From an optimization exercise on the open Yosys and OpenROAD flow, aimed at small area, a short achievable clock period and few clock cycles per item; shortcuts taken in it are not production practice. Function was checked by simulation only, so behaviour that the tests miss may differ from the original. The series may have gaps, and a smaller design here may also do less where the tests do not look.

## design/flow/run.sh

```bash
#!/bin/bash
# synth_recipe.tcl (not shown) runs the flow's synth.tcl, then flattens the netlist and writes it again
# the make line also repeats each setting of config.mk as NAME=value (left out here)
make -C /OpenROAD-flow-scripts/flow DESIGN_CONFIG=/design/flow/config.mk WORK_HOME=/design/flow/orfs CLKGATE_MAP_FILE= SYNTH_SCRIPT=/design/flow/synth_recipe.tcl finish
```

## design/flow/config.mk

```make
export PLATFORM = sky130hd
export DESIGN_NAME = pt100_temp
export DESIGN_NICKNAME = pt100_temp
export VERILOG_FILES = /design/flow/design.v
export SDC_FILE = /design/flow/constraint.sdc
export NUM_CORES = 4
export LEC_CHECK = 0
export CAP_MARGIN = 20
export CORE_MARGIN = 2
export CORE_UTILIZATION = 40
export PLACE_DENSITY = 0.6
export SLEW_MARGIN = 20
```

## design/flow/constraint.sdc

```tcl
create_clock -name core_clock -period 24.0 [get_ports {clk}]
set_input_delay 4.8000 -clock core_clock [delete_from_list [all_inputs] [get_ports {clk}]]
set_output_delay 4.8000 -clock core_clock [all_outputs]
set_load 0.01 [all_outputs]
```

## design/flow/design.v

```verilog
`timescale 1ns / 1ps
module qtwosComp(
    input [N-2:0] a,
    output [2*N-1:0] b
    );
	reg [2*N-1:0] data;
	reg [2*N-1:0] flip;
	reg [2*N-1:0] out;
	parameter Q = 15;
	parameter N = 32;
	assign b = out;
	always @*
	begin
		data <= a;		 
	end
	always @*
	begin
		flip <= ~a;
	end
	always @*
	begin
		out <= flip + 1;
	end
endmodule
`timescale 1ns / 1ps
module qmult(
    input [N-1:0] a,
    input [N-1:0] b,
    output [N-1:0] c
    );
	wire [2*N-1:0] a_ext;
	wire [2*N-1:0] b_ext;
	wire [2*N-1:0] r_ext;
	reg [2*N-1:0] a_mult;
	reg [2*N-1:0] b_mult;
	reg [2*N-1:0] result;
	reg [N-1:0] retVal;
	parameter Q = 8;
	parameter N = 20;
	qtwosComp #(Q,N) comp_a (a[N-2:0], a_ext);
	qtwosComp #(Q,N) comp_b (b[N-2:0], b_ext);
	qtwosComp #(Q,N) comp_r (result[N-2+Q:Q], r_ext);
	assign c = retVal;
	always @*
	begin
		if(a[N-1] == 1)
			a_mult <= a_ext;
		else
			a_mult <= a;
		if(b[N-1] == 1)
			b_mult <= b_ext;
		else
			b_mult <= b;		
	end 
	always @*
	begin
		result <= a_mult * b_mult;
	end
	always @*
	begin		
		if((a[N-1] == 1 && b[N-1] == 0) || (a[N-1] == 0 && b[N-1] == 1)) begin
			retVal[N-1] <= 1;
			retVal[N-2:0] <= r_ext[N-2:0];
		end
		else begin
			retVal[N-1] <= 0;
			retVal[N-2:0] <= result[N-2+Q:Q];
		end
	end
endmodule
`timescale 1ns / 1ps
module qadd(
    input [N-1:0] a,
    input [N-1:0] b,
    output reg [N-1:0] c
    );
	parameter Q = 15;
	parameter N = 28;
reg [N-1:0] res;
always @* begin
    if ( res[N-2:0] == 0 )
        c = 0;
    else
        c = res;
end
always @*
begin
	if(a[N-1] == 1 && b[N-1] == 1) begin
		res[N-1] = 1;
		res[N-2:0] = a[N-2:0] + b[N-2:0];
	end
	else if(a[N-1] == 0 && b[N-1] == 0) begin
		res[N-1] = 0;
		res[N-2:0] = a[N-2:0] + b[N-2:0];
	end
	else if(a[N-1] == 0 && b[N-1] == 1) begin
		if(a[N-2:0] > b[N-2:0]) begin
			res[N-1] = 0;
			res[N-2:0] = a[N-2:0] - b[N-2:0];
		end
		else begin
			res[N-1] = 1;
		    res[N-2:0] = b[N-2:0] - a[N-2:0];
        end
	end
	else begin
        if(a[N-2:0] > b[N-2:0]) begin
            res[N-1] = 1;
            res[N-2:0] = a[N-2:0] - b[N-2:0];
        end
        else begin
            res[N-1] = 0;
            res[N-2:0] = b[N-2:0] - a[N-2:0];
        end
    end
end
endmodule
`timescale 1ns / 1ps
module negar(
    in,
    neg_in
    );
input logic [N-1:0] in;
output logic [N-1:0] neg_in;
parameter Q = 15;
parameter N = 28;    
logic [N-1:0] aux;
always_comb begin
    if ( in[N-1] == 1) begin
        neg_in[N-1] = 0; 
        neg_in[N-2:0] = in[N-2:0];
    end
    else begin
        neg_in[N-1] = 1;
        neg_in[N-2:0] = in[N-2:0];
    end
end
endmodule
`timescale 1ns / 1ps
module qdiv(
	input [N-1:0] dividend,
	input [N-1:0] divisor,
	input rst,
	input start,
	input clk,
	output reg [N-1:0] quotient_out,
	output complete
	);
	parameter Q = 8;
	parameter N = 20;
	reg [N-1:0] quotient;
	reg [N-1:0] dividend_copy;
	reg [2*(N-1)-1:0] divider_copy;
	reg [5:0] bitn; 
	reg done;
	always @* begin
	   if (dividend[N-2:0] == 0 )
	       quotient_out = 0;
       else
           quotient_out = quotient;
	end
	assign complete = done;
	always @( posedge clk ) 
	begin
		if( rst )
			done <= 1'b1;
		else if( done && start ) begin
			done <= 1'b0;
			bitn <= N+Q-2;
			quotient <= 0;
			dividend_copy <= {1'b0,dividend[N-2:0]};
			divider_copy[2*(N-1)-1] <= 0;
			divider_copy[2*(N-1)-2:N-2] <= divisor[N-2:0];
			divider_copy[N-3:0] <= 0;
			if((dividend[N-1] == 1 && divisor[N-1] == 0) || (dividend[N-1] == 0 && divisor[N-1] == 1))
				quotient[N-1] <= 1;
			else
				quotient[N-1] <= 0;
		end 
		else if(!done) begin
			if(dividend_copy >= divider_copy) begin
				dividend_copy <= dividend_copy - divider_copy;
				quotient[bitn] <= 1'b1;
			end
			divider_copy <= divider_copy >> 1;
			if(bitn == 0)
				done <= 1'b1;
			bitn <= bitn - 1;	
		end
	end
endmodule
`timescale 1ns / 1ps
module bits2temp1(
    clk,
    rst,
    start,
    yk,
    done,
    yT
    );
input wire clk;
input wire rst;
input wire start;
input wire [11:0] yk;
output reg done;
output reg [N-1:0] yT;
parameter Q = 15;
parameter N = 28;
localparam V = 163840;   
localparam inv_res_V = 40662109;  
localparam gain = 9863168;  
localparam c = 32932;  
localparam b = 6619300;   
localparam betha = 8511169;  
localparam dos = 65536;  
localparam S_IDLE = 3'd0;
localparam S_D1S  = 3'd1;
localparam S_D1W  = 3'd2;
localparam S_D2S  = 3'd3;
localparam S_D2W  = 3'd4;
localparam S_D3S  = 3'd5;
localparam S_D3W  = 3'd6;
reg [2:0] state;
reg [N-1:0] bits;
reg [N-1:0] Vg;
reg [N-1:0] gain_Vg;
wire st1 = (state == S_D1S);
wire st2 = (state == S_D2S);
wire st3 = (state == S_D3S);
wire done1, done2, done3;
wire [N-1:0] q_Vg;
qdiv #(Q,N) div_Vg (bits, inv_res_V, rst, st1, clk, q_Vg, done1);
wire [N-1:0] q_gain_Vg;
qdiv #(Q,N) div1 (gain, Vg, rst, st2, clk, q_gain_Vg, done2);
wire [N-1:0] V_gain_Vg;
qmult #(Q,N) mult1 (V, gain_Vg, V_gain_Vg);
wire [N-1:0] neg_V_gain_Vg;
negar #(Q,N) neg2 (V_gain_Vg,neg_V_gain_Vg);
wire [N-1:0] den;
qadd #(Q,N) sum1 ( neg_V_gain_Vg, c, den);
wire [N-1:0] num;
negar #(Q,N) neg1 (b,num);
wire [N-1:0]  aux1;
qdiv #(Q,N) div2 (num, den, rst, st3, clk, aux1, done3);
wire [N-1:0] t_o;
qmult #(Q,N) mult2 (betha, aux1, t_o);
always @(posedge clk) begin
    done <= 1'b0;
    if (rst) begin
        state <= S_IDLE;
    end
    else begin
        case (state)
        S_IDLE: if (start) begin
                    bits <= {1'b0, (yk == 0) ? 12'd1 : yk, {Q{1'b0}}};
                    state <= S_D1S;
                end
        S_D1S:  state <= S_D1W;
        S_D1W:  if (done1) begin
                    Vg <= q_Vg;
                    state <= S_D2S;
                end
        S_D2S:  state <= S_D2W;
        S_D2W:  if (done2) begin
                    gain_Vg <= q_gain_Vg;
                    state <= S_D3S;
                end
        S_D3S:  state <= S_D3W;
        S_D3W:  if (done3) begin
                    yT <= t_o;
                    done <= 1'b1;
                    state <= S_IDLE;
                end
        default: state <= S_IDLE;
        endcase
    end
end
endmodule
`timescale 1ns / 1ps
module lowpass_filter(
    clk,
    rst,
    start,
    yT,
    yT_filt
    );
input logic clk;
input logic rst;
input logic start;
input logic [N-1:0] yT;
output logic [N-1:0] yT_filt;
parameter Q = 15; 
parameter N = 28;
localparam offset = 0;
localparam neg_a1 = 64567; 
localparam a2 = 31813;
localparam a3 = 0; 
localparam a4 = 0;
localparam a5 = 0; 
localparam b0 = 4;
localparam b1 = 7;
localparam b2 = 4;
localparam b3 = 0;
localparam b4 = 0;
localparam b5 = 0;
logic [N-1:0] a1; 
negar #(Q,N) neg0 (neg_a1,a1);
logic [N-1:0] y0; 
logic [N-1:0] y1; 
logic [N-1:0] y2; 
logic [N-1:0] y3;
logic [N-1:0] y4; 
logic [N-1:0] y5;
logic [N-1:0] u1;  
logic [N-1:0] u2;  
logic [N-1:0] u3;  
logic [N-1:0] u4;  
logic [N-1:0] u5; 
always_ff @(posedge clk) begin
    if (rst) begin
        y5 <= 0;
        y4 <= 0;
        y3 <= 0;
        y2 <= 0;
        y1 <= 0;
        y0 <= 0;
        u5 <= 0;
        u4 <= 0;
        u3 <= 0;
        u2 <= 0;
        u1 <= 0;
    end
    else if (start) begin
        y5 <= y4;
        y4 <= y3;
        y3 <= y2;
        y2 <= y1; 
        y1 <= y0;
        y0 <= yT;
        u5 <= u4; 
        u4 <= u3; 
        u3 <= u2;
        u2 <= u1;
        u1 <=  u0 + offset;
    end
end
logic [N-1:0] yb0; 
qmult #(Q,N) multb0 (b0, y0, yb0);
logic [N-1:0] yb1; 
qmult #(Q,N) multb1 (b1, y1, yb1);
logic [N-1:0] yb2; 
qmult #(Q,N) multb2 (b2, y2, yb2);
logic [N-1:0] yb3; 
qmult #(Q,N) multb3 (b3, y3, yb3);
logic [N-1:0] yb4; 
qmult #(Q,N) multb4 (b4, y4, yb4);
logic [N-1:0] yb5; 
qmult #(Q,N) multb5 (b5, y5, yb5);
logic [N-1:0] auxb0;  
qadd #(Q,N) sumb0 (yb0, yb1, auxb0);
logic [N-1:0] auxb1;  
qadd #(Q,N) sumb1 (yb2, yb3, auxb1);
logic [N-1:0] auxb2;  
qadd #(Q,N) sumb2 (yb4, yb5, auxb2);
logic [N-1:0] auxb3;  
qadd #(Q,N) sumb3 (auxb0, auxb1, auxb3);
logic [N-1:0] yb;  
qadd #(Q,N) sumb (auxb2, auxb3, yb);
logic [N-1:0] ua1; 
qmult #(Q,N) multa1 (a1, u1, ua1);
logic [N-1:0] ua2; 
qmult #(Q,N) multa2 (a2, u2, ua2);
logic [N-1:0] ua3; 
qmult #(Q,N) multa3 (a3, u3, ua3);
logic [N-1:0] ua4; 
qmult #(Q,N) multa4 (a4, u4, ua4);
logic [N-1:0] ua5; 
qmult #(Q,N) multa5 (a5, u5, ua5);
logic [N-1:0] auxa1;  
qadd #(Q,N) suma1 (ua1, ua2, auxa1);
logic [N-1:0] auxa2;  
qadd #(Q,N) suma2 (ua3, ua4, auxa2);
logic [N-1:0] auxa3;  
qadd #(Q,N) suma3 (auxa1, auxa2, auxa3);
logic [N-1:0] ua;  
qadd #(Q,N) suma (auxa3, ua5, ua);
logic [N-1:0] ya; 
negar #(Q,N) nega (ua,ya);
logic [N-1:0] u0;  
qadd #(Q,N) sum_ab (yb, ya, u0);
always_ff @(posedge clk) begin
    yT_filt <= u0; 
end
endmodule
`timescale 1ns / 1ps
module pt100_temp (
    input  wire        clk,
    input  wire        rst,
    input  wire        in_valid,
    output wire        in_ready,
    input  wire [11:0] yk,
    output wire        out_valid,
    output wire [27:0] temp,
    output wire [27:0] temp_filt,
    output wire        alarm
    );
parameter Q = 15;
parameter N = 28;
localparam HT = 2457600;  
localparam T_IDLE = 2'd0;
localparam T_CONV = 2'd1;
localparam T_FILT = 2'd2;
localparam T_OUT  = 2'd3;
reg [1:0] tstate;
reg alarm_r;
wire conv_done;
wire [N-1:0] yT;
assign in_ready  = (tstate == T_IDLE);
assign out_valid = (tstate == T_OUT);
assign temp      = yT;
assign alarm     = alarm_r;
wire accept = in_valid && in_ready;
bits2temp1 #(Q,N) conv (
    .clk(clk), .rst(rst), .start(accept), .yk(yk), .done(conv_done), .yT(yT));
lowpass_filter #(Q,N) filt (
    .clk(clk), .rst(rst), .start(conv_done), .yT(yT), .yT_filt(temp_filt));
always @(posedge clk) begin
    if (conv_done)
        alarm_r <= (yT > HT);
end
always @(posedge clk) begin
    if (rst)
        tstate <= T_IDLE;
    else begin
        case (tstate)
        T_IDLE: if (accept) tstate <= T_CONV;
        T_CONV: if (conv_done) tstate <= T_FILT;
        T_FILT: tstate <= T_OUT;
        T_OUT:  tstate <= T_IDLE;
        endcase
    end
end
endmodule
```

Run 1, routed metal, one colour a layer:
Scale: 1 px per um. Two of the layers only.
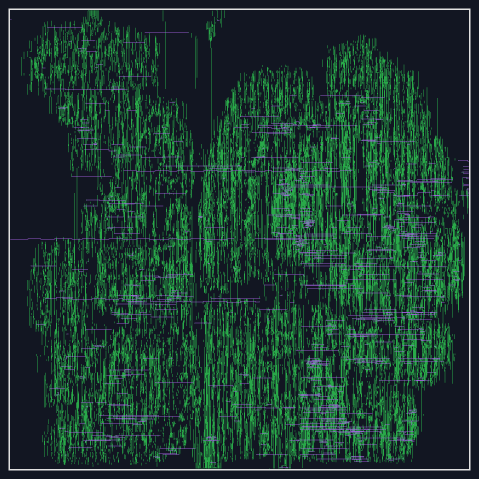
Key: met2 = green [wire length 106 mm]; met3 = purple [wire length 10200 um]

Run 1, placed cells, one colour a class:
Scale: 1 px per um.
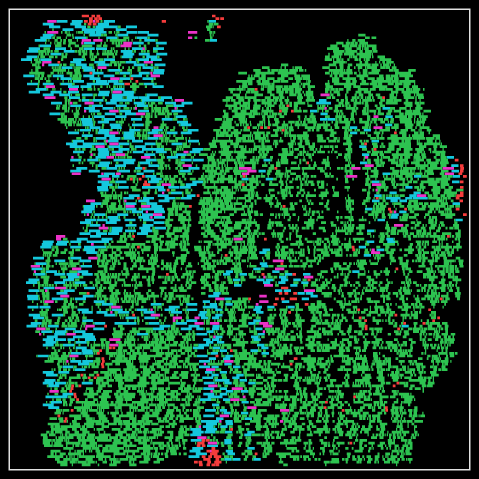
Key: other buffers and delay cells = red [cells 177]; all other logic = green [cells 8631]; clock drivers and dummy loads = magenta [cells 143]; flops = cyan [cells 622]

Run 1, path with the least slack:
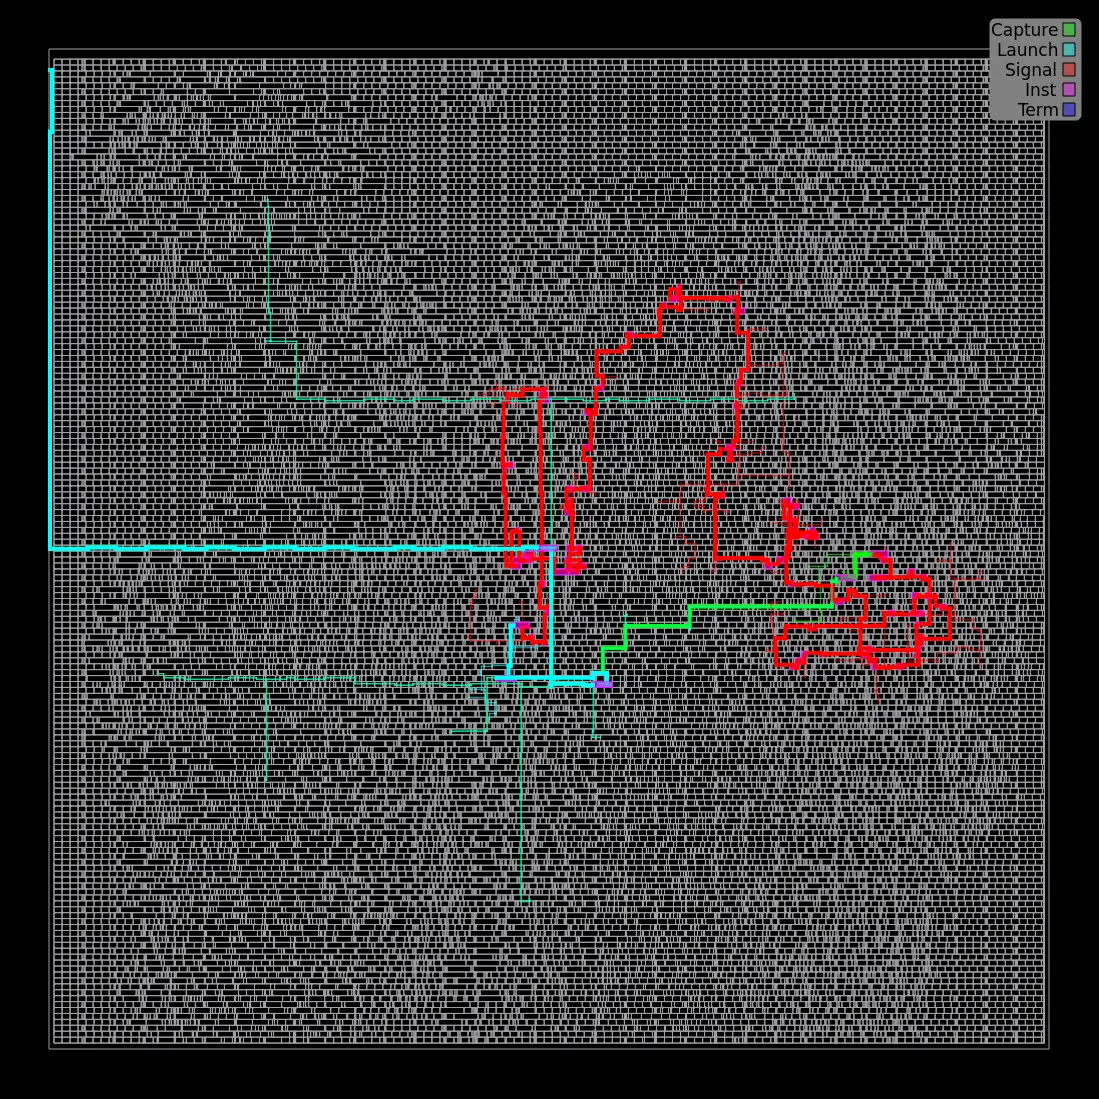
total negative slack: 0 ns
Setup WS post-layout: 1.72 ns

==> run notes, run 1 <==
outcome=timing/DRC/antenna clean; ANT nets after route=0; final hold slack=0.438 ns; Synth async-reset ratio=0%; min cycle time layout=22.28 ns; highest clock rate=0.0449 GHz; kind of cell adding the most delay to the critical path=simple AND/OR/NAND/NOR gates; Clock Path Buffers=3; Avg WL per Cell=18.7 um; Critical Path Start=filt.u2[0]; GPL Wtd Cong=0.955; HP Start=conv.div1.quotient[15]; Arr. time, crit path=22.82 ns; crit path max-delay cell type=nand2_1; Die Width=459 um; Synth Warn #=25; vias in the first global route=66100; most instantiated cells after synthesis=inv_1, ha_1, nor2_1; Util after Layout=43.4%; filler cell count=20100; slowest cell delay on critical path=0.72 ns; DR iter-0 viols=4546; Clock transition at path regs=0.06 ns; Post-Place Worst Slack=1.53 ns; Seq/Total Area, Yosys=20.4%; Layout area overhead=7.67%; cell seen most often among critical-path stages=ha_1; kind of critical path=reg2reg; synth unique cells=135; core area=0.205 mm2; Final Non-Filler Cells=12300; CTS tree=yes; Largest regs=conv.div1.divider_copy x53, conv.div2.divider_copy x53, conv.div_Vg.divider_copy x52; total track usage=21.5%; Die Span Y=459 um; critical path capture point type=flip-flop; Post-Syn Area=0.0828 mm2; clock tree sinks=622; Post-layout nets=11200; Final Slew Violations=0; Post-synth top flop=edfxtp_1; Avg Cell Area, Syn=8.65 um2; MaxCap Viol Count=0; placed inst area=0.0865 mm2; top-count cell post-synth=inv_1; Post-route DRC=0; Root Driver=clkbuf_16; initial core utilization=40.3%; Worst R2R Start=filt.u2[0]; RSZ-0062 raised after global routing=false; period utilization=92.8%; Final Hold Fails=0; largest net degree at the start of global routing=109; Slew @ Worst Pin=1.10 ns; Mapped Cells=9565; H-tree Lvls=3; CP Buf/Inv Count=7; Site Rows=166; PortBufs=73; CP required=24.55 ns; #FFs+latches synth=622; Setup violations, final=0; gr ovfl total=0; EDFF count, synth=441; DRT Pass-1 Iters=6; initial antenna violation count=2; drt via density=5.44; total CTS buffers=77; HPWL after DPL=185000 um; Rel. slew slack=26.6%; total die area=0.211 mm2; vias=66700; crit-path max FO=19; HP Class=reg2reg; Top Ports=74; share of Yosys cell area claimed by the top area cell type=16.5%; global-route wire length before repair=367000 um; layout cell share with drive strength beyond 1=4.15%; total wire length=230000 um; leading area contributor after synthesis=ha_1; Cells after DPL=12100; Clock Skew=0.0387 ns; nature of the critical path startpoint=flip-flop; clock latency on the worst-skew pair=0.70 ns; Design Area, Final=0.0891 mm2; main area contributors after synthesis=ha_1, edfxtp_1, fa_1
Testbench counts for the RTL of run 1, summed over its fixed seeds: cycles 130,560, samples 960.
## run 1: layout make-up
| class | instances | area, um2 | area share, % |
|---|---|---|---|
| flip-flops and latches | 622 | 16900 | 18.9 |
| clock inverters | 41 | 529 | 0.594 |
| repair buffers | 177 | 1520 | 1.71 |
| multi-input cells | 7206 | 59400 | 66.6 |
| clock buffers | 102 | 2080 | 2.33 |
| diodes | 2 | 5.00 | 0.00562 |
| well taps | 2688 | 3360 | 3.77 |
| inverters | 1425 | 5350 | 6.00 |
## run 1: final timing paths
check / to / slack [ns] / cells after the start
setup / recovery: filt.u1[27] / 1.72 / 78
hold / removal: conv.gain_Vg[15] / 0.44 / 0
setup reg to reg: filt.u1[27] / 1.72 / 78
hold reg to reg: conv.gain_Vg[15] / 0.44 / 0
## run 1: layer usage
layer | global-route usage (%) | share of wire [%] | up-vias
li1 | - | - | 32500
met1 | 30.2 | 47 | 32400
met2 | 35.5 | 46 | 1538
met3 | 2.05 | 4.4 | 264
met4 | 5.10 | 2.3 | 0
met5 | 0 | 0 | -
## run 1: cell families after synthesis
group / Yosys count / share of synthesized area (%)
AO/OA/AOI/OAI: 1840 / 14.4
XOR/XNOR: 601 / 6.38
adder cells (fa/ha/maj): 1694 / 31.1
buffers and inverters: 1772 / 8.25
flip-flops: 622 / 20.4
multiplexers: 242 / 2.98
other: 2 / 0.00907
AND/OR/NAND/NOR: 2792 / 16.5
## run 1: timing repair
| action | in CTS | in global routing |
|---|---|---|
| hold buffers | 0 | 0 |
| resized for setup | 0 | 3 |
| setup endpoints to repair | 0 | 3 |
| buffers inserted | 0 | 0 |
## run 1: cell usage in the layout (no fill, tap or decap), types with 36 or more instances in the layout
master              n
or4_1              54
nor4_1             87
or2_2              45
nand2_1           566
dfxtp_1           177
o21bai_1           70
o21ai_0           386
edfxtp_1          441
mux2i_1           209
nand3_1           162
conb_1             36
fa_1              603
o31ai_1            96
buf_4             102
nor2_1            928
nor2b_1            87
a21oi_1           524
or3_1             102
inv_1            1419
clkdlybuf4s50_1    72
a21o_1            133
and3_1             55
xnor2_1           440
a31oi_1            76
nor3_1            250
a211oi_1           53
o21a_1             69
clkbuf_16          77
ha_1             1091
and2_1            113
xor2_1            153
a21boi_0           49
nand2b_1          103
nand4_1            84
==> inputs of run 2 (changes only) <==
--- a/design/flow/design.v
+++ b/design/flow/design.v
@@ -404,40 +404,238 @@
     output wire [27:0] temp_filt,
     output wire        alarm
     );
-parameter Q = 15;
-parameter N = 28;
-localparam HT = 2457600;  
-localparam T_IDLE = 2'd0;
-localparam T_CONV = 2'd1;
-localparam T_FILT = 2'd2;
-localparam T_OUT  = 2'd3;
-reg [1:0] tstate;
-reg alarm_r;
-wire conv_done;
-wire [N-1:0] yT;
-assign in_ready  = (tstate == T_IDLE);
-assign out_valid = (tstate == T_OUT);
-assign temp      = yT;
-assign alarm     = alarm_r;
-wire accept = in_valid && in_ready;
-bits2temp1 #(Q,N) conv (
-    .clk(clk), .rst(rst), .start(accept), .yk(yk), .done(conv_done), .yT(yT));
-lowpass_filter #(Q,N) filt (
-    .clk(clk), .rst(rst), .start(conv_done), .yT(yT), .yT_filt(temp_filt));
-always @(posedge clk) begin
-    if (conv_done)
-        alarm_r <= (yT > HT);
+localparam [26:0] C1 = 27'd40662109;     
+localparam [8:0]  G8 = 9'd301;           
+localparam [22:0] BN = 23'd6619300;      
+localparam [26:0] HT = 27'd2457600;
+localparam S_RDY = 3'd0, S_D1 = 3'd1, S_T1 = 3'd2, S_D2 = 3'd3,
+           S_T2 = 3'd4, S_T3 = 3'd5, S_D3 = 3'd6;
+reg [2:0]  state;
+reg        fin;
+reg [27:0] P;         
+reg [26:0] D;         
+reg [27:0] Q;         
+reg [5:0]  cnt;       
+reg        dsign;     
+reg [27:0] T;         
+reg        alarm_r;
+assign in_ready = (state == S_RDY);
+assign temp     = T;
+assign alarm    = alarm_r;
+wire accept = in_valid && (state == S_RDY);
+wire [5:0] p1 = cnt;
+wire [5:0] p2 = cnt - 6'd1;
+function [26:0] dmask(input [26:0] d, input [5:0] p);
+    integer i;
+    begin
+        for (i = 0; i < 27; i = i + 1)
+            dmask[i] = d[i] & ((i >= 15) || (p + i >= 15));
+    end
+endfunction
+function nbit(input [2:0] st, input [5:0] p);
+    reg [5:0] j;
+    begin
+        nbit = 1'b0;
+        if (st == S_D2) begin
+            j = p - 6'd31;
+            if (p >= 31 && j < 9) nbit = G8[j];
+        end else if (st == S_D3) begin
+            j = p - 6'd16;
+            if (p >= 16 && j < 23) nbit = BN[j];
+        end
+    end
+endfunction
+wire [26:0] de1 = dmask(D, p1);
+wire [26:0] de2 = dmask(D, p2);
+wire [28:0] df1 = {1'b0, P} - {2'b0, de1};
+wire        q1  = ~df1[28];
+wire [26:0] r1  = q1 ? df1[26:0] : P[26:0];
+wire [27:0] pm  = {r1, nbit(state, p1)};
+wire [28:0] df2 = {1'b0, pm} - {2'b0, de2};
+wire        q2  = ~df2[28];
+wire [26:0] r2  = q2 ? df2[26:0] : pm[26:0];
+wire [27:0] pn  = {r2, nbit(state, p2)};
+reg [5:0]  p0_2;
+reg [27:0] pi_2;
+always @* begin
+    casez (Q[16:5])
+    12'b1???????????: begin p0_2 = 6'd23; pi_2 = 28'd38528; end
+    12'b01??????????: begin p0_2 = 6'd23; pi_2 = 28'd38528; end
+    12'b001?????????: begin p0_2 = 6'd25; pi_2 = 28'd9632;  end
+    12'b0001????????: begin p0_2 = 6'd25; pi_2 = 28'd9632;  end
+    12'b00001???????: begin p0_2 = 6'd27; pi_2 = 28'd2408;  end
+    12'b000001??????: begin p0_2 = 6'd27; pi_2 = 28'd2408;  end
+    12'b0000001?????: begin p0_2 = 6'd29; pi_2 = 28'd602;   end
+    12'b00000001????: begin p0_2 = 6'd29; pi_2 = 28'd602;   end
+    12'b000000001???: begin p0_2 = 6'd31; pi_2 = 28'd150;   end
+    12'b0000000001??: begin p0_2 = 6'd31; pi_2 = 28'd150;   end
+    12'b00000000001?: begin p0_2 = 6'd33; pi_2 = 28'd37;    end
+    12'b000000000001: begin p0_2 = 6'd33; pi_2 = 28'd37;    end
+    default:          begin p0_2 = 6'd35; pi_2 = 28'd9;     end
+    endcase
+end
+reg [5:0]  p0_3;
+reg [27:0] pi_3;
+always @* begin
+    casez (D[26:10])
+    17'b1????????????????: begin p0_3 = 6'd11; pi_3 = 28'd105908800; end
+    17'b01???????????????: begin p0_3 = 6'd13; pi_3 = 28'd26477200; end
+    17'b001??????????????: begin p0_3 = 6'd13; pi_3 = 28'd26477200; end
+    17'b0001?????????????: begin p0_3 = 6'd15; pi_3 = 28'd6619300; end
+    17'b00001????????????: begin p0_3 = 6'd15; pi_3 = 28'd6619300; end
+    17'b000001???????????: begin p0_3 = 6'd17; pi_3 = 28'd1654825; end
+    17'b0000001??????????: begin p0_3 = 6'd17; pi_3 = 28'd1654825; end
+    17'b00000001?????????: begin p0_3 = 6'd19; pi_3 = 28'd413706; end
+    17'b000000001????????: begin p0_3 = 6'd19; pi_3 = 28'd413706; end
+    17'b0000000001???????: begin p0_3 = 6'd21; pi_3 = 28'd103426; end
+    17'b00000000001??????: begin p0_3 = 6'd21; pi_3 = 28'd103426; end
+    17'b000000000001?????: begin p0_3 = 6'd23; pi_3 = 28'd25856; end
+    17'b0000000000001????: begin p0_3 = 6'd23; pi_3 = 28'd25856; end
+    17'b00000000000001???: begin p0_3 = 6'd25; pi_3 = 28'd6464; end
+    17'b000000000000001??: begin p0_3 = 6'd25; pi_3 = 28'd6464; end
+    17'b0000000000000001?: begin p0_3 = 6'd27; pi_3 = 28'd1616; end
+    17'b00000000000000001: begin p0_3 = 6'd27; pi_3 = 28'd1616; end
+    default:               begin p0_3 = 6'd29; pi_3 = 28'd404; end
+    endcase
 end
+wire        gs  = Q[27];
+wire [26:0] m5  = Q[26:0] + {Q[24:0], 2'b00};
+wire [27:0] dd  = {1'b0, m5} - 28'd32932;
+reg  [26:0] dm;
+reg         ds;
+always @* begin
+    if (gs) begin
+        dm = m5 + 27'd32932; ds = 1'b0;
+    end else if (!dd[27] && dd[26:0] != 27'd0) begin
+        dm = dd[26:0]; ds = 1'b1;
+    end else begin
+        dm = 27'd32932 - m5; ds = 1'b0;
+    end
+end
+wire        as   = ~dsign | Q[27];
+wire [41:0] A42  = {15'd0, Q[26:0]};
+wire [41:0] X    = (A42 << 13) + (A42 << 8) + (A42 << 6) - A42 + (as ? 42'd0 : 42'd32767);
+wire [26:0] tmag = (Q[26:0] << 8) + (Q[26:0] << 2) - X[41:15];
 always @(posedge clk) begin
-    if (rst)
-        tstate <= T_IDLE;
-    else begin
-        case (tstate)
-        T_IDLE: if (accept) tstate <= T_CONV;
-        T_CONV: if (conv_done) tstate <= T_FILT;
-        T_FILT: tstate <= T_OUT;
-        T_OUT:  tstate <= T_IDLE;
+    if (rst) begin
+        state <= S_RDY;
+        fin   <= 1'b0;
+    end else begin
+        case (state)
+        S_RDY: begin
+            fin <= 1'b0;
+            if (accept) begin
+                P     <= {1'b0, (yk == 12'd0) ? 12'd1 : yk, 13'd0} ;
+                D     <= C1;
+                Q     <= 28'd0;
+                cnt   <= 6'd17;
+                state <= S_D1;
+            end
+        end
+        S_D1, S_D2, S_D3: begin
+            P   <= pn;
+            Q   <= {Q[25:0], q1, q2};
+            cnt <= cnt - 6'd2;
+            if (cnt == 6'd1) begin
+                if (state == S_D1) state <= S_T1;
+                else if (state == S_D2) state <= S_T2;
+                else begin state <= S_RDY; fin <= 1'b1; end
+            end
+        end
+        S_T1: begin
+            D     <= {10'd0, Q[16:0]};
+            P     <= pi_2;
+            cnt   <= p0_2;
+            Q     <= 28'd0;
+            state <= S_D2;
+        end
+        S_T2: begin
+            D     <= dm;
+            dsign <= ds;
+            Q     <= 28'd0;
+            state <= S_T3;
+        end
+        S_T3: begin
+            P     <= pi_3;
+            cnt   <= p0_3;
+            state <= S_D3;
+        end
+        default: state <= S_RDY;
         endcase
     end
 end
+wire tdone = fin && (state == S_RDY) && !rst;
+always @(posedge clk) begin
+    if (tdone) begin
+        T       <= {as, tmag};
+        alarm_r <= as | (tmag > HT);
+    end
+end
+function signed [27:0] wrap(input signed [29:0] x);
+    begin
+        if (x >= 30'sd134217728)       wrap = x - 30'sd134217728;
+        else if (x <= -30'sd134217728) wrap = x + 30'sd134217728;
+        else                           wrap = x[27:0];
+    end
+endfunction
+reg        f1, f2, f3, f4;
+reg        ovr;
+reg signed [16:0] Py;     
+reg signed [14:0] v4p;    
+reg signed [27:0] U0;     
+reg signed [27:0] U1;     
+reg signed [27:0] UA;     
+reg signed [22:0] MR;
+reg [27:0] TF;
+assign out_valid = ovr;
+assign temp_filt = TF;
+wire signed [27:0] Tm  = {1'b0, T[26:0]};
+wire signed [27:0] Ts  = T[27] ? -Tm : Tm;
+wire signed [14:0] v4  = Ts >>> 13;
+wire signed [30:0] Ts8 = {Ts, 3'b000};
+wire signed [30:0] t7  = Ts8 - Ts;
+wire signed [15:0] v7  = t7 >>> 15;
+wire signed [29:0] u0n = v4 + Py - UA;
+wire        msel = f3;                    
+wire signed [27:0] mx  = msel ? U0 : U1;
+wire signed [37:0] mxx = mx;
+wire signed [37:0] mz  = (mxx <<< 10) - (mxx <<< 6);
+wire signed [37:0] mm  = msel ? (mz + (mxx <<< 3) + mxx)
+                              : ((mxx <<< 2) + mxx - mz);
+wire signed [22:0] mq  = mm >>> 15;
+wire signed [29:0] ua2 = U1 + MR;
+wire signed [29:0] U0x = U0;
+wire signed [29:0] ua1s = MR - (U0x <<< 1);
+wire signed [27:0] ua1 = wrap(ua1s);
+wire signed [29:0] uas = ua1 + UA;
+wire [26:0] u0abs = U0[27] ? -U0[26:0] : U0[26:0];
+always @(posedge clk) begin
+    if (rst) begin
+        f1 <= 1'b0; f2 <= 1'b0; f3 <= 1'b0; f4 <= 1'b0;
+        ovr <= 1'b0;
+        Py <= 17'sd0; v4p <= 15'sd0;
+        U0 <= 28'sd0; U1 <= 28'sd0; UA <= 28'sd0;
+    end else begin
+        f1  <= tdone;
+        f2  <= f1;
+        f3  <= f2;
+        f4  <= f3;
+        ovr <= f2;
+        if (f1) begin
+            U0  <= wrap(u0n);
+            U1  <= U0;
+            Py  <= v7 + v4p;
+            v4p <= v4;
+        end
+        if (f2) begin
+            TF <= {U0[27], u0abs};
+        end
+        if (f2 | f3)
+            MR <= mq;
+        if (f3)
+            UA <= wrap(ua2);
+        if (f4)
+            UA <= wrap(uas);
+    end
+end
 endmodule
Run 2, placed cells, one colour a class:
Scale: 2 px per um.
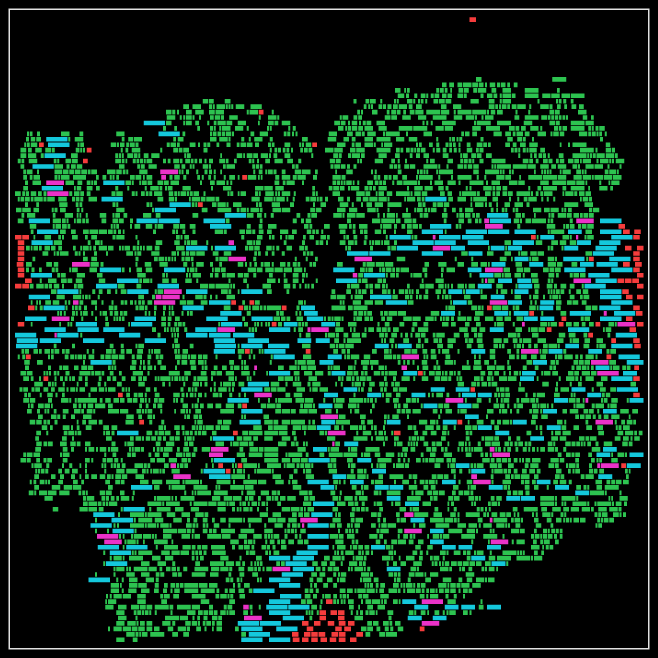
Seq area share: 17.6%
Util after Layout: 43.7%

Run 2, path with the least slack:
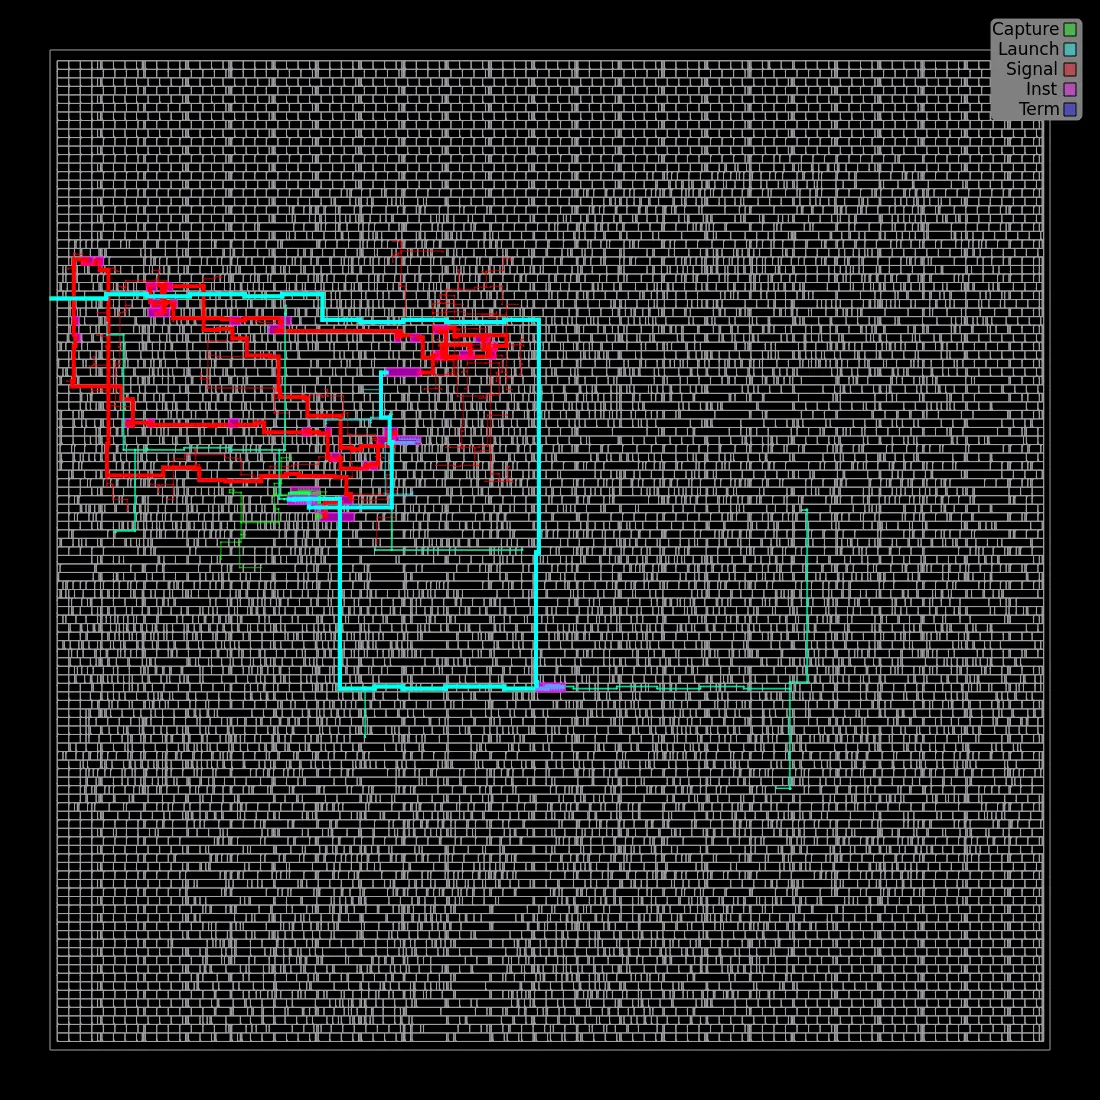
min cycle time layout: 11.56 ns
Setup WS post-layout: 12.44 ns
Final Non-Filler Cells: 6096

==> run 2 against run 1 <==
  * Setup slack improved by 11 ns
  * Count of clock-buffer cells in the layout fell by 61
  * Critical path depth fell by 45
  * Sequential share of layout area fell by 1.3 points
  * Via count fell by 48%
  * First-iteration DRC count fell by 48%
  * Area after synthesis fell by 52%
  * Non-clock buffer count fell by 65
  * Register-to-register slack improved by 11 ns
  * Routed wire length fell by 48%
  * Final cell count fell by 50%
  * Largest cell class unchanged
==> run notes, run 2 <==
leading area contributor after synthesis=ha_1; r2r setup slk=12.44 ns; H-tree Lvls=2; commonest non-fill, non-tap cell in the layout=ha_1; most instantiated cells after synthesis=ha_1, inv_1, nor2_1; kind of critical path=reg2reg; drt via density=5.71; period utilization=48.2%; Root Driver=clkbuf_16; Post-layout nets=5468; CP required=24.33 ns; Post-Place Worst Slack=12.71 ns; worst hold path endpoint=f3; Worst R2R Start=cnt[0]; DR iter-0 viols=2364; Top Ports=74; HP Start=f2; synth unique cells=102; Post-Syn Area=0.0397 mm2; Die Width=319 um; Die Span Y=319 um; Clock transition at path regs=0.06 ns; PortBufs=73; Design Area, Final=0.0431 mm2; DRT Pass-1 Iters=6; clock latency on the worst-skew pair=0.59 ns; MaxCap Viol Count=0; FF-to-FF End=P[4]; Mapped Cells=4774; main area contributors after synthesis=ha_1, edfxtp_1, fa_1; top-count cell post-synth=ha_1; EDFF count, synth=170; total wire length=119000 um; Synth async-reset ratio=0%; CTS tree=yes; core area=0.0984 mm2; share of Yosys cell area claimed by the top area cell type=16.9%; nature of the critical path startpoint=flip-flop; Post-route DRC=0; crit-path max FO=47; Clock Skew=0.0305 ns; Seq/Total Area, Yosys=19.1%; Setup violations, final=0; R2R depth=33; vias=34800; vias in the first global route=33200; initial core utilization=40.3%; Post-CTS Resized=0; Final Hold Fails=0; Post-synth top flop=edfxtp_1; total die area=0.102 mm2; Avg Cell Area, Syn=8.31 um2; total CTS buffers=37; #FFs+latches synth=294; Arr. time, crit path=11.89 ns; crit path max-delay cell type=edfxtp_1; Final Slew Violations=0; placed inst area=0.0418 mm2; postcts setup bufs=0; ANT nets after route=0; Slew @ Worst Pin=1.05 ns; largest net degree at the start of global routing=61; Rel. slew slack=30.2%; HP Class=reg2reg; most frequent cells in the layout=ha_1, inv_1, nor2_1; gr ovfl total=0; RSZ-0062 raised after global routing=false; initial antenna violation count=0; clock tree sinks=294; Hold Buf Count CTS=0; hold depth=1; HPWL after DPL=95000 um; total negative slack=0 ns; Avg WL per Cell=19.5 um; Site Rows=115; global-route wire length before repair=187000 um; Clock Path Buffers=3; Layout area overhead=8.51%; GPL Wtd Cong=0.929; Synth Warn #=1; layout cell share with drive strength beyond 1=4.35%; critical path capture point type=flip-flop; total track usage=22.7%; outcome=timing/DRC/antenna clean; slowest cell delay on critical path=0.85 ns; highest clock rate=0.0865 GHz
Testbench counts for the RTL of run 2, summed over its fixed seeds: cycles 31,022, samples 960.
Run 2, clock wires, drivers and flops:
Scale: 1.5 px per um.
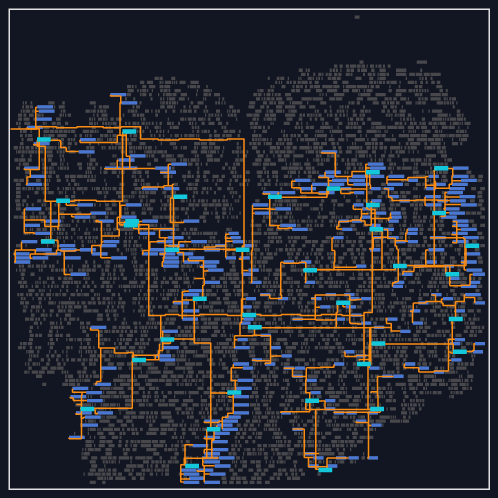
Key: cells driving clock nets = cyan [count 37]; flip-flops = blue [count 294]; clock wires = orange [length 5070 um]
There are 38 routed clock nets.

[run 2: changes by cell type after synthesis, moves of 159 or more]
cell	delta
inv_1	-999
ha_1	-556
nor2_1	-516
fa_1	-464
edfxtp_1	-271
nand2_1	-247
a21oi_1	-187
clkbuf_1	-159
[run 2: worst max-delay path by stage]
stage                       from     to  cells after the start
after global routing      cnt[0]   P[4]                     33
after floorplan           cnt[0]  P[19]                     38
after global placement    cnt[0]   P[4]                     33
final                     cnt[0]   P[4]                     33
after CTS                 cnt[0]   P[4]                     33
after detailed placement  cnt[0]   P[4]                     33
[run 2: layout make-up]
| cell class | instances | area [um2] |
|---|---|---|
| Sequential cell | 294 | 7600 |
| Clock inverter | 27 | 309 |
| Tap cell | 1287 | 1610 |
| Inverter | 426 | 1600 |
| Clock buffer | 41 | 951 |
| Timing Repair Buffer | 112 | 1020 |
| Multi-Input combinational cell | 3908 | 30000 |
| Antenna cell | 1 | 2.50 |
| Fill cell | 9881 | 55400 |
[run 2: layer usage]
metal  wire, um  vias to the layer above  GRT usage [%]  part of all wire, %
li1           -                    17200              -                    -
met1      53900                    16600           30.1                   45
met2      56700                      847           39.3                   48
met3       5390                      166           2.44                  4.5
met4       2860                        0           5.66                  2.4
met5          0                        -              0                    0
[run 2: critical path: cells and delay by family, from the launching register on]
kind	cells	cell delay, ns
compound gates	18	4.77
fa+ha+maj	5	2.09
buf+inv	4	1.48
simple gates	4	1.25
flops	1	0.85
mux	2	0.81
[run 2: cell families (layout without fill, tap and decap cells)]
logic type,count (synthesis),count (layout),share of synthesized area (%)
compound gates,1319,1319,22.0
xor+xnor,415,415,9.16
fa+ha+maj,674,674,23.9
buf+inv,572,606,5.50
flops,294,294,19.1
mux,150,150,3.83
other cells,0,1,0
simple gates,1350,1350,16.5
[run 2: stage by stage]
stage / cells / hold slack, ns
after global routing: 6095 / 0.477
after CTS: 6095 / 0.459
final: 6096 / 0.453
after detailed placement: 6027 / 0.449
after global placement: 6027 / 0.444
after floorplan: 4774 / 0.428
==> inputs of run 3 (changes only) <==
--- a/design/flow/design.v
+++ b/design/flow/design.v
@@ -405,8 +405,6 @@
     output wire        alarm
     );
 localparam [26:0] C1 = 27'd40662109;     
-localparam [8:0]  G8 = 9'd301;           
-localparam [22:0] BN = 23'd6619300;      
 localparam [26:0] HT = 27'd2457600;
 localparam S_RDY = 3'd0, S_D1 = 3'd1, S_T1 = 3'd2, S_D2 = 3'd3,
            S_T2 = 3'd4, S_T3 = 3'd5, S_D3 = 3'd6;
@@ -417,44 +415,50 @@
 reg [27:0] Q;         
 reg [5:0]  cnt;       
 reg        dsign;     
-reg [27:0] T;         
-reg        alarm_r;
 assign in_ready = (state == S_RDY);
-assign temp     = T;
-assign alarm    = alarm_r;
 wire accept = in_valid && (state == S_RDY);
-wire [5:0] p1 = cnt;
-wire [5:0] p2 = cnt - 6'd1;
-function [26:0] dmask(input [26:0] d, input [5:0] p);
-    integer i;
-    begin
-        for (i = 0; i < 27; i = i + 1)
-            dmask[i] = d[i] & ((i >= 15) || (p + i >= 15));
+wire [5:0] p2 = {cnt[5:1], 1'b0};
+reg [14:0] keep1, keep2;
+integer k;
+always @* begin
+    for (k = 0; k < 15; k = k + 1) begin
+        keep1[k] = (cnt >= 15 - k);
+        keep2[k] = (cnt >= 16 - k);
     end
-endfunction
-function nbit(input [2:0] st, input [5:0] p);
-    reg [5:0] j;
-    begin
-        nbit = 1'b0;
-        if (st == S_D2) begin
-            j = p - 6'd31;
-            if (p >= 31 && j < 9) nbit = G8[j];
-        end else if (st == S_D3) begin
-            j = p - 6'd16;
-            if (p >= 16 && j < 23) nbit = BN[j];
-        end
+end
+wire [26:0] de1 = {D[26:15], D[14:0] & keep1};
+wire [26:0] de2 = {D[26:15], D[14:0] & keep2};
+reg nb1, nb2;
+always @* begin
+    nb1 = 1'b0; nb2 = 1'b0;
+    if (state == S_D2) begin
+        case (cnt)
+        6'd31, 6'd33: nb1 = 1'b1;
+        default: nb1 = 1'b0;
+        endcase
+        case (cnt)
+        6'd35: nb2 = 1'b1;       
+        default: nb2 = 1'b0;
+        endcase
+    end else if (state == S_D3) begin
+        case (cnt)
+        6'd21, 6'd23: nb1 = 1'b1;
+        default: nb1 = 1'b0;
+        endcase
+        case (cnt)
+        6'd19: nb2 = 1'b1;       
+        default: nb2 = 1'b0;
+        endcase
     end
-endfunction
-wire [26:0] de1 = dmask(D, p1);
-wire [26:0] de2 = dmask(D, p2);
+end
 wire [28:0] df1 = {1'b0, P} - {2'b0, de1};
 wire        q1  = ~df1[28];
 wire [26:0] r1  = q1 ? df1[26:0] : P[26:0];
-wire [27:0] pm  = {r1, nbit(state, p1)};
+wire [27:0] pm  = {r1, nb1};
 wire [28:0] df2 = {1'b0, pm} - {2'b0, de2};
 wire        q2  = ~df2[28];
 wire [26:0] r2  = q2 ? df2[26:0] : pm[26:0];
-wire [27:0] pn  = {r2, nbit(state, p2)};
+wire [27:0] pn  = {r2, nb2};
 reg [5:0]  p0_2;
 reg [27:0] pi_2;
 always @* begin
@@ -500,22 +504,11 @@
 end
 wire        gs  = Q[27];
 wire [26:0] m5  = Q[26:0] + {Q[24:0], 2'b00};
-wire [27:0] dd  = {1'b0, m5} - 28'd32932;
-reg  [26:0] dm;
-reg         ds;
-always @* begin
-    if (gs) begin
-        dm = m5 + 27'd32932; ds = 1'b0;
-    end else if (!dd[27] && dd[26:0] != 27'd0) begin
-        dm = dd[26:0]; ds = 1'b1;
-    end else begin
-        dm = 27'd32932 - m5; ds = 1'b0;
-    end
-end
-wire        as   = ~dsign | Q[27];
-wire [41:0] A42  = {15'd0, Q[26:0]};
-wire [41:0] X    = (A42 << 13) + (A42 << 8) + (A42 << 6) - A42 + (as ? 42'd0 : 42'd32767);
-wire [26:0] tmag = (Q[26:0] << 8) + (Q[26:0] << 2) - X[41:15];
+wire [27:0] e   = {1'b0, m5} + (gs ? 28'd32932 : 28'hfff7f5c);
+wire        en  = ~gs & e[27];
+wire [15:0] eneg = ~e[15:0] + 16'd1;
+wire [26:0] dm  = en ? {11'd0, eneg} : e[26:0];
+wire        ds  = ~gs & ~en & (e[26:0] != 27'd0);
 always @(posedge clk) begin
     if (rst) begin
         state <= S_RDY;
@@ -525,7 +518,7 @@
         S_RDY: begin
             fin <= 1'b0;
             if (accept) begin
-                P     <= {1'b0, (yk == 12'd0) ? 12'd1 : yk, 13'd0} ;
+                P     <= {1'b0, (yk == 12'd0) ? 12'd1 : yk, 13'd0};
                 D     <= C1;
                 Q     <= 28'd0;
                 cnt   <= 6'd17;
@@ -564,78 +557,142 @@
         endcase
     end
 end
-wire tdone = fin && (state == S_RDY) && !rst;
-always @(posedge clk) begin
-    if (tdone) begin
-        T       <= {as, tmag};
-        alarm_r <= as | (tmag > HT);
-    end
-end
-function signed [27:0] wrap(input signed [29:0] x);
-    begin
-        if (x >= 30'sd134217728)       wrap = x - 30'sd134217728;
-        else if (x <= -30'sd134217728) wrap = x + 30'sd134217728;
-        else                           wrap = x[27:0];
-    end
-endfunction
-reg        f1, f2, f3, f4;
+reg [27:0] T;         
+reg        alarm_r;
+reg [27:0] TF;        
+reg [27:0] U1;        
+reg [27:0] UA;        
+reg [16:0] Py;        
+reg [14:0] v4p;       
+reg [28:0] ACC;
+reg        sticky;
+reg [4:0]  upc;
+reg        run;
 reg        ovr;
-reg signed [16:0] Py;     
-reg signed [14:0] v4p;    
-reg signed [27:0] U0;     
-reg signed [27:0] U1;     
-reg signed [27:0] UA;     
-reg signed [22:0] MR;
-reg [27:0] TF;
-assign out_valid = ovr;
+assign temp      = T;
+assign alarm     = alarm_r;
 assign temp_filt = TF;
-wire signed [27:0] Tm  = {1'b0, T[26:0]};
-wire signed [27:0] Ts  = T[27] ? -Tm : Tm;
-wire signed [14:0] v4  = Ts >>> 13;
-wire signed [30:0] Ts8 = {Ts, 3'b000};
-wire signed [30:0] t7  = Ts8 - Ts;
-wire signed [15:0] v7  = t7 >>> 15;
-wire signed [29:0] u0n = v4 + Py - UA;
-wire        msel = f3;                    
-wire signed [27:0] mx  = msel ? U0 : U1;
-wire signed [37:0] mxx = mx;
-wire signed [37:0] mz  = (mxx <<< 10) - (mxx <<< 6);
-wire signed [37:0] mm  = msel ? (mz + (mxx <<< 3) + mxx)
-                              : ((mxx <<< 2) + mxx - mz);
-wire signed [22:0] mq  = mm >>> 15;
-wire signed [29:0] ua2 = U1 + MR;
-wire signed [29:0] U0x = U0;
-wire signed [29:0] ua1s = MR - (U0x <<< 1);
-wire signed [27:0] ua1 = wrap(ua1s);
-wire signed [29:0] uas = ua1 + UA;
-wire [26:0] u0abs = U0[27] ? -U0[26:0] : U0[26:0];
+assign out_valid = ovr;
+localparam SRC_T = 3'd0, SRC_PY = 3'd1, SRC_V4 = 3'd2, SRC_UA = 3'd3,
+           SRC_ACC = 3'd4, SRC_U1 = 3'd5, SRC_TF = 3'd6;
+reg [2:0] src;
+reg [1:0] negm;
+reg [1:0] ls;         
+reg [2:0] rs;         
+reg       useacc;
+reg       wr;
+always @* begin
+    src = SRC_T; negm = 2'd0; ls = 2'd0; rs = 3'd0; useacc = 1'b1; wr = 1'b0;
+    case (upc)
+    5'd0:  begin src = SRC_T;   useacc = 1'b0; rs = 3'd5; end           
+    5'd1:  begin src = SRC_T;   negm = 2'd1;   rs = 3'd1; end           
+    5'd2:  begin src = SRC_T;   negm = 2'd1;   rs = 3'd4; end           
+    5'd3:  begin src = SRC_T;   negm = 2'd1;   rs = 3'd1; end           
+    5'd4:  begin src = SRC_T;   ls = 2'd2; end                           
+    5'd5:  begin src = SRC_T;   ls = 2'd3; end                           
+    5'd6:  begin src = SRC_T;   negm = 2'd2; useacc = 1'b0; rs = 3'd7; end  
+    5'd7:  begin src = SRC_PY; end                                       
+    5'd8:  begin src = SRC_UA;  negm = 2'd1; wr = 1'b1; end              
+    5'd9:  begin src = SRC_ACC; negm = 2'd2; useacc = 1'b0; end          
+    5'd10: begin src = SRC_T;   negm = 2'd3; useacc = 1'b0; rs = 3'd2; end  
+    5'd11: begin src = SRC_T;   negm = 2'd2; rs = 3'd6; end              
+    5'd12: begin src = SRC_V4; end
+    5'd13: begin src = SRC_U1;  negm = 2'd2; useacc = 1'b0; rs = 3'd1; end  
+    5'd14: begin src = SRC_U1;  negm = 2'd2; rs = 3'd3; end              
+    5'd15: begin src = SRC_U1;  negm = 2'd2; rs = 3'd3; end              
+    5'd16: begin src = SRC_U1;  negm = 2'd3; rs = 3'd4; end              
+    5'd17: begin src = SRC_U1;  negm = 2'd2; wr = 1'b1; end
+    5'd18: begin src = SRC_TF;  negm = 2'd2; useacc = 1'b0; rs = 3'd2; end  
+    5'd19: begin src = SRC_TF;  negm = 2'd2; rs = 3'd2; end              
+    5'd20: begin src = SRC_TF;  negm = 2'd3; rs = 3'd3; end              
+    5'd21: begin src = SRC_TF;  negm = 2'd2; rs = 3'd4; end              
+    5'd22: begin src = SRC_TF;  negm = 2'd3; ls = 2'd1; wr = 1'b1; end   
+    5'd23: begin src = SRC_UA;  wr = 1'b1; end                           
+    default: ;
+    endcase
+end
+reg [28:0] sv;        
+reg        ssg;       
+always @* begin
+    case (src)
+    SRC_T:   begin sv = {2'b00, T[26:0]};  ssg = T[27];  end
+    SRC_PY:  begin sv = {{12{Py[16]}}, Py}; ssg = 1'b0;  end
+    SRC_V4:  begin sv = {{14{v4p[14]}}, v4p}; ssg = 1'b0; end
+    SRC_UA:  begin sv = {UA[27], UA};       ssg = 1'b0;  end
+    SRC_ACC: begin sv = ACC;                ssg = ACC[28]; end
+    SRC_U1:  begin sv = {2'b00, U1[26:0]}; ssg = U1[27]; end
+    default: begin sv = {2'b00, TF[26:0]}; ssg = TF[27]; end
+    endcase
+end
+reg [28:0] sh;
+always @* begin
+    case (ls)
+    2'd0: sh = sv;
+    2'd1: sh = {sv[27:0], 1'b0};
+    2'd2: sh = {sv[26:0], 2'b00};
+    default: sh = {sv[20:0], 8'd0};
+    endcase
+end
+wire neg = (negm == 2'd1) | ((negm == 2'd2) & ssg) | ((negm == 2'd3) & ~ssg);
+wire cin = neg | ((upc == 5'd4) & T[27] & sticky);
+wire [28:0] base = useacc ? ACC : 29'd0;
+wire [28:0] sum  = base + (sh ^ {29{neg}}) + {28'd0, cin};
+reg [28:0] shr;
+reg        lost;
+always @* begin
+    case (rs)
+    3'd0: begin shr = sum;                         lost = 1'b0; end
+    3'd1: begin shr = {{2{sum[28]}}, sum[28:2]};   lost = |sum[1:0]; end
+    3'd2: begin shr = {{3{sum[28]}}, sum[28:3]};   lost = 1'b0; end
+    3'd3: begin shr = {{4{sum[28]}}, sum[28:4]};   lost = 1'b0; end
+    3'd4: begin shr = {{5{sum[28]}}, sum[28:5]};   lost = |sum[4:0]; end
+    3'd5: begin shr = {{6{sum[28]}}, sum[28:6]};   lost = |sum[5:0]; end
+    3'd6: begin shr = {{12{sum[28]}}, sum[28:12]}; lost = 1'b0; end
+    default: begin shr = {{13{sum[28]}}, sum[28:13]}; lost = 1'b0; end
+    endcase
+end
+reg [28:0] res;
+always @* begin
+    res = shr;
+    if (wr) begin
+        if (shr[28:27] == 2'b01)      res[27] = 1'b0;
+        else if (shr[28:27] == 2'b10) res[27] = 1'b1;
+        else if (shr[28:27] == 2'b11 && shr[26:0] == 27'd0) res = 29'd0;
+    end
+end
+wire tload = fin && (state == S_RDY) && !rst;
 always @(posedge clk) begin
     if (rst) begin
-        f1 <= 1'b0; f2 <= 1'b0; f3 <= 1'b0; f4 <= 1'b0;
-        ovr <= 1'b0;
-        Py <= 17'sd0; v4p <= 15'sd0;
-        U0 <= 28'sd0; U1 <= 28'sd0; UA <= 28'sd0;
+        run <= 1'b0; upc <= 5'd0; ovr <= 1'b0;
+        TF <= 28'd0; U1 <= 28'd0; UA <= 28'd0; Py <= 17'd0; v4p <= 15'd0;
     end else begin
-        f1  <= tdone;
-        f2  <= f1;
-        f3  <= f2;
-        f4  <= f3;
-        ovr <= f2;
-        if (f1) begin
-            U0  <= wrap(u0n);
-            U1  <= U0;
-            Py  <= v7 + v4p;
-            v4p <= v4;
-        end
-        if (f2) begin
-            TF <= {U0[27], u0abs};
-        end
-        if (f2 | f3)
-            MR <= mq;
-        if (f3)
-            UA <= wrap(ua2);
-        if (f4)
-            UA <= wrap(uas);
+        ovr <= 1'b0;
+        if (tload) begin
+            T   <= {~dsign | Q[27], Q[26:0]};
+            run <= 1'b1;
+            upc <= 5'd0;
+        end else if (run) begin
+            ACC <= res;
+            upc <= upc + 5'd1;
+            if (upc == 5'd23) run <= 1'b0;
+            case (upc)
+            5'd0: sticky <= lost;
+            5'd1, 5'd2, 5'd3: sticky <= sticky | lost;
+            5'd5: begin
+                T[26:0] <= res[26:0];
+                alarm_r <= T[27] | (res[26:0] > HT);
+            end
+            5'd7: Py <= ACC[16:0];
+            5'd9: begin
+                TF  <= {ACC[28], res[26:0]};
+                U1  <= TF;
+                ovr <= 1'b1;
+            end
+            5'd12: begin Py <= res[16:0]; v4p <= Py[14:0]; end
+            5'd17, 5'd23: UA <= res[27:0];
+            default: ;
+            endcase
+        end
     end
 end
 endmodule
Run 3, floorplan with the power grid:
Scale: 1.5 px per um. Pins as bars on the die edge.
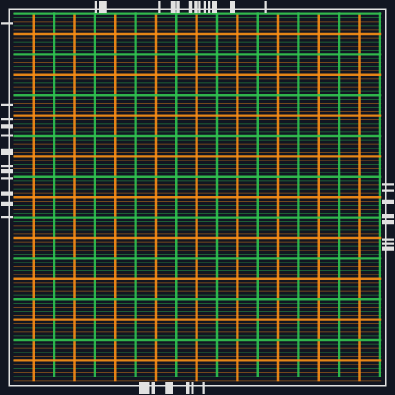
Key: VSS = orange; VDD = green
18 straps on met5. 91 met1 rails follow the rows.

Run 3, clock wires, drivers and flops:
Scale: 2 px per um.
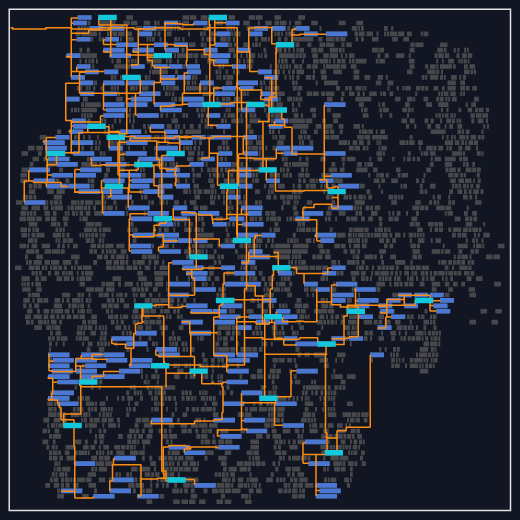
Key: cells driving clock nets = cyan [count 34]; flip-flops = blue [count 288]; clock wires = orange [length 4380 um]
There are 35 routed clock nets.

==> run 3 against run 2 <==
  * Highest routed layer unchanged
  * Via count decreased by 32%
  * Design area shrank 38%
  * Register-to-register slack better by 3.0 ns
  * Count of clock-buffer cells in the layout up 7
  * Area after synthesis is 39% lower
  * Sequential share of layout area is 9.5 points higher
  * Still clean
  * Non-clock buffer count fell by 2
  * Critical path type unchanged
  * Global-route usage rose by 5.2 points
  * Routed wire length decreased by 24%
==> run notes, run 3 <==
hold depth=2; final hold slack=0.450 ns; Die Span Y=250 um; #FFs+latches synth=288; total negative slack=0 ns; filler cell count=5967; FF-to-FF End=P[13]; total track usage=27.9%; critical path capture point type=flip-flop; Post-CTS Resized=0; Slew @ Worst Pin=1.06 ns; Arr. time, crit path=8.83 ns; PortBufs=73; synth unique cells=104; Final Hold Fails=0; RSZ-0062 raised after global routing=false; share of Yosys cell area claimed by the top area cell type=18.5%; Post-Syn Area=0.0242 mm2; highest clock rate=0.117 GHz; R2R depth=34; drt via density=6.21; postcts setup bufs=0; ANT nets after route=0; top-count cell post-synth=nand2_1; total wire length=90900 um; Critical Path Start=cnt[1]; layout cell share with drive strength beyond 1=6.80%; Clock transition at path regs=0.07 ns; Die Width=250 um; min cycle time layout=8.53 ns; Clock Path Buffers=3; clock latency on the worst-skew pair=0.56 ns; HPWL after DPL=68600 um; Post-layout nets=3186; main area contributors after synthesis=edfxtp_1, dfxtp_1, ha_1; period utilization=35.5%; largest net degree at the start of global routing=92; total CTS buffers=34; Post-route DRC=0; total die area=0.0625 mm2; Avg Cell Area, Syn=7.97 um2; DRT Pass-1 Iters=7; most frequent cells in the layout=nand2_1, nor2_1, a21oi_1; clock tree sinks=288; vias=23800; Clock Skew=0.0178 ns; Final Slew Violations=0; Mapped Cells=3035; leading area contributor after synthesis=edfxtp_1; HP Start=U1[19]; crit path max-delay cell type=edfxtp_1; Synth Warn #=1; outcome=timing/DRC/antenna clean; Layout area overhead=10.7%; Synth async-reset ratio=0%
Testbench counts for the RTL of run 3, summed over its fixed seeds: cycles 31,086, samples 960.
Run 3, placed cells, one colour a class:
Scale: 2 px per um.
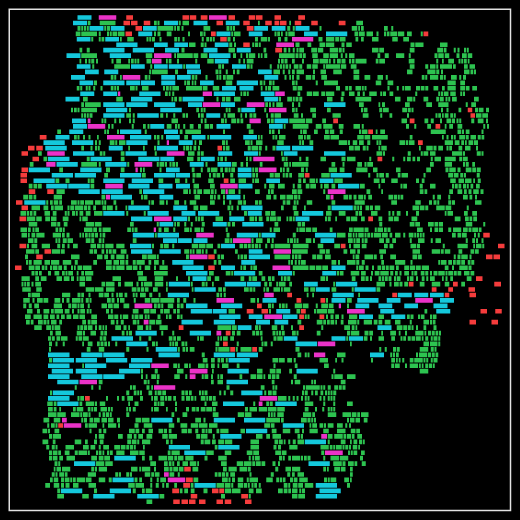
Seq area share: 27.1%
Site Rows: 90
Util after Layout: 44.6%
Design Area, Final: 0.0268 mm2
core area: 0.0600 mm2

==> run 3: metrics by stage <==
stage / cell area (um2) / utilization, % / instances / setup WS (ns)
2_1_floorplan: 24200 / - / 3035 / 16.20
3_3_place_gp: 25600 / 42.6 / 3764 / 15.79
3_5_place_dp: 25600 / 42.6 / 3764 / 15.63
4_1_cts: 26800 / 44.6 / 3826 / 15.59
5_1_grt: 26800 / 44.6 / 3826 / 14.90
6_report: 26800 / 44.6 / 3828 / 15.47
==> run 3: layout make-up <==
cell class | count | area (um2) | share of cell area [%]
multi-input cells | 2489 | 16000 | 59.7
well taps | 782 | 978 | 3.65
repair buffers | 110 | 1010 | 3.76
flip-flops and latches | 288 | 7260 | 27.1
diodes | 2 | 5.00 | 0.0187
inverters | 95 | 357 | 1.33
clock buffers | 48 | 1000 | 3.73
clock inverters | 14 | 185 | 0.692
==> run 3: worst max-delay path by stage <==
| stage | endpoint | slack [ns] | cells past startpoint |
|---|---|---|---|
| 6_report | P[13] | 15.47 | 34 |
| 3_3_place_gp | P[13] | 15.79 | 34 |
| 4_1_cts | P[23] | 15.59 | 33 |
| 2_1_floorplan | Q[0] | 16.20 | 3 |
| 5_1_grt | P[13] | 14.90 | 34 |
| 3_5_place_dp | P[23] | 15.63 | 33 |
==> run 3: metal layers <==
layer | vias to the layer above | GRT usage (%) | part of all wire [%]
li1 | 11000 | - | -
met1 | 11500 | 41.5 | 46
met2 | 1080 | 42.3 | 44
met3 | 121 | 3.77 | 7.6
met4 | 0 | 7.00 | 2.4
met5 | - | 0 | 0
==> run 3: worst max-delay path: cells and delay by family (launching register included) <==
family | cells | cell delay (ns)
AND/OR/NAND/NOR | 10 | 1.63
AO/OA/AOI/OAI | 15 | 3.44
buffers and inverters | 4 | 0.97
flip-flops | 1 | 0.51
multiplexers | 2 | 0.75
adder cells (fa/ha/maj) | 3 | 0.93
==> run 3: kinds of logic after synthesis <==
family | share of synthesized area [%]
AOI/OAI and AO/OA | 24.5
DFF | 30.0
and+or+nand+nor | 22.1
adders and majority gates | 8.10
buffers and inverters | 4.26
muxes | 5.61
xor gates and xnor gates | 5.38
==> inputs of run 4 (changes only) <==
--- a/design/flow/design.v
+++ b/design/flow/design.v
@@ -406,28 +406,22 @@
     );
 localparam [26:0] C1 = 27'd40662109;     
 localparam [26:0] HT = 27'd2457600;
-localparam S_RDY = 3'd0, S_D1 = 3'd1, S_T1 = 3'd2, S_D2 = 3'd3,
-           S_T2 = 3'd4, S_T3 = 3'd5, S_D3 = 3'd6;
+localparam S_IDLE = 3'd0, S_D1A = 3'd1, S_D1 = 3'd2, S_D2 = 3'd3,
+           S_T2 = 3'd4, S_D3 = 3'd5;
+reg        rst_r;     
 reg [2:0]  state;
-reg        fin;
+reg [11:0] ybuf;      
+reg        yv;
 reg [27:0] P;         
 reg [26:0] D;         
 reg [27:0] Q;         
 reg [5:0]  cnt;       
+reg [15:0] KM;        
 reg        dsign;     
-assign in_ready = (state == S_RDY);
-wire accept = in_valid && (state == S_RDY);
-wire [5:0] p2 = {cnt[5:1], 1'b0};
-reg [14:0] keep1, keep2;
-integer k;
-always @* begin
-    for (k = 0; k < 15; k = k + 1) begin
-        keep1[k] = (cnt >= 15 - k);
-        keep2[k] = (cnt >= 16 - k);
-    end
-end
-wire [26:0] de1 = {D[26:15], D[14:0] & keep1};
-wire [26:0] de2 = {D[26:15], D[14:0] & keep2};
+assign in_ready = ~(yv | rst_r);
+wire accept = in_valid & ~yv & ~rst_r;
+wire [26:0] de1 = {D[26:15], D[14:0] & KM[15:1]};
+wire [26:0] de2 = {D[26:15], D[14:0] & KM[14:0]};
 reg nb1, nb2;
 always @* begin
     nb1 = 1'b0; nb2 = 1'b0;
@@ -436,33 +430,30 @@
         6'd31, 6'd33: nb1 = 1'b1;
         default: nb1 = 1'b0;
         endcase
-        case (cnt)
-        6'd35: nb2 = 1'b1;       
-        default: nb2 = 1'b0;
-        endcase
+        nb2 = (cnt == 6'd35);            
     end else if (state == S_D3) begin
         case (cnt)
         6'd21, 6'd23: nb1 = 1'b1;
         default: nb1 = 1'b0;
         endcase
-        case (cnt)
-        6'd19: nb2 = 1'b1;       
-        default: nb2 = 1'b0;
-        endcase
+        nb2 = (cnt == 6'd19);            
     end
 end
-wire [28:0] df1 = {1'b0, P} - {2'b0, de1};
-wire        q1  = ~df1[28];
-wire [26:0] r1  = q1 ? df1[26:0] : P[26:0];
-wire [27:0] pm  = {r1, nb1};
-wire [28:0] df2 = {1'b0, pm} - {2'b0, de2};
-wire        q2  = ~df2[28];
-wire [26:0] r2  = q2 ? df2[26:0] : pm[26:0];
+wire [28:0] s1  = {1'b0, P} - {2'b0, de1};
+wire        q1  = ~s1[28];
+wire [29:0] X   = {1'b0, P, nb1};
+wire [29:0] A2  = X - {3'b0, de2};
+wire [29:0] B2  = X - {2'b0, de1, 1'b0} - {3'b0, de2};
+wire        q2  = q1 ? ~B2[29] : ~A2[29];
+wire [26:0] r2  = q1 ? (q2 ? B2[26:0] : {s1[25:0], nb1})
+                     : (q2 ? A2[26:0] : X[26:0]);
 wire [27:0] pn  = {r2, nb2};
+wire        last = (cnt == 6'd1);
+wire [1:0]  km_in = {cnt >= 6'd17, cnt >= 6'd19};
 reg [5:0]  p0_2;
 reg [27:0] pi_2;
 always @* begin
-    casez (Q[16:5])
+    casez (Q[14:3])             
     12'b1???????????: begin p0_2 = 6'd23; pi_2 = 28'd38528; end
     12'b01??????????: begin p0_2 = 6'd23; pi_2 = 28'd38528; end
     12'b001?????????: begin p0_2 = 6'd25; pi_2 = 28'd9632;  end
@@ -478,15 +469,24 @@
     default:          begin p0_2 = 6'd35; pi_2 = 28'd9;     end
     endcase
 end
+wire        gs  = Q[27];
+wire [26:0] m5  = Q[26:0] + {Q[24:0], 2'b00};
+wire [27:0] e   = {1'b0, m5} + (gs ? 28'd32932 : 28'hfff7f5c);
+wire        en  = ~gs & e[27];
+wire [15:0] eneg = ~e[15:0] + 16'd1;
+wire [26:0] dm  = en ? {11'd0, eneg} : e[26:0];
+wire        ds  = ~gs & ~en & (e[26:0] != 27'd0);
 reg [5:0]  p0_3;
 reg [27:0] pi_3;
+reg [15:0] km_3;
 always @* begin
-    casez (D[26:10])
-    17'b1????????????????: begin p0_3 = 6'd11; pi_3 = 28'd105908800; end
-    17'b01???????????????: begin p0_3 = 6'd13; pi_3 = 28'd26477200; end
-    17'b001??????????????: begin p0_3 = 6'd13; pi_3 = 28'd26477200; end
-    17'b0001?????????????: begin p0_3 = 6'd15; pi_3 = 28'd6619300; end
-    17'b00001????????????: begin p0_3 = 6'd15; pi_3 = 28'd6619300; end
+    km_3 = 16'hffff;
+    casez (dm[26:10])
+    17'b1????????????????: begin p0_3 = 6'd11; pi_3 = 28'd105908800; km_3 = 16'hffe0; end
+    17'b01???????????????: begin p0_3 = 6'd13; pi_3 = 28'd26477200; km_3 = 16'hfff8; end
+    17'b001??????????????: begin p0_3 = 6'd13; pi_3 = 28'd26477200; km_3 = 16'hfff8; end
+    17'b0001?????????????: begin p0_3 = 6'd15; pi_3 = 28'd6619300; km_3 = 16'hfffe; end
+    17'b00001????????????: begin p0_3 = 6'd15; pi_3 = 28'd6619300; km_3 = 16'hfffe; end
     17'b000001???????????: begin p0_3 = 6'd17; pi_3 = 28'd1654825; end
     17'b0000001??????????: begin p0_3 = 6'd17; pi_3 = 28'd1654825; end
     17'b00000001?????????: begin p0_3 = 6'd19; pi_3 = 28'd413706; end
@@ -502,58 +502,71 @@
     default:               begin p0_3 = 6'd29; pi_3 = 28'd404; end
     endcase
 end
-wire        gs  = Q[27];
-wire [26:0] m5  = Q[26:0] + {Q[24:0], 2'b00};
-wire [27:0] e   = {1'b0, m5} + (gs ? 28'd32932 : 28'hfff7f5c);
-wire        en  = ~gs & e[27];
-wire [15:0] eneg = ~e[15:0] + 16'd1;
-wire [26:0] dm  = en ? {11'd0, eneg} : e[26:0];
-wire        ds  = ~gs & ~en & (e[26:0] != 27'd0);
+wire [11:0] y1  = (ybuf == 12'd0) ? 12'd1 : ybuf;
+wire [12:0] yd  = {1'b0, y1} - 13'd2482;
+wire        q16 = ~yd[12];
+wire start = (state == S_IDLE) | ((state == S_D3) & last);
+wire go    = start & (yv | accept);
+wire tload = (state == S_D3) & last;
 always @(posedge clk) begin
-    if (rst) begin
-        state <= S_RDY;
-        fin   <= 1'b0;
+    rst_r <= rst;
+    if (rst_r) begin
+        state <= S_IDLE;
+        yv    <= 1'b0;
     end else begin
+        if (accept) begin
+            ybuf <= yk;
+            yv   <= 1'b1;
+        end else if (state == S_D1A)
+            yv   <= 1'b0;
         case (state)
-        S_RDY: begin
-            fin <= 1'b0;
-            if (accept) begin
-                P     <= {1'b0, (yk == 12'd0) ? 12'd1 : yk, 13'd0};
-                D     <= C1;
+        S_D1A: begin
+            P     <= q16 ? {1'b0, yd[11:0], 15'd5958} : {1'b0, y1, 15'd0};
+            D     <= C1;
+            Q     <= {27'd0, q16};
+            cnt   <= 6'd15;
+            KM    <= 16'hfffe;
+            state <= S_D1;
+        end
+        S_D1: begin
+            Q   <= {Q[25:0], q1, q2};
+            if (last) begin
+                D     <= {10'd0, Q[14:0], q1, q2};
+                P     <= pi_2;
+                cnt   <= p0_2;
+                KM    <= 16'hffff;
                 Q     <= 28'd0;
-                cnt   <= 6'd17;
-                state <= S_D1;
+                state <= S_D2;
+            end else begin
+                P   <= pn;
+                cnt <= cnt - 6'd2;
+                KM  <= {KM[13:0], km_in};
             end
         end
-        S_D1, S_D2, S_D3: begin
+        S_D2: begin
             P   <= pn;
             Q   <= {Q[25:0], q1, q2};
             cnt <= cnt - 6'd2;
-            if (cnt == 6'd1) begin
-                if (state == S_D1) state <= S_T1;
-                else if (state == S_D2) state <= S_T2;
-                else begin state <= S_RDY; fin <= 1'b1; end
-            end
-        end
-        S_T1: begin
-            D     <= {10'd0, Q[16:0]};
-            P     <= pi_2;
-            cnt   <= p0_2;
-            Q     <= 28'd0;
-            state <= S_D2;
+            KM  <= {KM[13:0], km_in};
+            if (last) state <= S_T2;
         end
         S_T2: begin
             D     <= dm;
             dsign <= ds;
-            Q     <= 28'd0;
-            state <= S_T3;
-        end
-        S_T3: begin
             P     <= pi_3;
             cnt   <= p0_3;
+            KM    <= km_3;
+            Q     <= 28'd0;
             state <= S_D3;
         end
-        default: state <= S_RDY;
+        S_D3: begin
+            P   <= pn;
+            Q   <= {Q[25:0], q1, q2};
+            cnt <= cnt - 6'd2;
+            KM  <= {KM[13:0], km_in};
+            if (last) state <= go ? S_D1A : S_IDLE;
+        end
+        default: if (go) state <= S_D1A;
         endcase
     end
 end
@@ -660,15 +673,14 @@
         else if (shr[28:27] == 2'b11 && shr[26:0] == 27'd0) res = 29'd0;
     end
 end
-wire tload = fin && (state == S_RDY) && !rst;
 always @(posedge clk) begin
-    if (rst) begin
+    if (rst_r) begin
         run <= 1'b0; upc <= 5'd0; ovr <= 1'b0;
         TF <= 28'd0; U1 <= 28'd0; UA <= 28'd0; Py <= 17'd0; v4p <= 15'd0;
     end else begin
         ovr <= 1'b0;
         if (tload) begin
-            T   <= {~dsign | Q[27], Q[26:0]};
+            T   <= {~dsign | Q[25], Q[24:0], q1, q2};
             run <= 1'b1;
             upc <= 5'd0;
         end else if (run) begin
@@ -686,7 +698,7 @@
             5'd9: begin
                 TF  <= {ACC[28], res[26:0]};
                 U1  <= TF;
-                ovr <= 1'b1;
+                ovr <= ~rst;
             end
             5'd12: begin Py <= res[16:0]; v4p <= Py[14:0]; end
             5'd17, 5'd23: UA <= res[27:0];
Run 4, floorplan with the power grid:
Scale: 1.5 px per um. Pins as bars on the die edge.
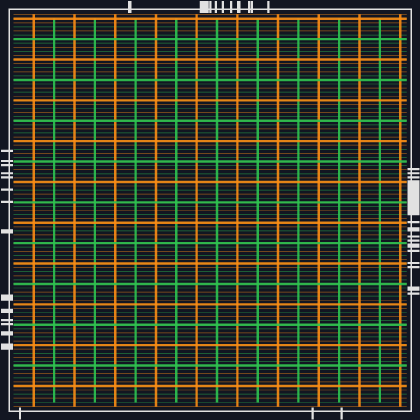
Key: VSS = orange; VDD = green
74 signal pins sit on the boundary. 97 met1 rails follow the rows.

Run 4, placed cells, one colour a class:
Scale: 2 px per um.
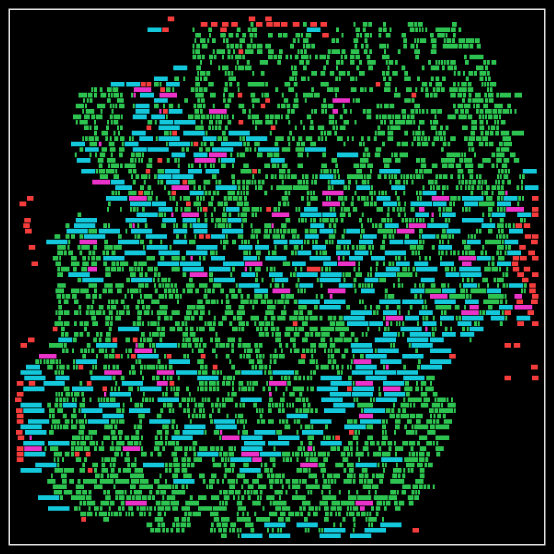
Util after Layout: 44.7%
Seq area share: 26.6%
Site Rows: 96
Design Area, Final: 0.0306 mm2

==> run 4 against run 3 <==
  * Critical path type unchanged
  * Flip-flop and latch count grew 29
  * Global-route usage shrank 0.19 points
  * Still clean
  * Critical endpoint is now alarm_r
==> run notes, run 4 <==
Arr. time, crit path=7.94 ns; slowest cell delay on critical path=0.83 ns; core area=0.0685 mm2; Avg Cell Area, Syn=8.04 um2; postcts setup bufs=0; Clock transition at path regs=0.06 ns; CP Buf/Inv Count=2; Hold Buf Count CTS=0; DRT Pass-1 Iters=8; DR iter-0 viols=3404; Synth Warn #=1; Setup violations, final=0; Clock Skew=0.0217 ns; Worst R2R Start=src[1]; Slew @ Worst Pin=1.06 ns; gr ovfl total=0; H-tree Lvls=2; Post-Place Worst Slack=16.60 ns; total track usage=27.7%; largest net degree at the start of global routing=88; CP Depth=23; period utilization=31.7%; layout cell share with drive strength beyond 1=6.13%; min cycle time layout=7.61 ns; synth unique cells=108; hold depth=2; total CTS buffers=40; ANT nets after route=0; drt via density=6.23; Layout area overhead=10.6%; Post-layout nets=3650; CTS tree=yes; outcome=timing/DRC/antenna clean; R2R depth=23; vias in the first global route=24300; Post-synth top flop=edfxtp_1; Final Hold Fails=0; crit-path max FO=61; Mapped Cells=3441; Synth async-reset ratio=0%; total wire length=101000 um
Testbench counts for the RTL of run 4, summed over its fixed seeds: cycles 28,206, samples 960.
Run 4, clock wires, drivers and flops:
Scale: 2 px per um.
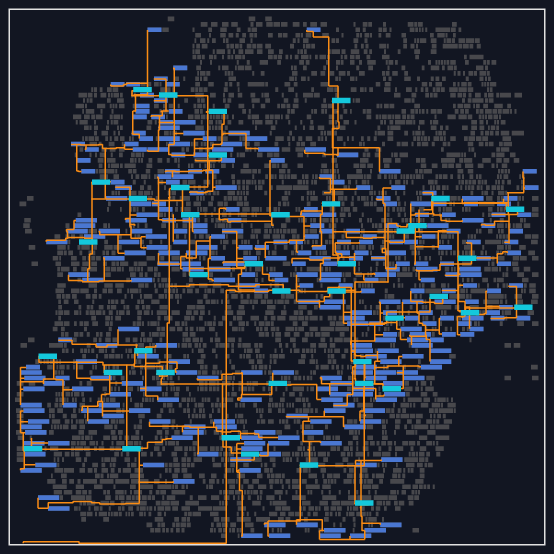
Key: flip-flops = blue [count 317]; cells driving clock nets = cyan [count 40]; clock wires = orange [length 5060 um]
There are 41 routed clock nets.

run 4: how the worst max path moves through the flow:
| stage | from | to | slack (ns) |
|---|---|---|---|
| floorplan | state[1] | D[0] | 16.06 |
| global placement | Q[3] | cnt[3] | 16.65 |
| detailed placement | Q[3] | cnt[3] | 16.60 |
| CTS | Q[3] | cnt[3] | 16.54 |
| global route | src[1] | UA[27] | 15.94 |
| finish | src[1] | alarm_r | 16.39 |
run 4: tightest hold or removal path: cells and delay by family (launching register included):
family / cells / cell delay (ns)
flip-flops: 1 / 0.31
AND/OR/NAND/NOR: 1 / 0.05
AO/OA/AOI/OAI: 1 / 0.05
run 4: cells by family (layout without fill, tap and decap cells):
kind of cell	Yosys count	count (layout)	share of synthesized area (%)
DFF	317	317	29.4
and+or+nand+nor	1283	1283	21.3
muxes	83	83	3.68
AOI/OAI and AO/OA	1080	1080	25.6
xor gates and xnor gates	180	180	5.70
adders and majority gates	208	208	10.3
buffers and inverters	290	308	4.05
run 4: final cells by class:
cell class	instances	area, um2
multi-input cells	2834	18500
flip-flops and latches	317	8120
well taps	882	1100
clock buffers	56	1100
repair buffers	121	1100
clock inverters	18	206
fillers	6861	37900
inverters	113	424
run 4: metrics by stage:
stage / instance area [um2] / std cells / utilization [%]
after floorplan: 27700 / 3441 / -
after global placement: 29200 / 4266 / 42.7
after detailed placement: 29200 / 4266 / 42.7
after CTS: 30600 / 4340 / 44.6
after global routing: 30600 / 4341 / 44.7
final: 30600 / 4341 / 44.7
run 4: routing by layer:
metal / GRT usage (%) / up-vias / routed length [um]
li1: - / 12600 / -
met1: 43.0 / 12900 / 47400
met2: 39.1 / 1377 / 41100
met3: 4.45 / 154 / 9940
met4: 7.12 / 0 / 2520
met5: 0 / - / 0
==> inputs of run 5 (changes only) <==
--- a/design/flow/config.mk
+++ b/design/flow/config.mk
@@ -5,8 +5,9 @@
 export SDC_FILE = /design/flow/constraint.sdc
 export NUM_CORES = 4
 export LEC_CHECK = 0
+export ABC_AREA = 1
 export CAP_MARGIN = 20
 export CORE_MARGIN = 2
-export CORE_UTILIZATION = 40
-export PLACE_DENSITY = 0.6
+export CORE_UTILIZATION = 60
+export PLACE_DENSITY = 0.75
 export SLEW_MARGIN = 20
Run 5, clock wires, drivers and flops:
Scale: 2 px per um.
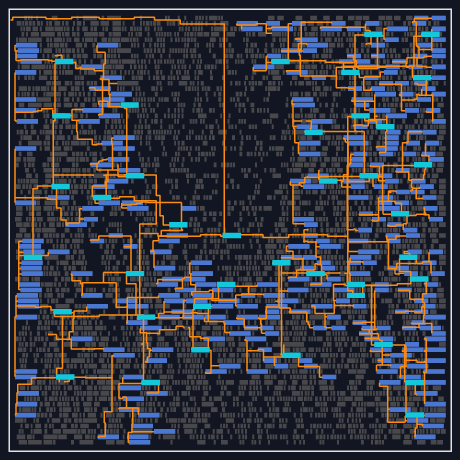
Key: flip-flops = blue [count 317]; cells driving clock nets = cyan [count 39]; clock wires = orange [length 4760 um]
Position of the flops: widely spread.

Run 5, path with the least slack:
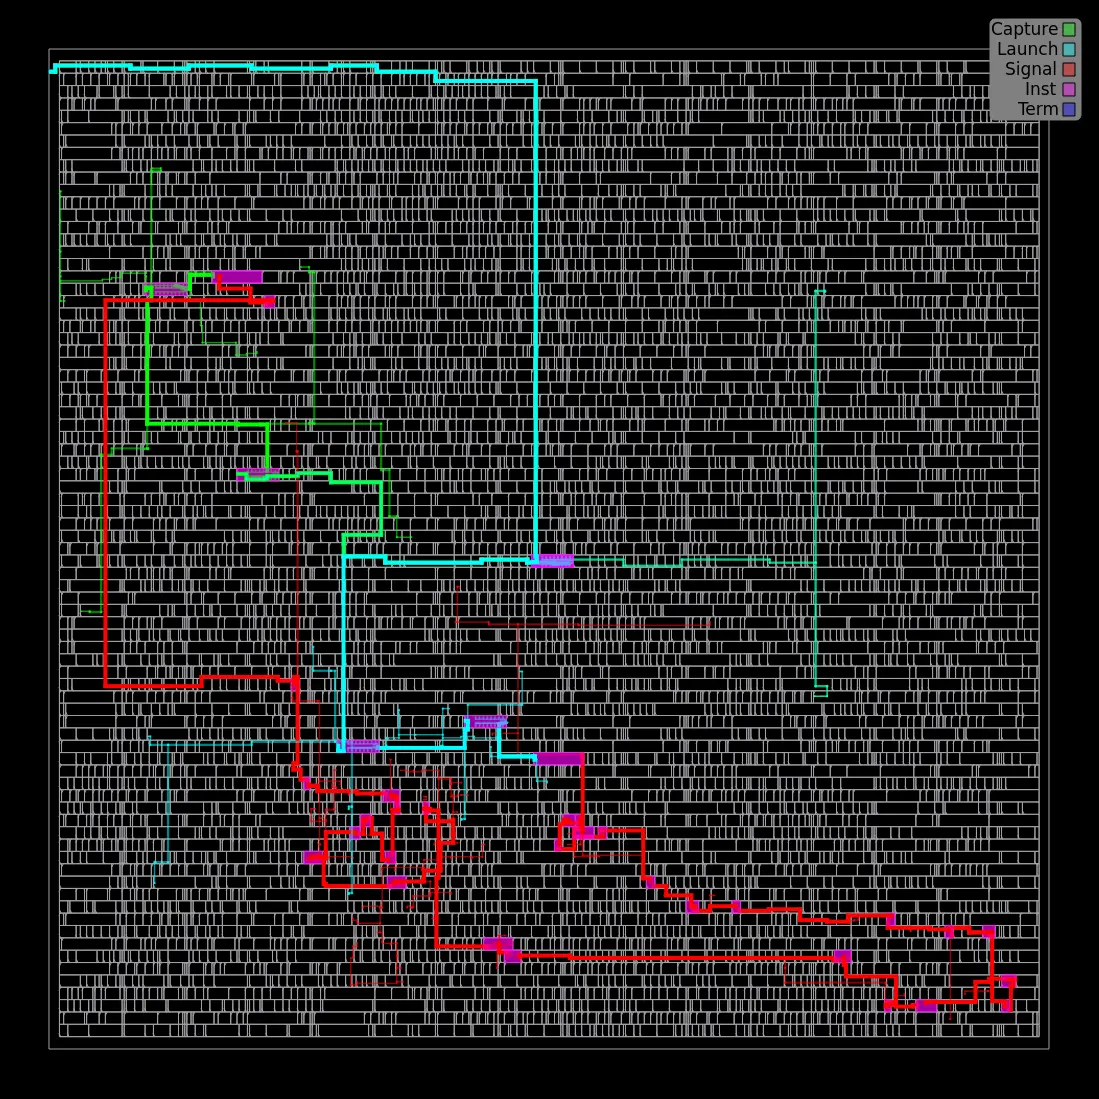
Setup WS post-layout: 16.79 ns
Final Non-Filler Cells: 4818
Util after Layout: 65.9%
min cycle time layout: 7.21 ns

==> run 5 against run 4 <==
  * Fmax up 5.5%
  * Global-route usage up 16 points
  * Largest cell class unchanged
  * Flip-flop and latch count unchanged
  * Register-to-register slack better by 0.40 ns
==> run notes, run 5 <==
Layout area overhead=8.88%; #FFs+latches synth=317; CTS tree=yes; Final Slew Violations=0; Arr. time, crit path=7.47 ns; outcome=timing/DRC/antenna clean; nature of the critical path startpoint=flip-flop; Post-Syn Area=0.0280 mm2; total CTS buffers=39; Clock Skew=0.0293 ns; initial antenna violation count=3; Slew @ Worst Pin=1.14 ns; gr ovfl total=0; slowest cell delay on critical path=0.89 ns; total negative slack=0 ns; period utilization=30.1%; EDFF count, synth=177; Mapped Cells=4166; MaxCap Viol Count=0; HPWL after DPL=83000 um; Hold Buf Count CTS=0; highest clock rate=0.139 GHz; Clock transition at path regs=0.06 ns; initial core utilization=60.5%; GPL Wtd Cong=1.05; Synth async-reset ratio=0%; DR iter-0 viols=4151; most frequent cells in the layout=nand2_1, inv_1, a21oi_1; total wire length=108000 um; CP required=24.26 ns; total track usage=43.9%; Final Hold Fails=0; critical path capture point type=flip-flop; kind of cell adding the most delay to the critical path=compound AO/OA/AOI/OAI gates; PortBufs=73; vias=30200; crit-path max FO=28; leading area contributor after synthesis=edfxtp_1; postcts setup bufs=0; vias in the first global route=27300; main area contributors after synthesis=edfxtp_1, nand2_1, dfxtp_1; Clock Path Buffers=3; share of Yosys cell area claimed by the top area cell type=18.9%; global-route wire length before repair=162000 um; Post-route DRC=0; Synth Warn #=1; Setup violations, final=0; drt via density=6.28; most instantiated cells after synthesis=nand2_1, inv_1, a21oi_1; Reg with most FFs=ACC; Die Width=220 um; Post-synth top flop=edfxtp_1; kind of critical path=reg2reg; CP Buf/Inv Count=1; Cells after DPL=4745; RSZ-0062 raised after global routing=false; clock tree sinks=317; layout cell share with drive strength beyond 1=3.83%; Top Ports=74; Avg WL per Cell=22.4 um; clock latency on the worst-skew pair=0.60 ns; Largest register FFs=29; Seq/Total Area, Yosys=28.9%; synth unique cells=62; Avg Cell Area, Syn=6.73 um2; Site Rows=79; DRT Pass-1 Iters=6; Post-layout nets=4402; ANT nets after route=0; H-tree Lvls=2; Die Span Y=220 um; Root Driver=clkbuf_16; Post-CTS Resized=0; Rel. slew slack=23.0%; commonest non-fill, non-tap cell in the layout=nand2_1; core area=0.0464 mm2; total die area=0.0485 mm2; crit path max-delay cell type=o21ai_0; top-count cell post-synth=nand2_1; HP Class=reg2reg; largest net degree at the start of global routing=84
Run 5, placed cells, one colour a class:
Scale: 2 px per um.
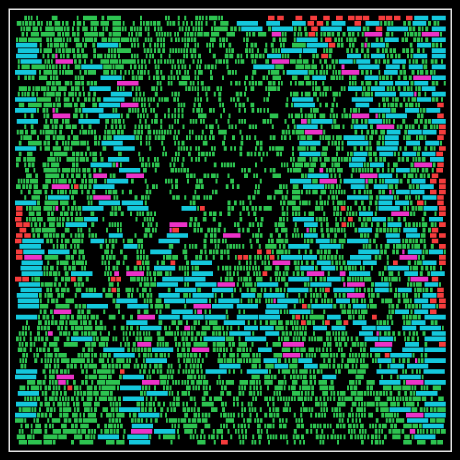
Key: flops = cyan [cells 317]; other buffers and delay cells = red [cells 101]; all other logic = green [cells 3720]; clock drivers and dummy loads = magenta [cells 71]

run 5: logic make-up (layout without fill, tap and decap cells):
| logic type | after synthesis | in the layout | share of synthesized area [%] |
|---|---|---|---|
| and+or+nand+nor | 1837 | 1837 | 28.0 |
| other | 0 | 2 | 0 |
| muxes | 1 | 1 | 0.0357 |
| AOI/OAI and AO/OA | 933 | 933 | 18.7 |
| xor gates and xnor gates | 133 | 133 | 4.15 |
| adders and majority gates | 208 | 208 | 10.1 |
| buffers and inverters | 737 | 780 | 9.97 |
| DFF | 317 | 317 | 28.9 |
run 5: path summary, 6_finish.rpt:
check	from	end	slack (ns)	depth (start not counted)
worst min-delay path	v4p[12]	v4p[12]	0.45	2
worst max register to register	Q[8]	P[9]	16.79	29
worst max-delay path	Q[8]	P[9]	16.79	29
worst min register to register	v4p[12]	v4p[12]	0.45	2
run 5: metrics by stage:
| step | worst slack, ns | utilization, % | area, um2 | hold WS (ns) |
|---|---|---|---|---|
| 2_1_floorplan | 18.13 | - | 28000 | 0.425 |
| 3_3_place_gp | 17.25 | 63.1 | 29300 | 0.435 |
| 3_5_place_dp | 17.19 | 63.1 | 29300 | 0.442 |
| 4_1_cts | 16.90 | 65.9 | 30500 | 0.451 |
| 5_1_grt | 16.48 | 65.9 | 30500 | 0.467 |
| 6_report | 16.79 | 65.9 | 30500 | 0.454 |
run 5: layer usage:
layer  up-vias  track usage [%]  share of wire, %
li1      14000                -                 -
met1     13900             56.2                38
met2      1997             68.4                44
met3       394             8.85                11
met4         4             26.8               7.1
met5         -                0             0.025
run 5: worst min-delay path: cells and delay by family, from the launching register on:
family | cells | cell delay, ns
AOI/OAI and AO/OA | 1 | 0.06
buffers and inverters | 1 | 0.05
DFF | 1 | 0.30
run 5: final cells by class:
type                       count  area, um2
antenna                        2       5.00
fill                        4310      15800
multi-input combinational   3112      17200
clock buffer                  52       1030
clock inverter                19        226
tap                          607        759
sequential                   317       8120
timing repair buffer         101        941
inverter                     608       2280
--- run 6: outline of the changes from run 5 ---
design/flow/design.v: 710 -> 731 lines; modules unchanged: 7
  pt100_temp: edited, 315 -> 336 lines
Run 6, clock wires, drivers and flops:
Scale: 2 px per um.
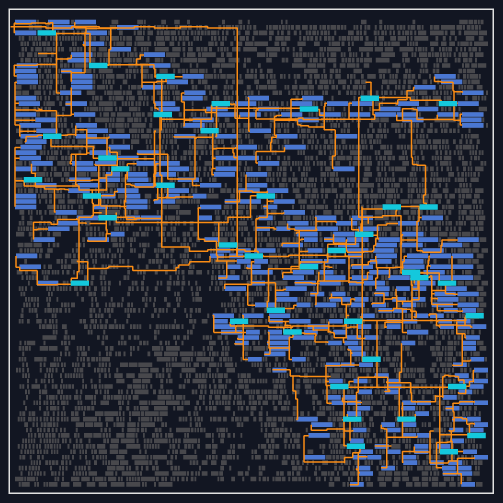
Key: clock wires = orange [length 5280 um]; flip-flops = blue [count 371]; cells driving clock nets = cyan [count 41]
There are 42 routed clock nets.

Run 6, placed cells, one colour a class:
Scale: 2 px per um.
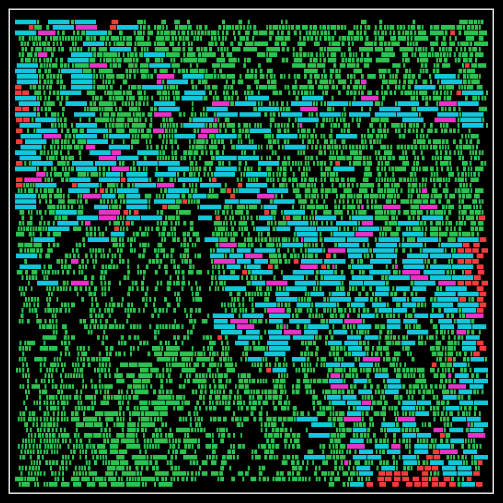
Key: flops = cyan [cells 371]; clock drivers and dummy loads = magenta [cells 76]; other buffers and delay cells = red [cells 106]; all other logic = green [cells 4341]

==> run 6 against run 5 <==
  * Die area is 20% higher
  * Core utilization is 0.17 points higher
  * Register-to-register slack worse by 0.61 ns
  * Fmax is 7.8% lower
  * First-iteration DRC count is 23% higher
  * Area after synthesis is 20% higher
  * Critical path depth is 1 higher
  * Hold slack better by 0.012 ns
  * Routed wire length is 12% higher
==> run notes, run 6 <==
share of Yosys cell area claimed by the top area cell type=19.8%; vias=34800; Post-Place Worst Slack=16.42 ns; postcts setup bufs=0; most instantiated cells after synthesis=nand2_1, inv_1, nor2_1; Util after Layout=66.0%; gr ovfl total=0; Clock Skew=0.0480 ns; Post-Syn Area=0.0338 mm2; Post-route DRC=0; Layout area overhead=8.35%; commonest non-fill, non-tap cell in the layout=nand2_1; Die Span Y=241 um; nature of the critical path startpoint=flip-flop; period utilization=32.6%; min cycle time layout=7.82 ns; global-route wire length before repair=183000 um; Slew @ Worst Pin=1.14 ns; highest clock rate=0.128 GHz; MaxCap Viol Count=0; slowest cell delay on critical path=1.00 ns; DRT Pass-1 Iters=9; PortBufs=73; HPWL after DPL=94800 um; total die area=0.0582 mm2; drt via density=6.16; cell seen most often among critical-path stages=nand2_1; vias in the first global route=31200; hold depth=2; #FFs+latches synth=371; Seq/Total Area, Yosys=28.6%; Rel. slew slack=23.5%; Post-synth top flop=edfxtp_1; synth unique cells=67; Hold Buf Count CTS=0; initial core utilization=61.0%; Final Hold Fails=0; r2r setup slk=16.18 ns; initial antenna violation count=4; layout cell share with drive strength beyond 1=5.03%; core area=0.0554 mm2; Cells after DPL=5565; Post-layout nets=5176; total CTS buffers=41; crit-path max FO=37; CTS tree=yes; Post-CTS Resized=0; Final Slew Violations=0; Clock Path Buffers=3; Arr. time, crit path=8.17 ns; Synth Warn #=1; outcome=timing/DRC/antenna clean; leading area contributor after synthesis=edfxtp_1; largest net degree at the start of global routing=88; kind of critical path=reg2reg; GPL Wtd Cong=1.05; Synth async-reset ratio=0%; CP required=24.34 ns; critical path capture point type=flip-flop; Die Width=241 um; Reg with most FFs=ACC; HP Class=reg2reg; filler cell count=5035; Site Rows=86; total negative slack=0 ns; most frequent cells in the layout=nand2_1, inv_1, nor2_1; top-count cell post-synth=nand2_1; Setup violations, final=0; main area contributors after synthesis=edfxtp_1, nand2_1, dfxtp_1
Testbench counts for the RTL of run 6, summed over its fixed seeds: cycles 19,686, samples 960.
Run 6, path with the least slack:
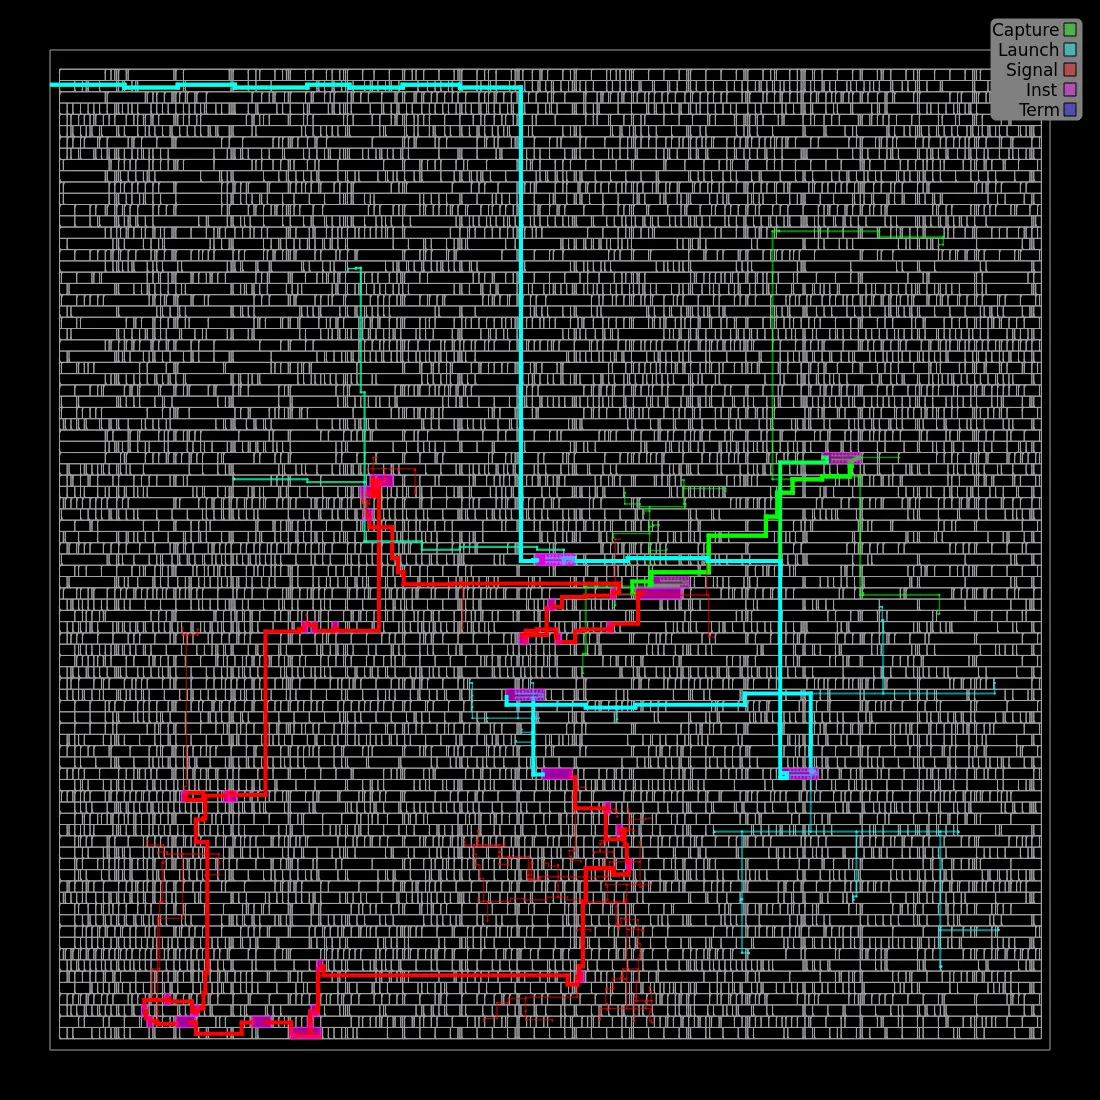
Final Non-Filler Cells: 5643
Setup WS post-layout: 16.18 ns

run 6: changes by cell type after synthesis, sizes merged, moves of 36 or more:
cell,change
edfxtp,+46
nor2,+151
inv,+110
o22ai,+36
nand2,+68
o21ai,+112
ha,+58
run 6: kinds of logic after synthesis:
kind of cell | Yosys count | share of synthesized area (%)
and+or+nand+nor | 2053 | 26.0
xor gates and xnor gates | 162 | 4.22
AOI/OAI and AO/OA | 1103 | 18.7
DFF | 371 | 28.6
buffers and inverters | 868 | 9.83
muxes | 3 | 0.0889
adders and majority gates | 300 | 12.6
run 6: layout make-up:
cell class / instances / area (um2) / share of cell area [%]
Tap cell: 748 / 936 / 2.56
Sequential cell: 371 / 9660 / 26.4
Antenna cell: 1 / 2.50 / 0.00684
Clock inverter: 18 / 256 / 0.701
Inverter: 720 / 2700 / 7.38
Timing Repair Buffer: 106 / 978 / 2.67
Multi-Input combinational cell: 3621 / 20900 / 57.0
Clock buffer: 58 / 1210 / 3.31
run 6: final timing paths:
path / from / endpoint
worst min-delay path: v4p[12] / v4p[12]
worst max-delay path: sb[2] / alarm_r
worst max register to register: sb[2] / alarm_r
worst min register to register: v4p[12] / v4p[12]
run 6: critical path: cells and delay by family, from the launching register on:
family,cells,cell delay [ns]
and+or+nand+nor,18,2.87
buffers and inverters,6,1.70
AOI/OAI and AO/OA,3,1.31
adders and majority gates,3,1.20
DFF,1,0.44
run 6: stage by stage:
stage | area (um2)
CTS | 36600
finish | 36600
global route | 36600
detailed placement | 35100
global placement | 35100
floorplan | 33800
run 6: per-layer routing:
| metal | global-route usage, % | wire length, um |
|---|---|---|
| met5 | 0 | 26 |
| met4 | 13.8 | 4580 |
| met3 | 10.6 | 16900 |
| met2 | 57.7 | 48500 |
| met1 | 61.2 | 51200 |
==> run 7: too many edits to list; what changed since run 6 <==
design/flow/design.v: 731 -> 1430 lines; modules unchanged: 7
  pt100_temp: edited, 336 -> 388 lines
  pt_add13: new, 45 lines
  pt_add16: new, 59 lines
  pt_add27: new, 97 lines
  pt_add28: new, 103 lines
  pt_add29: new, 105 lines
  pt_add30: new, 109 lines
  pt_add35: new, 129 lines
==> module pt_add28 as of run 7 <==
module pt_add28 (input [27:0] a, input [27:0] b, input ci, output [27:0] s, output co);
wire [27:0] p0 = a ^ b;
wire [27:0] g0 = a & b;
wire gci = g0[0] | (p0[0] & ci);
wire gx0 = g0[1] | (p0[1] & gci);
wire px0 = p0[1] & p0[0];
wire gx1 = g0[3] | (p0[3] & g0[2]);
wire px1 = p0[3] & p0[2];
wire gx2 = g0[5] | (p0[5] & g0[4]);
wire px2 = p0[5] & p0[4];
wire gx3 = g0[7] | (p0[7] & g0[6]);
wire px3 = p0[7] & p0[6];
wire gx4 = g0[9] | (p0[9] & g0[8]);
wire px4 = p0[9] & p0[8];
wire gx5 = g0[11] | (p0[11] & g0[10]);
wire px5 = p0[11] & p0[10];
wire gx6 = g0[13] | (p0[13] & g0[12]);
wire px6 = p0[13] & p0[12];
wire gx7 = g0[15] | (p0[15] & g0[14]);
wire px7 = p0[15] & p0[14];
wire gx8 = g0[17] | (p0[17] & g0[16]);
wire px8 = p0[17] & p0[16];
wire gx9 = g0[19] | (p0[19] & g0[18]);
wire px9 = p0[19] & p0[18];
wire gx10 = g0[21] | (p0[21] & g0[20]);
wire px10 = p0[21] & p0[20];
wire gx11 = g0[23] | (p0[23] & g0[22]);
wire px11 = p0[23] & p0[22];
wire gx12 = g0[25] | (p0[25] & g0[24]);
wire px12 = p0[25] & p0[24];
wire gx13 = g0[27] | (p0[27] & g0[26]);
wire px13 = p0[27] & p0[26];
wire gx14 = gx1 | (px1 & gx0);
wire px14 = px1 & px0;
wire gx15 = gx3 | (px3 & gx2);
wire px15 = px3 & px2;
wire gx16 = gx5 | (px5 & gx4);
wire px16 = px5 & px4;
wire gx17 = gx7 | (px7 & gx6);
wire px17 = px7 & px6;
wire gx18 = gx9 | (px9 & gx8);
wire px18 = px9 & px8;
wire gx19 = gx11 | (px11 & gx10);
wire px19 = px11 & px10;
wire gx20 = gx13 | (px13 & gx12);
wire px20 = px13 & px12;
wire gx21 = gx15 | (px15 & gx14);
wire px21 = px15 & px14;
wire gx22 = gx17 | (px17 & gx16);
wire px22 = px17 & px16;
wire gx23 = gx19 | (px19 & gx18);
wire px23 = px19 & px18;
wire gx24 = gx22 | (px22 & gx21);
wire px24 = px22 & px21;
wire gx25 = gx23 | (px23 & gx24);
wire px25 = px23 & px24;
wire gx26 = gx16 | (px16 & gx21);
wire px26 = px16 & px21;
wire gx27 = gx18 | (px18 & gx24);
wire px27 = px18 & px24;
wire gx28 = gx20 | (px20 & gx25);
wire px28 = px20 & px25;
wire gx29 = gx2 | (px2 & gx14);
wire px29 = px2 & px14;
wire gx30 = gx4 | (px4 & gx21);
wire px30 = px4 & px21;
wire gx31 = gx6 | (px6 & gx26);
wire px31 = px6 & px26;
wire gx32 = gx8 | (px8 & gx24);
wire px32 = px8 & px24;
wire gx33 = gx10 | (px10 & gx27);
wire px33 = px10 & px27;
wire gx34 = gx12 | (px12 & gx25);
wire px34 = px12 & px25;
wire gx35 = g0[2] | (p0[2] & gx0);
wire px35 = p0[2] & px0;
wire gx36 = g0[4] | (p0[4] & gx14);
wire px36 = p0[4] & px14;
wire gx37 = g0[6] | (p0[6] & gx29);
wire px37 = p0[6] & px29;
wire gx38 = g0[8] | (p0[8] & gx21);
wire px38 = p0[8] & px21;
wire gx39 = g0[10] | (p0[10] & gx30);
wire px39 = p0[10] & px30;
wire gx40 = g0[12] | (p0[12] & gx26);
wire px40 = p0[12] & px26;
wire gx41 = g0[14] | (p0[14] & gx31);
wire px41 = p0[14] & px31;
wire gx42 = g0[16] | (p0[16] & gx24);
wire px42 = p0[16] & px24;
wire gx43 = g0[18] | (p0[18] & gx32);
wire px43 = p0[18] & px32;
wire gx44 = g0[20] | (p0[20] & gx27);
wire px44 = p0[20] & px27;
wire gx45 = g0[22] | (p0[22] & gx33);
wire px45 = p0[22] & px33;
wire gx46 = g0[24] | (p0[24] & gx25);
wire px46 = p0[24] & px25;
wire gx47 = g0[26] | (p0[26] & gx34);
wire px47 = p0[26] & px34;
assign s = p0 ^ {gx47, gx34, gx46, gx25, gx45, gx33, gx44, gx27, gx43, gx32, gx42, gx24, gx41, gx31, gx40, gx26, gx39, gx30, gx38, gx21, gx37, gx29, gx36, gx14, gx35, gx0, gci, ci};
assign co = gx28;
endmodule
==> module pt_add13 as of run 7 <==
module pt_add13 (input [12:0] a, input [12:0] b, input ci, output [12:0] s, output co);
wire [12:0] p0 = a ^ b;
wire [12:0] g0 = a & b;
wire gci = g0[0] | (p0[0] & ci);
wire gx0 = g0[1] | (p0[1] & gci);
wire px0 = p0[1] & p0[0];
wire gx1 = g0[3] | (p0[3] & g0[2]);
wire px1 = p0[3] & p0[2];
wire gx2 = g0[5] | (p0[5] & g0[4]);
wire px2 = p0[5] & p0[4];
wire gx3 = g0[7] | (p0[7] & g0[6]);
wire px3 = p0[7] & p0[6];
wire gx4 = g0[9] | (p0[9] & g0[8]);
wire px4 = p0[9] & p0[8];
wire gx5 = g0[11] | (p0[11] & g0[10]);
wire px5 = p0[11] & p0[10];
wire gx6 = gx1 | (px1 & gx0);
wire px6 = px1 & px0;
wire gx7 = gx3 | (px3 & gx2);
wire px7 = px3 & px2;
wire gx8 = gx5 | (px5 & gx4);
wire px8 = px5 & px4;
wire gx9 = gx7 | (px7 & gx6);
wire px9 = px7 & px6;
wire gx10 = gx8 | (px8 & gx9);
wire px10 = px8 & px9;
wire gx11 = gx2 | (px2 & gx6);
wire px11 = px2 & px6;
wire gx12 = gx4 | (px4 & gx9);
wire px12 = px4 & px9;
wire gx13 = g0[2] | (p0[2] & gx0);
wire px13 = p0[2] & px0;
wire gx14 = g0[4] | (p0[4] & gx6);
wire px14 = p0[4] & px6;
wire gx15 = g0[6] | (p0[6] & gx11);
wire px15 = p0[6] & px11;
wire gx16 = g0[8] | (p0[8] & gx9);
wire px16 = p0[8] & px9;
wire gx17 = g0[10] | (p0[10] & gx12);
wire px17 = p0[10] & px12;
wire gx18 = g0[12] | (p0[12] & gx10);
wire px18 = p0[12] & px10;
assign s = p0 ^ {gx10, gx17, gx12, gx16, gx9, gx15, gx11, gx14, gx6, gx13, gx0, gci, ci};
assign co = gx18;
endmodule
--- a/design/flow/config.mk
+++ b/design/flow/config.mk
@@ -7,7 +7,7 @@
 export LEC_CHECK = 0
 export ABC_AREA = 1
-export CAP_MARGIN = 20
+export CAP_MARGIN = 60
 export CORE_MARGIN = 2
 export CORE_UTILIZATION = 60
 export PLACE_DENSITY = 0.75
-export SLEW_MARGIN = 20
+export SLEW_MARGIN = 60
Run 7, routed metal, one colour a layer:
Scale: 2 px per um. Two of the layers only.
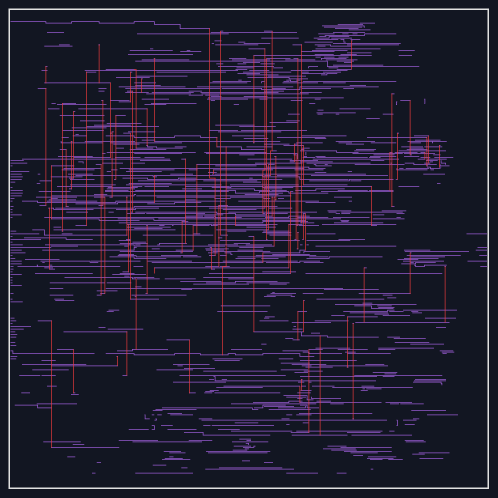
Key: met4 = red [wire length 2930 um]; met3 = purple [wire length 13600 um]

Run 7, clock wires, drivers and flops:
Scale: 2 px per um.
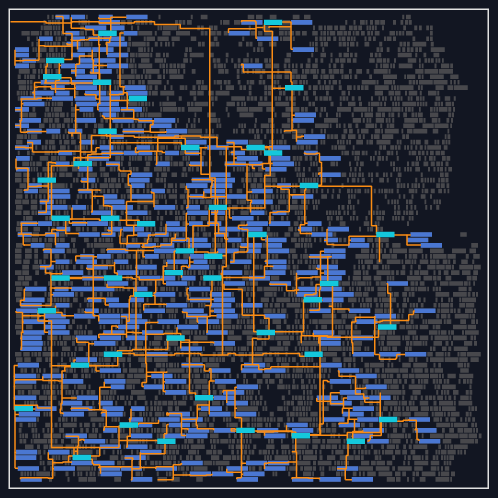
clock latency on the worst-skew pair: 0.59 ns
Clock Skew: 0.0160 ns

==> run 7 against run 6 <==
  * Synthesized cell count is 15% lower
  * Count of clock-buffer cells in the layout is 3 higher
  * Clock skew is 0.032 ns lower
  * Sequential share of layout area is 5.0 points higher
  * Final cell count is 14% lower
==> run notes, run 7 <==
kind of critical path=reg2reg; H-tree Lvls=2; DR iter-0 viols=4054; initial core utilization=60.4%; Mapped Cells=4119; Synth async-reset ratio=0%; Die Width=239 um; CP required=24.34 ns; Setup WS post-layout=16.59 ns; Hold Buf Count CTS=0; most frequent cells in the layout=nand2_1, inv_1, nor2_1; commonest non-fill, non-tap cell in the layout=nand2_1; postcts setup bufs=0; HP Class=reg2reg; core area=0.0548 mm2; Rel. slew slack=58.3%; post-synthesis mux area share=0%; RSZ-0062 raised after global routing=false; Post-layout nets=4493; Avg WL per Cell=21.6 um; vias=30000; crit-path max FO=17; XOR/XNOR Fraction of Synth Area=3.68%; vias in the first global route=27800; Largest register FFs=29; total track usage=36.6%; Synth Warn #=1; number of antenna diodes=0; Site Rows=86; most instantiated cells after synthesis=nand2_1, inv_1, nor2_1; Post-route DRC=0; initial antenna violation count=6; gr ovfl total=0; Top Ports=74; total die area=0.0570 mm2; Compound-Gate Fraction of Synth Area=17.2%; Setup violations, final=0; GPL Wtd Cong=0.977; global-route wire length before repair=161000 um; total negative slack=0 ns; crit path max-delay cell type=fa_1; nature of the critical path startpoint=flip-flop; cell seen most often among critical-path stages=nand2_1; main combinational cell family by area after synthesis=simple AND/OR/NAND/NOR gates; ANT nets after route=0; top-count cell post-synth=nand2_1; R2R depth=36; drt via density=6.18; DRT Pass-1 Iters=6; share of Yosys cell area claimed by the top area cell type=27.0%; Post-synth top flop=edfxtp_1; slowest cell delay on critical path=0.47 ns; PortBufs=73; Slew @ Worst Pin=0.625 ns; EDFF count, synth=297; Post-Synth Adder-Cell Area=17.2%; Layout area overhead=9.50%; period utilization=30.9%; Post-CTS Resized=0; min cycle time layout=7.41 ns; post-synthesis simple-gate area fraction=18.2%; main area contributors after synthesis=edfxtp_1, fa_1, ha_1; #FFs+latches synth=419; largest net degree at the start of global routing=58; Final Slew Violations=0; CTS tree=yes; clock tree sinks=419; HPWL after DPL=78300 um; Seq/Total Area, Yosys=34.4%; Avg Cell Area, Syn=8.03 um2; r2r setup slk=16.59 ns; Final Hold Fails=0; Clock Path Buffers=3; Post-Place Worst Slack=16.86 ns; outcome=timing/DRC/antenna clean; Die Span Y=239 um; Root Driver=clkbuf_16; Clock transition at path regs=0.06 ns; Post-Syn Area=0.0331 mm2; Util after Layout=66.1%; highest clock rate=0.135 GHz; layout cell share with drive strength beyond 1=5.79%
Testbench counts for the RTL of run 7, summed over its fixed seeds: cycles 20,678, samples 960.
Run 7, floorplan with the power grid:
Scale: 1.5 px per um. Pins as bars on the die edge.
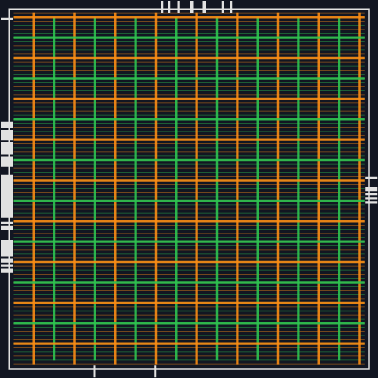
Key: VSS = orange; VDD = green
The core has 86 rows. 87 met1 rails follow the rows. 17 straps on met5.

## run 7: path summary, 6_finish.rpt
path,start,endpoint
max,sb[0],ACC[27]
min,f_acc,useacc
max reg2reg,sb[0],ACC[27]
min reg2reg,f_acc,useacc
## run 7: routing by layer
metal	up-vias	global-route usage [%]	share of wire (%)
met4	8	9.66	2.8
met3	202	8.71	13
met1	14200	54.8	43
li1	13900	-	-
met2	1735	53.2	42
met5	-	0	0.066
## run 7: critical path: cells and delay by family (launching register included)
| kind | cells | cell delay [ns] |
|---|---|---|
| simple gates | 20 | 2.58 |
| compound gates | 7 | 1.38 |
| fa+ha+maj | 3 | 1.27 |
| buf+inv | 4 | 0.88 |
| xor+xnor | 2 | 0.60 |
| flops | 1 | 0.44 |
## run 7: logic make-up after synthesis
logic type               count (synthesis)
AND/OR/NAND/NOR                       1417
AO/OA/AOI/OAI                          978
buffers and inverters                  800
flip-flops                             419
adder cells (fa/ha/maj)                366
XOR/XNOR                               139
## run 7: cell type report
class / instances / area (um2)
well taps: 704 / 881
repair buffers: 118 / 1110
clock buffers: 61 / 1340
fillers: 4625 / 18600
multi-input cells: 2900 / 18800
flip-flops and latches: 419 / 11400
inverters: 628 / 2380
clock inverters: 21 / 288
## run 7: metrics by stage
stage	hold WS [ns]	area, um2	cells
after floorplan	0.386	33100	4119
after global placement	0.390	34300	4760
after detailed placement	0.389	34500	4768
after CTS	0.403	36200	4850
after global routing	0.408	36200	4851
final	0.403	36200	4851
==> inputs of run 8 (changes only) <==
--- a/design/flow/design.v
+++ b/design/flow/design.v
@@ -417,8 +417,9 @@
 reg [5:0]  cnt;       
 reg [15:0] KM;        
 reg        dsign;     
-assign in_ready = ~(yv | rst_r);
-wire accept = in_valid & ~yv & ~rst_r;
+reg        rdy;       
+assign in_ready = rdy;
+wire accept = in_valid & rdy;
 wire [26:0] de1 = {D[26:15], D[14:0] & KM[15:1]};
 wire [26:0] de2 = {D[26:15], D[14:0] & KM[14:0]};
 reg nb1, nb2;
@@ -539,18 +540,16 @@
 wire startm = ((state == S_IDLE) | ((state == S_D3) & last)) & (ust == U_DONE);
 wire start1 = yv & ((ust == U_IDLE) | ((ust == U_DONE) & startm));
 wire tload  = (state == S_D3) & last;
+wire yv_n = ~rst_r & (accept | (yv & ~start1));
 always @(posedge clk) begin
     rst_r <= rst;
+    rdy   <= ~(yv_n | rst);
+    if (~yv) ybuf <= yk;
+    yv    <= yv_n;
     if (rst_r) begin
         state <= S_IDLE;
         ust   <= U_IDLE;
-        yv    <= 1'b0;
     end else begin
-        if (accept) begin
-            ybuf <= yk;
-            yv   <= 1'b1;
-        end else if (start1)
-            yv   <= 1'b0;
         if (start1) begin
             P1  <= q16 ? {yd[11:0], 15'd5958} : {y1, 15'd0};
             V1  <= {16'd0, q16};
@@ -619,7 +618,6 @@
 reg [3:0]  epc;       
 reg        erun;
 reg        ovr;
-reg        tfl;       
 assign temp      = T;
 assign alarm     = alarm_r;
 assign temp_filt = TF;
@@ -630,28 +628,30 @@
 reg [2:0] f_ma, f_mb;
 reg [1:0] f_sa;       
 reg [2:0] f_sb;       
-reg [2:0] f_rs;       
+reg [1:0] f_rs;       
 reg       f_acc;
 reg       f_wr;
+reg       f_abs;      
 always @* begin
     f_src = SRC_T; f_ma = 3'd0; f_mb = 3'd0; f_sa = 2'd0; f_sb = 3'd0;
-    f_rs = 3'd0; f_acc = 1'b1; f_wr = 1'b0;
+    f_rs = 2'd0; f_acc = 1'b1; f_wr = 1'b0; f_abs = 1'b0;
     case (fpc)
-    4'd0:  begin f_src = SRC_T;  f_acc = 1'b0; f_ma = 3'd1; f_mb = 3'd2; f_sb = 3'd4; f_rs = 3'd3; end  
-    4'd1:  begin f_src = SRC_T;  f_ma = 3'd2; f_mb = 3'd2; f_sb = 3'd3; f_rs = 3'd2; end                 
-    4'd2:  begin f_src = SRC_T;  f_ma = 3'd1; f_sa = 2'd2; f_mb = 3'd1; f_sb = 3'd5; end                 
-    4'd3:  begin f_src = SRC_TF; f_acc = 1'b0; f_ma = 3'd3; f_mb = 3'd3; f_sb = 3'd0; f_rs = 3'd1; end  
-    4'd4:  begin f_src = SRC_TF; f_ma = 3'd3; f_mb = 3'd4; f_sb = 3'd2; f_rs = 3'd4; end                 
+    4'd0:  begin f_src = SRC_T;  f_acc = 1'b0; f_ma = 3'd1; f_mb = 3'd2; f_sb = 3'd3; f_rs = 2'd1; end  
+    4'd1:  begin f_src = SRC_T;  f_ma = 3'd2; f_sa = 2'd2; f_mb = 3'd2; f_sb = 3'd4; f_rs = 2'd2; end    
+    4'd2:  begin f_src = SRC_T;  f_ma = 3'd1; f_sa = 2'd2; f_mb = 3'd1; f_sb = 3'd5; end                
+    4'd3:  begin f_src = SRC_TF; f_acc = 1'b0; f_ma = 3'd3; f_mb = 3'd3; f_sb = 3'd0; f_rs = 2'd1; end  
+    4'd4:  begin f_src = SRC_TF; f_ma = 3'd3; f_mb = 3'd4; f_sb = 3'd2; f_rs = 2'd2; end                
     4'd5:  begin f_src = SRC_TF; f_ma = 3'd3; f_wr = 1'b1; end
-    4'd6:  begin f_src = SRC_T;  f_acc = 1'b0; f_ma = 3'd3; f_rs = 3'd5; end                           
+    4'd6:  begin f_src = SRC_T;  f_acc = 1'b0; f_ma = 3'd3; f_sa = 2'd2; f_rs = 2'd3; end
     4'd7:  begin f_src = SRC_PY; f_ma = 3'd1; end
     4'd8:  begin f_src = SRC_UA; f_ma = 3'd2; f_wr = 1'b1; end
-    4'd9:  begin f_src = SRC_T;  f_acc = 1'b0; f_ma = 3'd4; f_mb = 3'd3; f_sb = 3'd1; f_rs = 3'd6; end
-    4'd10: begin f_src = SRC_V4; f_ma = 3'd1; end
-    4'd11: begin f_src = SRC_TF; f_acc = 1'b0; f_ma = 3'd3; f_mb = 3'd3; f_sb = 3'd1; f_rs = 3'd1; end  
-    4'd12: begin f_src = SRC_TF; f_ma = 3'd4; f_mb = 3'd3; f_sb = 3'd2; f_rs = 3'd4; end                 
-    4'd13: begin f_src = SRC_TF; f_ma = 3'd4; f_sa = 2'd1; f_wr = 1'b1; end
-    4'd14: begin f_src = SRC_U1; f_ma = 3'd1; f_wr = 1'b1; end
+    4'd9:  begin f_abs = 1'b1; end                                                                  
+    4'd10: begin f_src = SRC_T;  f_acc = 1'b0; f_ma = 3'd4; f_mb = 3'd3; f_sb = 3'd1; f_rs = 2'd3; end
+    4'd11: begin f_src = SRC_V4; f_ma = 3'd1; end
+    4'd12: begin f_src = SRC_TF; f_acc = 1'b0; f_ma = 3'd3; f_mb = 3'd3; f_sb = 3'd1; f_rs = 2'd1; end  
+    4'd13: begin f_src = SRC_TF; f_ma = 3'd4; f_mb = 3'd3; f_sb = 3'd2; f_rs = 2'd2; end                
+    4'd14: begin f_src = SRC_TF; f_ma = 3'd4; f_sa = 2'd1; f_wr = 1'b1; end
+    4'd15: begin f_src = SRC_U1; f_ma = 3'd1; f_wr = 1'b1; end
     default: ;
     endcase
 end
@@ -674,9 +674,10 @@
 reg        ena, enb, na, nb;
 reg [1:0]  sa;
 reg [2:0]  sb;
-reg [2:0]  rs;
+reg [1:0]  rs;
 reg        useacc;
 reg        wr;
+reg        absop;
 wire [34:0] sv = {{7{OPR[27]}}, OPR};
 reg  [34:0] oa, ob;
 always @* begin
@@ -689,67 +690,63 @@
     3'd0:    ob = {sv[32:0], 2'd0};
     3'd1:    ob = {sv[31:0], 3'd0};
     3'd2:    ob = {sv[30:0], 4'd0};
-    3'd3:    ob = {sv[29:0], 5'd0};
-    3'd4:    ob = {sv[28:0], 6'd0};
+    3'd3:    ob = {sv[28:0], 6'd0};
+    3'd4:    ob = {sv[27:0], 7'd0};
     default: ob = {sv[26:0], 8'd0};
     endcase
 end
 wire [34:0] xa = ena ? (oa ^ {35{na}}) : 35'd0;
 wire [34:0] xb = enb ? (ob ^ {35{nb}}) : 35'd0;
-wire [34:0] xc = useacc ? {{6{ACC[28]}}, ACC} : 35'd0;
+wire        nbase = absop & ACC[28];
+wire [34:0] xc = useacc ? ({{6{ACC[28]}}, ACC} ^ {35{nbase}}) : 35'd0;
 wire        cx = (epc == 4'd2) & T[27] & sticky;
 wire [34:0] cs = xa ^ xb ^ xc;
 wire [34:0] cc = (xa & xb) | (xa & xc) | (xb & xc);
 wire [34:0] sum;
 wire        sco;
-pt_add35 u_alu (.a(cs), .b({cc[33:0], ena & na}), .ci((enb & nb) | cx), .s(sum), .co(sco));
+pt_add35 u_alu (.a(cs), .b({cc[33:0], (ena & na) | nbase}), .ci((enb & nb) | cx), .s(sum), .co(sco));
 reg [28:0] shr;
 reg        lost;
 always @* begin
     lost = 1'b0;
     case (rs)
-    3'd1:    shr = sum[34:6];
-    3'd2:    begin shr = {sum[34], sum[34:7]};      lost = |sum[6:0]; end
-    3'd3:    begin shr = {{2{sum[34]}}, sum[34:8]}; lost = |sum[7:0]; end
-    3'd4:    shr = {{3{sum[34]}}, sum[34:9]};
-    3'd5:    shr = {{7{sum[34]}}, sum[34:13]};
-    3'd6:    shr = {{9{sum[34]}}, sum[34:15]};
+    2'd1:    begin shr = sum[34:6]; lost = |sum[5:0]; end
+    2'd2:    begin shr = {{3{sum[34]}}, sum[34:9]}; lost = |sum[8:0]; end
+    2'd3:    shr = {{9{sum[34]}}, sum[34:15]};
     default: shr = sum[28:0];
     endcase
 end
+localparam [28:0] KW = 29'h18000000;
+wire [28:0] ea = cs[28:0];
+wire [28:0] eb = {cc[27:0], (ena & na) | nbase};
+wire [28:0] ecr = {(ea[27:0] & eb[27:0]) | ((ea[27:0] ^ eb[27:0]) & ~KW[27:0]),
+                   (enb & nb) | cx};
+wire        eqk = ~|(ea ^ eb ^ KW ^ ecr);
 reg [28:0] res;
 always @* begin
     res = shr;
     if (wr) begin
         if (shr[28:27] == 2'b01)      res[27] = 1'b0;
         else if (shr[28:27] == 2'b10) res[27] = 1'b1;
-        else if (shr[28:27] == 2'b11 && shr[26:0] == 27'd0) res = 29'd0;
+        if (eqk) res = 29'd0;
     end
 end
-wire [26:0] uabs;
-wire        uco;
-pt_add27 u_abs (.a(ACC[26:0] ^ {27{ACC[28]}}), .b(27'd0), .ci(ACC[28]), .s(uabs), .co(uco));
 wire [26:0] tgt;
 wire        tgtc;
 pt_add27 u_ht (.a(T[26:0]), .b(~HT), .ci(1'b0), .s(tgt), .co(tgtc));    
 always @(posedge clk) begin
     if (rst_r) begin
-        frun <= 1'b0; erun <= 1'b0; fpc <= 4'd0; ovr <= 1'b0; tfl <= 1'b0;
+        frun <= 1'b0; erun <= 1'b0; fpc <= 4'd0; ovr <= 1'b0;
         TF <= 28'd0; UA <= 28'd0; Py <= 17'd0; v4p <= 15'd0;
     end else begin
-        ovr <= tfl & ~rst;
-        tfl <= erun & (epc == 4'd8);
-        if (tfl) begin
-            TF      <= {ACC[28], uabs};
-            alarm_r <= T[27] | tgtc;
-        end
+        ovr <= erun & absop & ~rst;
         if (tload) begin
             T    <= {~dsign | Q[25], Q[24:0], q1, q2};
             frun <= 1'b1;
             fpc  <= 4'd0;
         end else if (frun) begin
             fpc <= fpc + 4'd1;
-            if (fpc == 4'd14) frun <= 1'b0;
+            if (fpc == 4'd15) frun <= 1'b0;
         end
         erun <= frun & ~tload;
         if (frun) begin
@@ -764,6 +761,7 @@
             rs     <= f_rs;
             useacc <= f_acc;
             wr     <= f_wr;
+            absop  <= f_abs;
         end
         if (erun) begin
             ACC <= res;
@@ -773,8 +771,12 @@
             4'd2: T[26:0] <= res[26:0];
             4'd5: U1 <= res[27:0];
             4'd7: Py <= ACC[16:0];
-            4'd10: begin Py <= res[16:0]; v4p <= Py[14:0]; end
-            4'd14: UA <= res[27:0];
+            4'd9: begin
+                TF      <= {ACC[28], res[26:0]};
+                alarm_r <= T[27] | tgtc;
+            end
+            4'd11: begin Py <= res[16:0]; v4p <= Py[14:0]; end
+            4'd15: UA <= res[27:0];
             default: ;
             endcase
         end
Run 8, routed metal, one colour a layer:
Scale: 2 px per um. Two of the layers only.
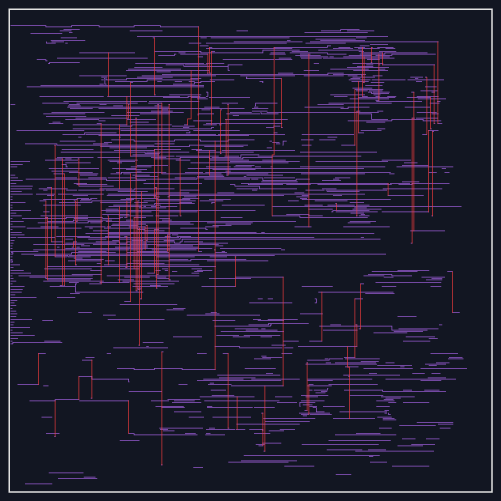
Key: met3 = purple [wire length 13900 um]; met4 = red [wire length 2940 um]

Run 8, placed cells, one colour a class:
Scale: 2 px per um.
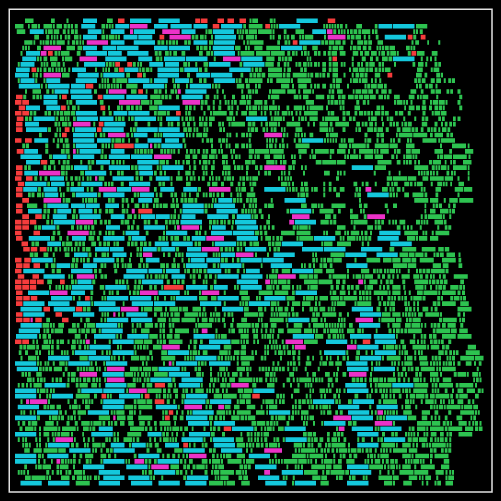
Key: flops = cyan [cells 419]; other buffers and delay cells = red [cells 115]; clock drivers and dummy loads = magenta [cells 82]; all other logic = green [cells 3598]

==> run 8 against run 7 <==
  * Design area up 1.2%
  * Hold slack worse by 0.0053 ns
  * Area after synthesis up 1.6%
  * Die area up 1.6%
  * Flip-flop and latch count unchanged
  * Non-clock buffer count down 3
  * First-iteration DRC count up 5.7%
==> run notes, run 8 <==
total negative slack=0 ns; ANT nets after route=0; PortBufs=73; largest net degree at the start of global routing=62; Post-layout nets=4578; most instantiated cells after synthesis=nand2_1, inv_1, o21ai_0; XOR/XNOR Fraction of Synth Area=2.81%; Top Ports=74; DRT Pass-1 Iters=8; Util after Layout=66.4%; final hold slack=0.398 ns; Synth Warn #=1; outcome=timing/DRC/antenna clean; GPL Wtd Cong=0.990; Final Hold Fails=0; Avg Cell Area, Syn=8.01 um2; drt via density=6.14; Setup violations, final=0; main combinational cell family by area after synthesis=simple AND/OR/NAND/NOR gates; Seq/Total Area, Yosys=33.8%; main area contributors after synthesis=edfxtp_1, ha_1, fa_1; total die area=0.0579 mm2; Final Slew Violations=0; global-route wire length before repair=162000 um; Layout area overhead=8.99%; Mapped Cells=4195; DR top layer=met5; Root Driver=clkbuf_16; leading area contributor after synthesis=edfxtp_1; total track usage=36.6%; EDFF count, synth=297; Post-synth top flop=edfxtp_1; Post-route DRC=0; Avg WL per Cell=21.3 um; filler cell count=4669; most frequent cells in the layout=nand2_1, inv_1, o21ai_0; post-synthesis simple-gate area fraction=20.3%; DR iter-0 viols=4286; register area=0.0114 mm2; Largest register FFs=29; CP Buf/Inv Count=1; nature of the critical path startpoint=flip-flop; Die Width=241 um; initial core utilization=60.9%; H-tree Lvls=2; #FFs+latches synth=419; Slew @ Worst Pin=0.721 ns; share of Yosys cell area claimed by the top area cell type=26.5%; Setup WS post-layout=17.34 ns
Testbench counts for the RTL of run 8, summed over its fixed seeds: cycles 20,678, samples 960.
Run 8, clock wires, drivers and flops:
Scale: 2 px per um.
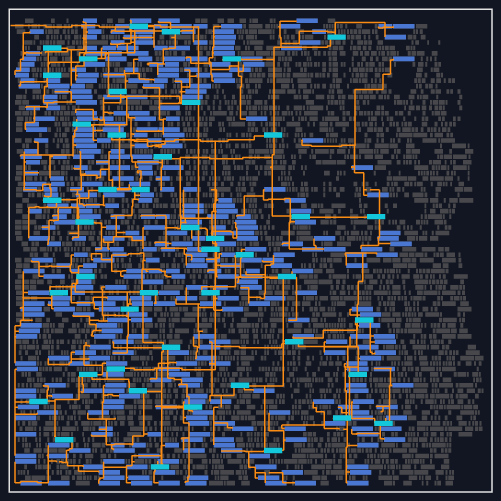
Clock Skew: 0.0291 ns
clock latency on the worst-skew pair: 0.61 ns

## run 8: per-stage QoR
| stage | cells | instance area [um2] |
|---|---|---|
| 3_5_place_dp | 4878 | 35000 |
| 5_1_grt | 4962 | 36600 |
| 3_3_place_gp | 4871 | 34800 |
| 2_1_floorplan | 4195 | 33600 |
| 6_report | 4963 | 36600 |
| 4_1_cts | 4960 | 36600 |
## run 8: logic make-up after synthesis
logic type	count (synthesis)
simple gates	1556
compound gates	943
buf+inv	784
flops	419
fa+ha+maj	385
xor+xnor	108
## run 8: worst min path at each step
stage               startpoint    end  slack, ns  cells after the start
finish                 f_rs[0]  rs[0]       0.40                      0
global route           f_rs[1]  rs[1]       0.41                      0
global placement       f_rs[0]  rs[0]       0.39                      0
detailed placement     f_rs[0]  rs[0]       0.39                      0
CTS                    f_rs[0]  rs[0]       0.40                      0
floorplan                f_abs  absop       0.39                      0
## run 8: layout make-up
class	count	share of cell area, %
Antenna cell	1	0.00683
Clock buffer	54	3.31
Clock inverter	28	1.00
Inverter	606	6.24
Multi-Input combinational cell	2992	52.8
Sequential cell	419	31.0
Tap cell	748	2.55
Timing Repair Buffer	115	3.09
## run 8: per-layer routing
metal,vias to the layer above,track usage (%)
li1,14100,-
met1,14300,55.9
met2,1846,51.3
met3,194,9.12
met4,2,9.75
met5,-,0

afterwards: timing with drivers on the ports:
The flow's constraints put no driver on any port. The routed layouts listed below were extracted and timed again, unchanged, in two steps. Step 1: set_driving_cell puts a clkbuf_16 on clk and a buf_2 on each other input, an assumption about the parent block. Step 2, shift: input delay + t, output delay - t, t = (earliest + latest rising clock arrival at the registers) / 2. This alone moves slack from input paths to output paths. Slacks: no drivers / after step 1 / after step 2; pairs: no drivers / after step 1.
run	shift t [ns]	slack for setup (ns)	latest minus earliest clock arrival (ns)
run 1	0.772	1.723 / 1.723 / 1.723	0.057 / 0.057
run 2	0.647	12.437 / 12.437 / 12.437	0.031 / 0.032
run 3	0.615	15.472 / 15.472 / 15.472	0.018 / 0.018
run 4	0.627	16.389 / 16.389 / 16.389	0.022 / 0.022
run 5	0.641	16.786 / 16.784 / 16.786	0.033 / 0.032
run 6	0.649	16.176 / 16.176 / 16.176	0.048 / 0.049
run 7	0.649	16.593 / 16.593 / 16.593	0.016 / 0.016
run 8	0.655	17.344 / 17.282 / 17.657	0.030 / 0.030
After both steps setup and hold are still met in every run listed.
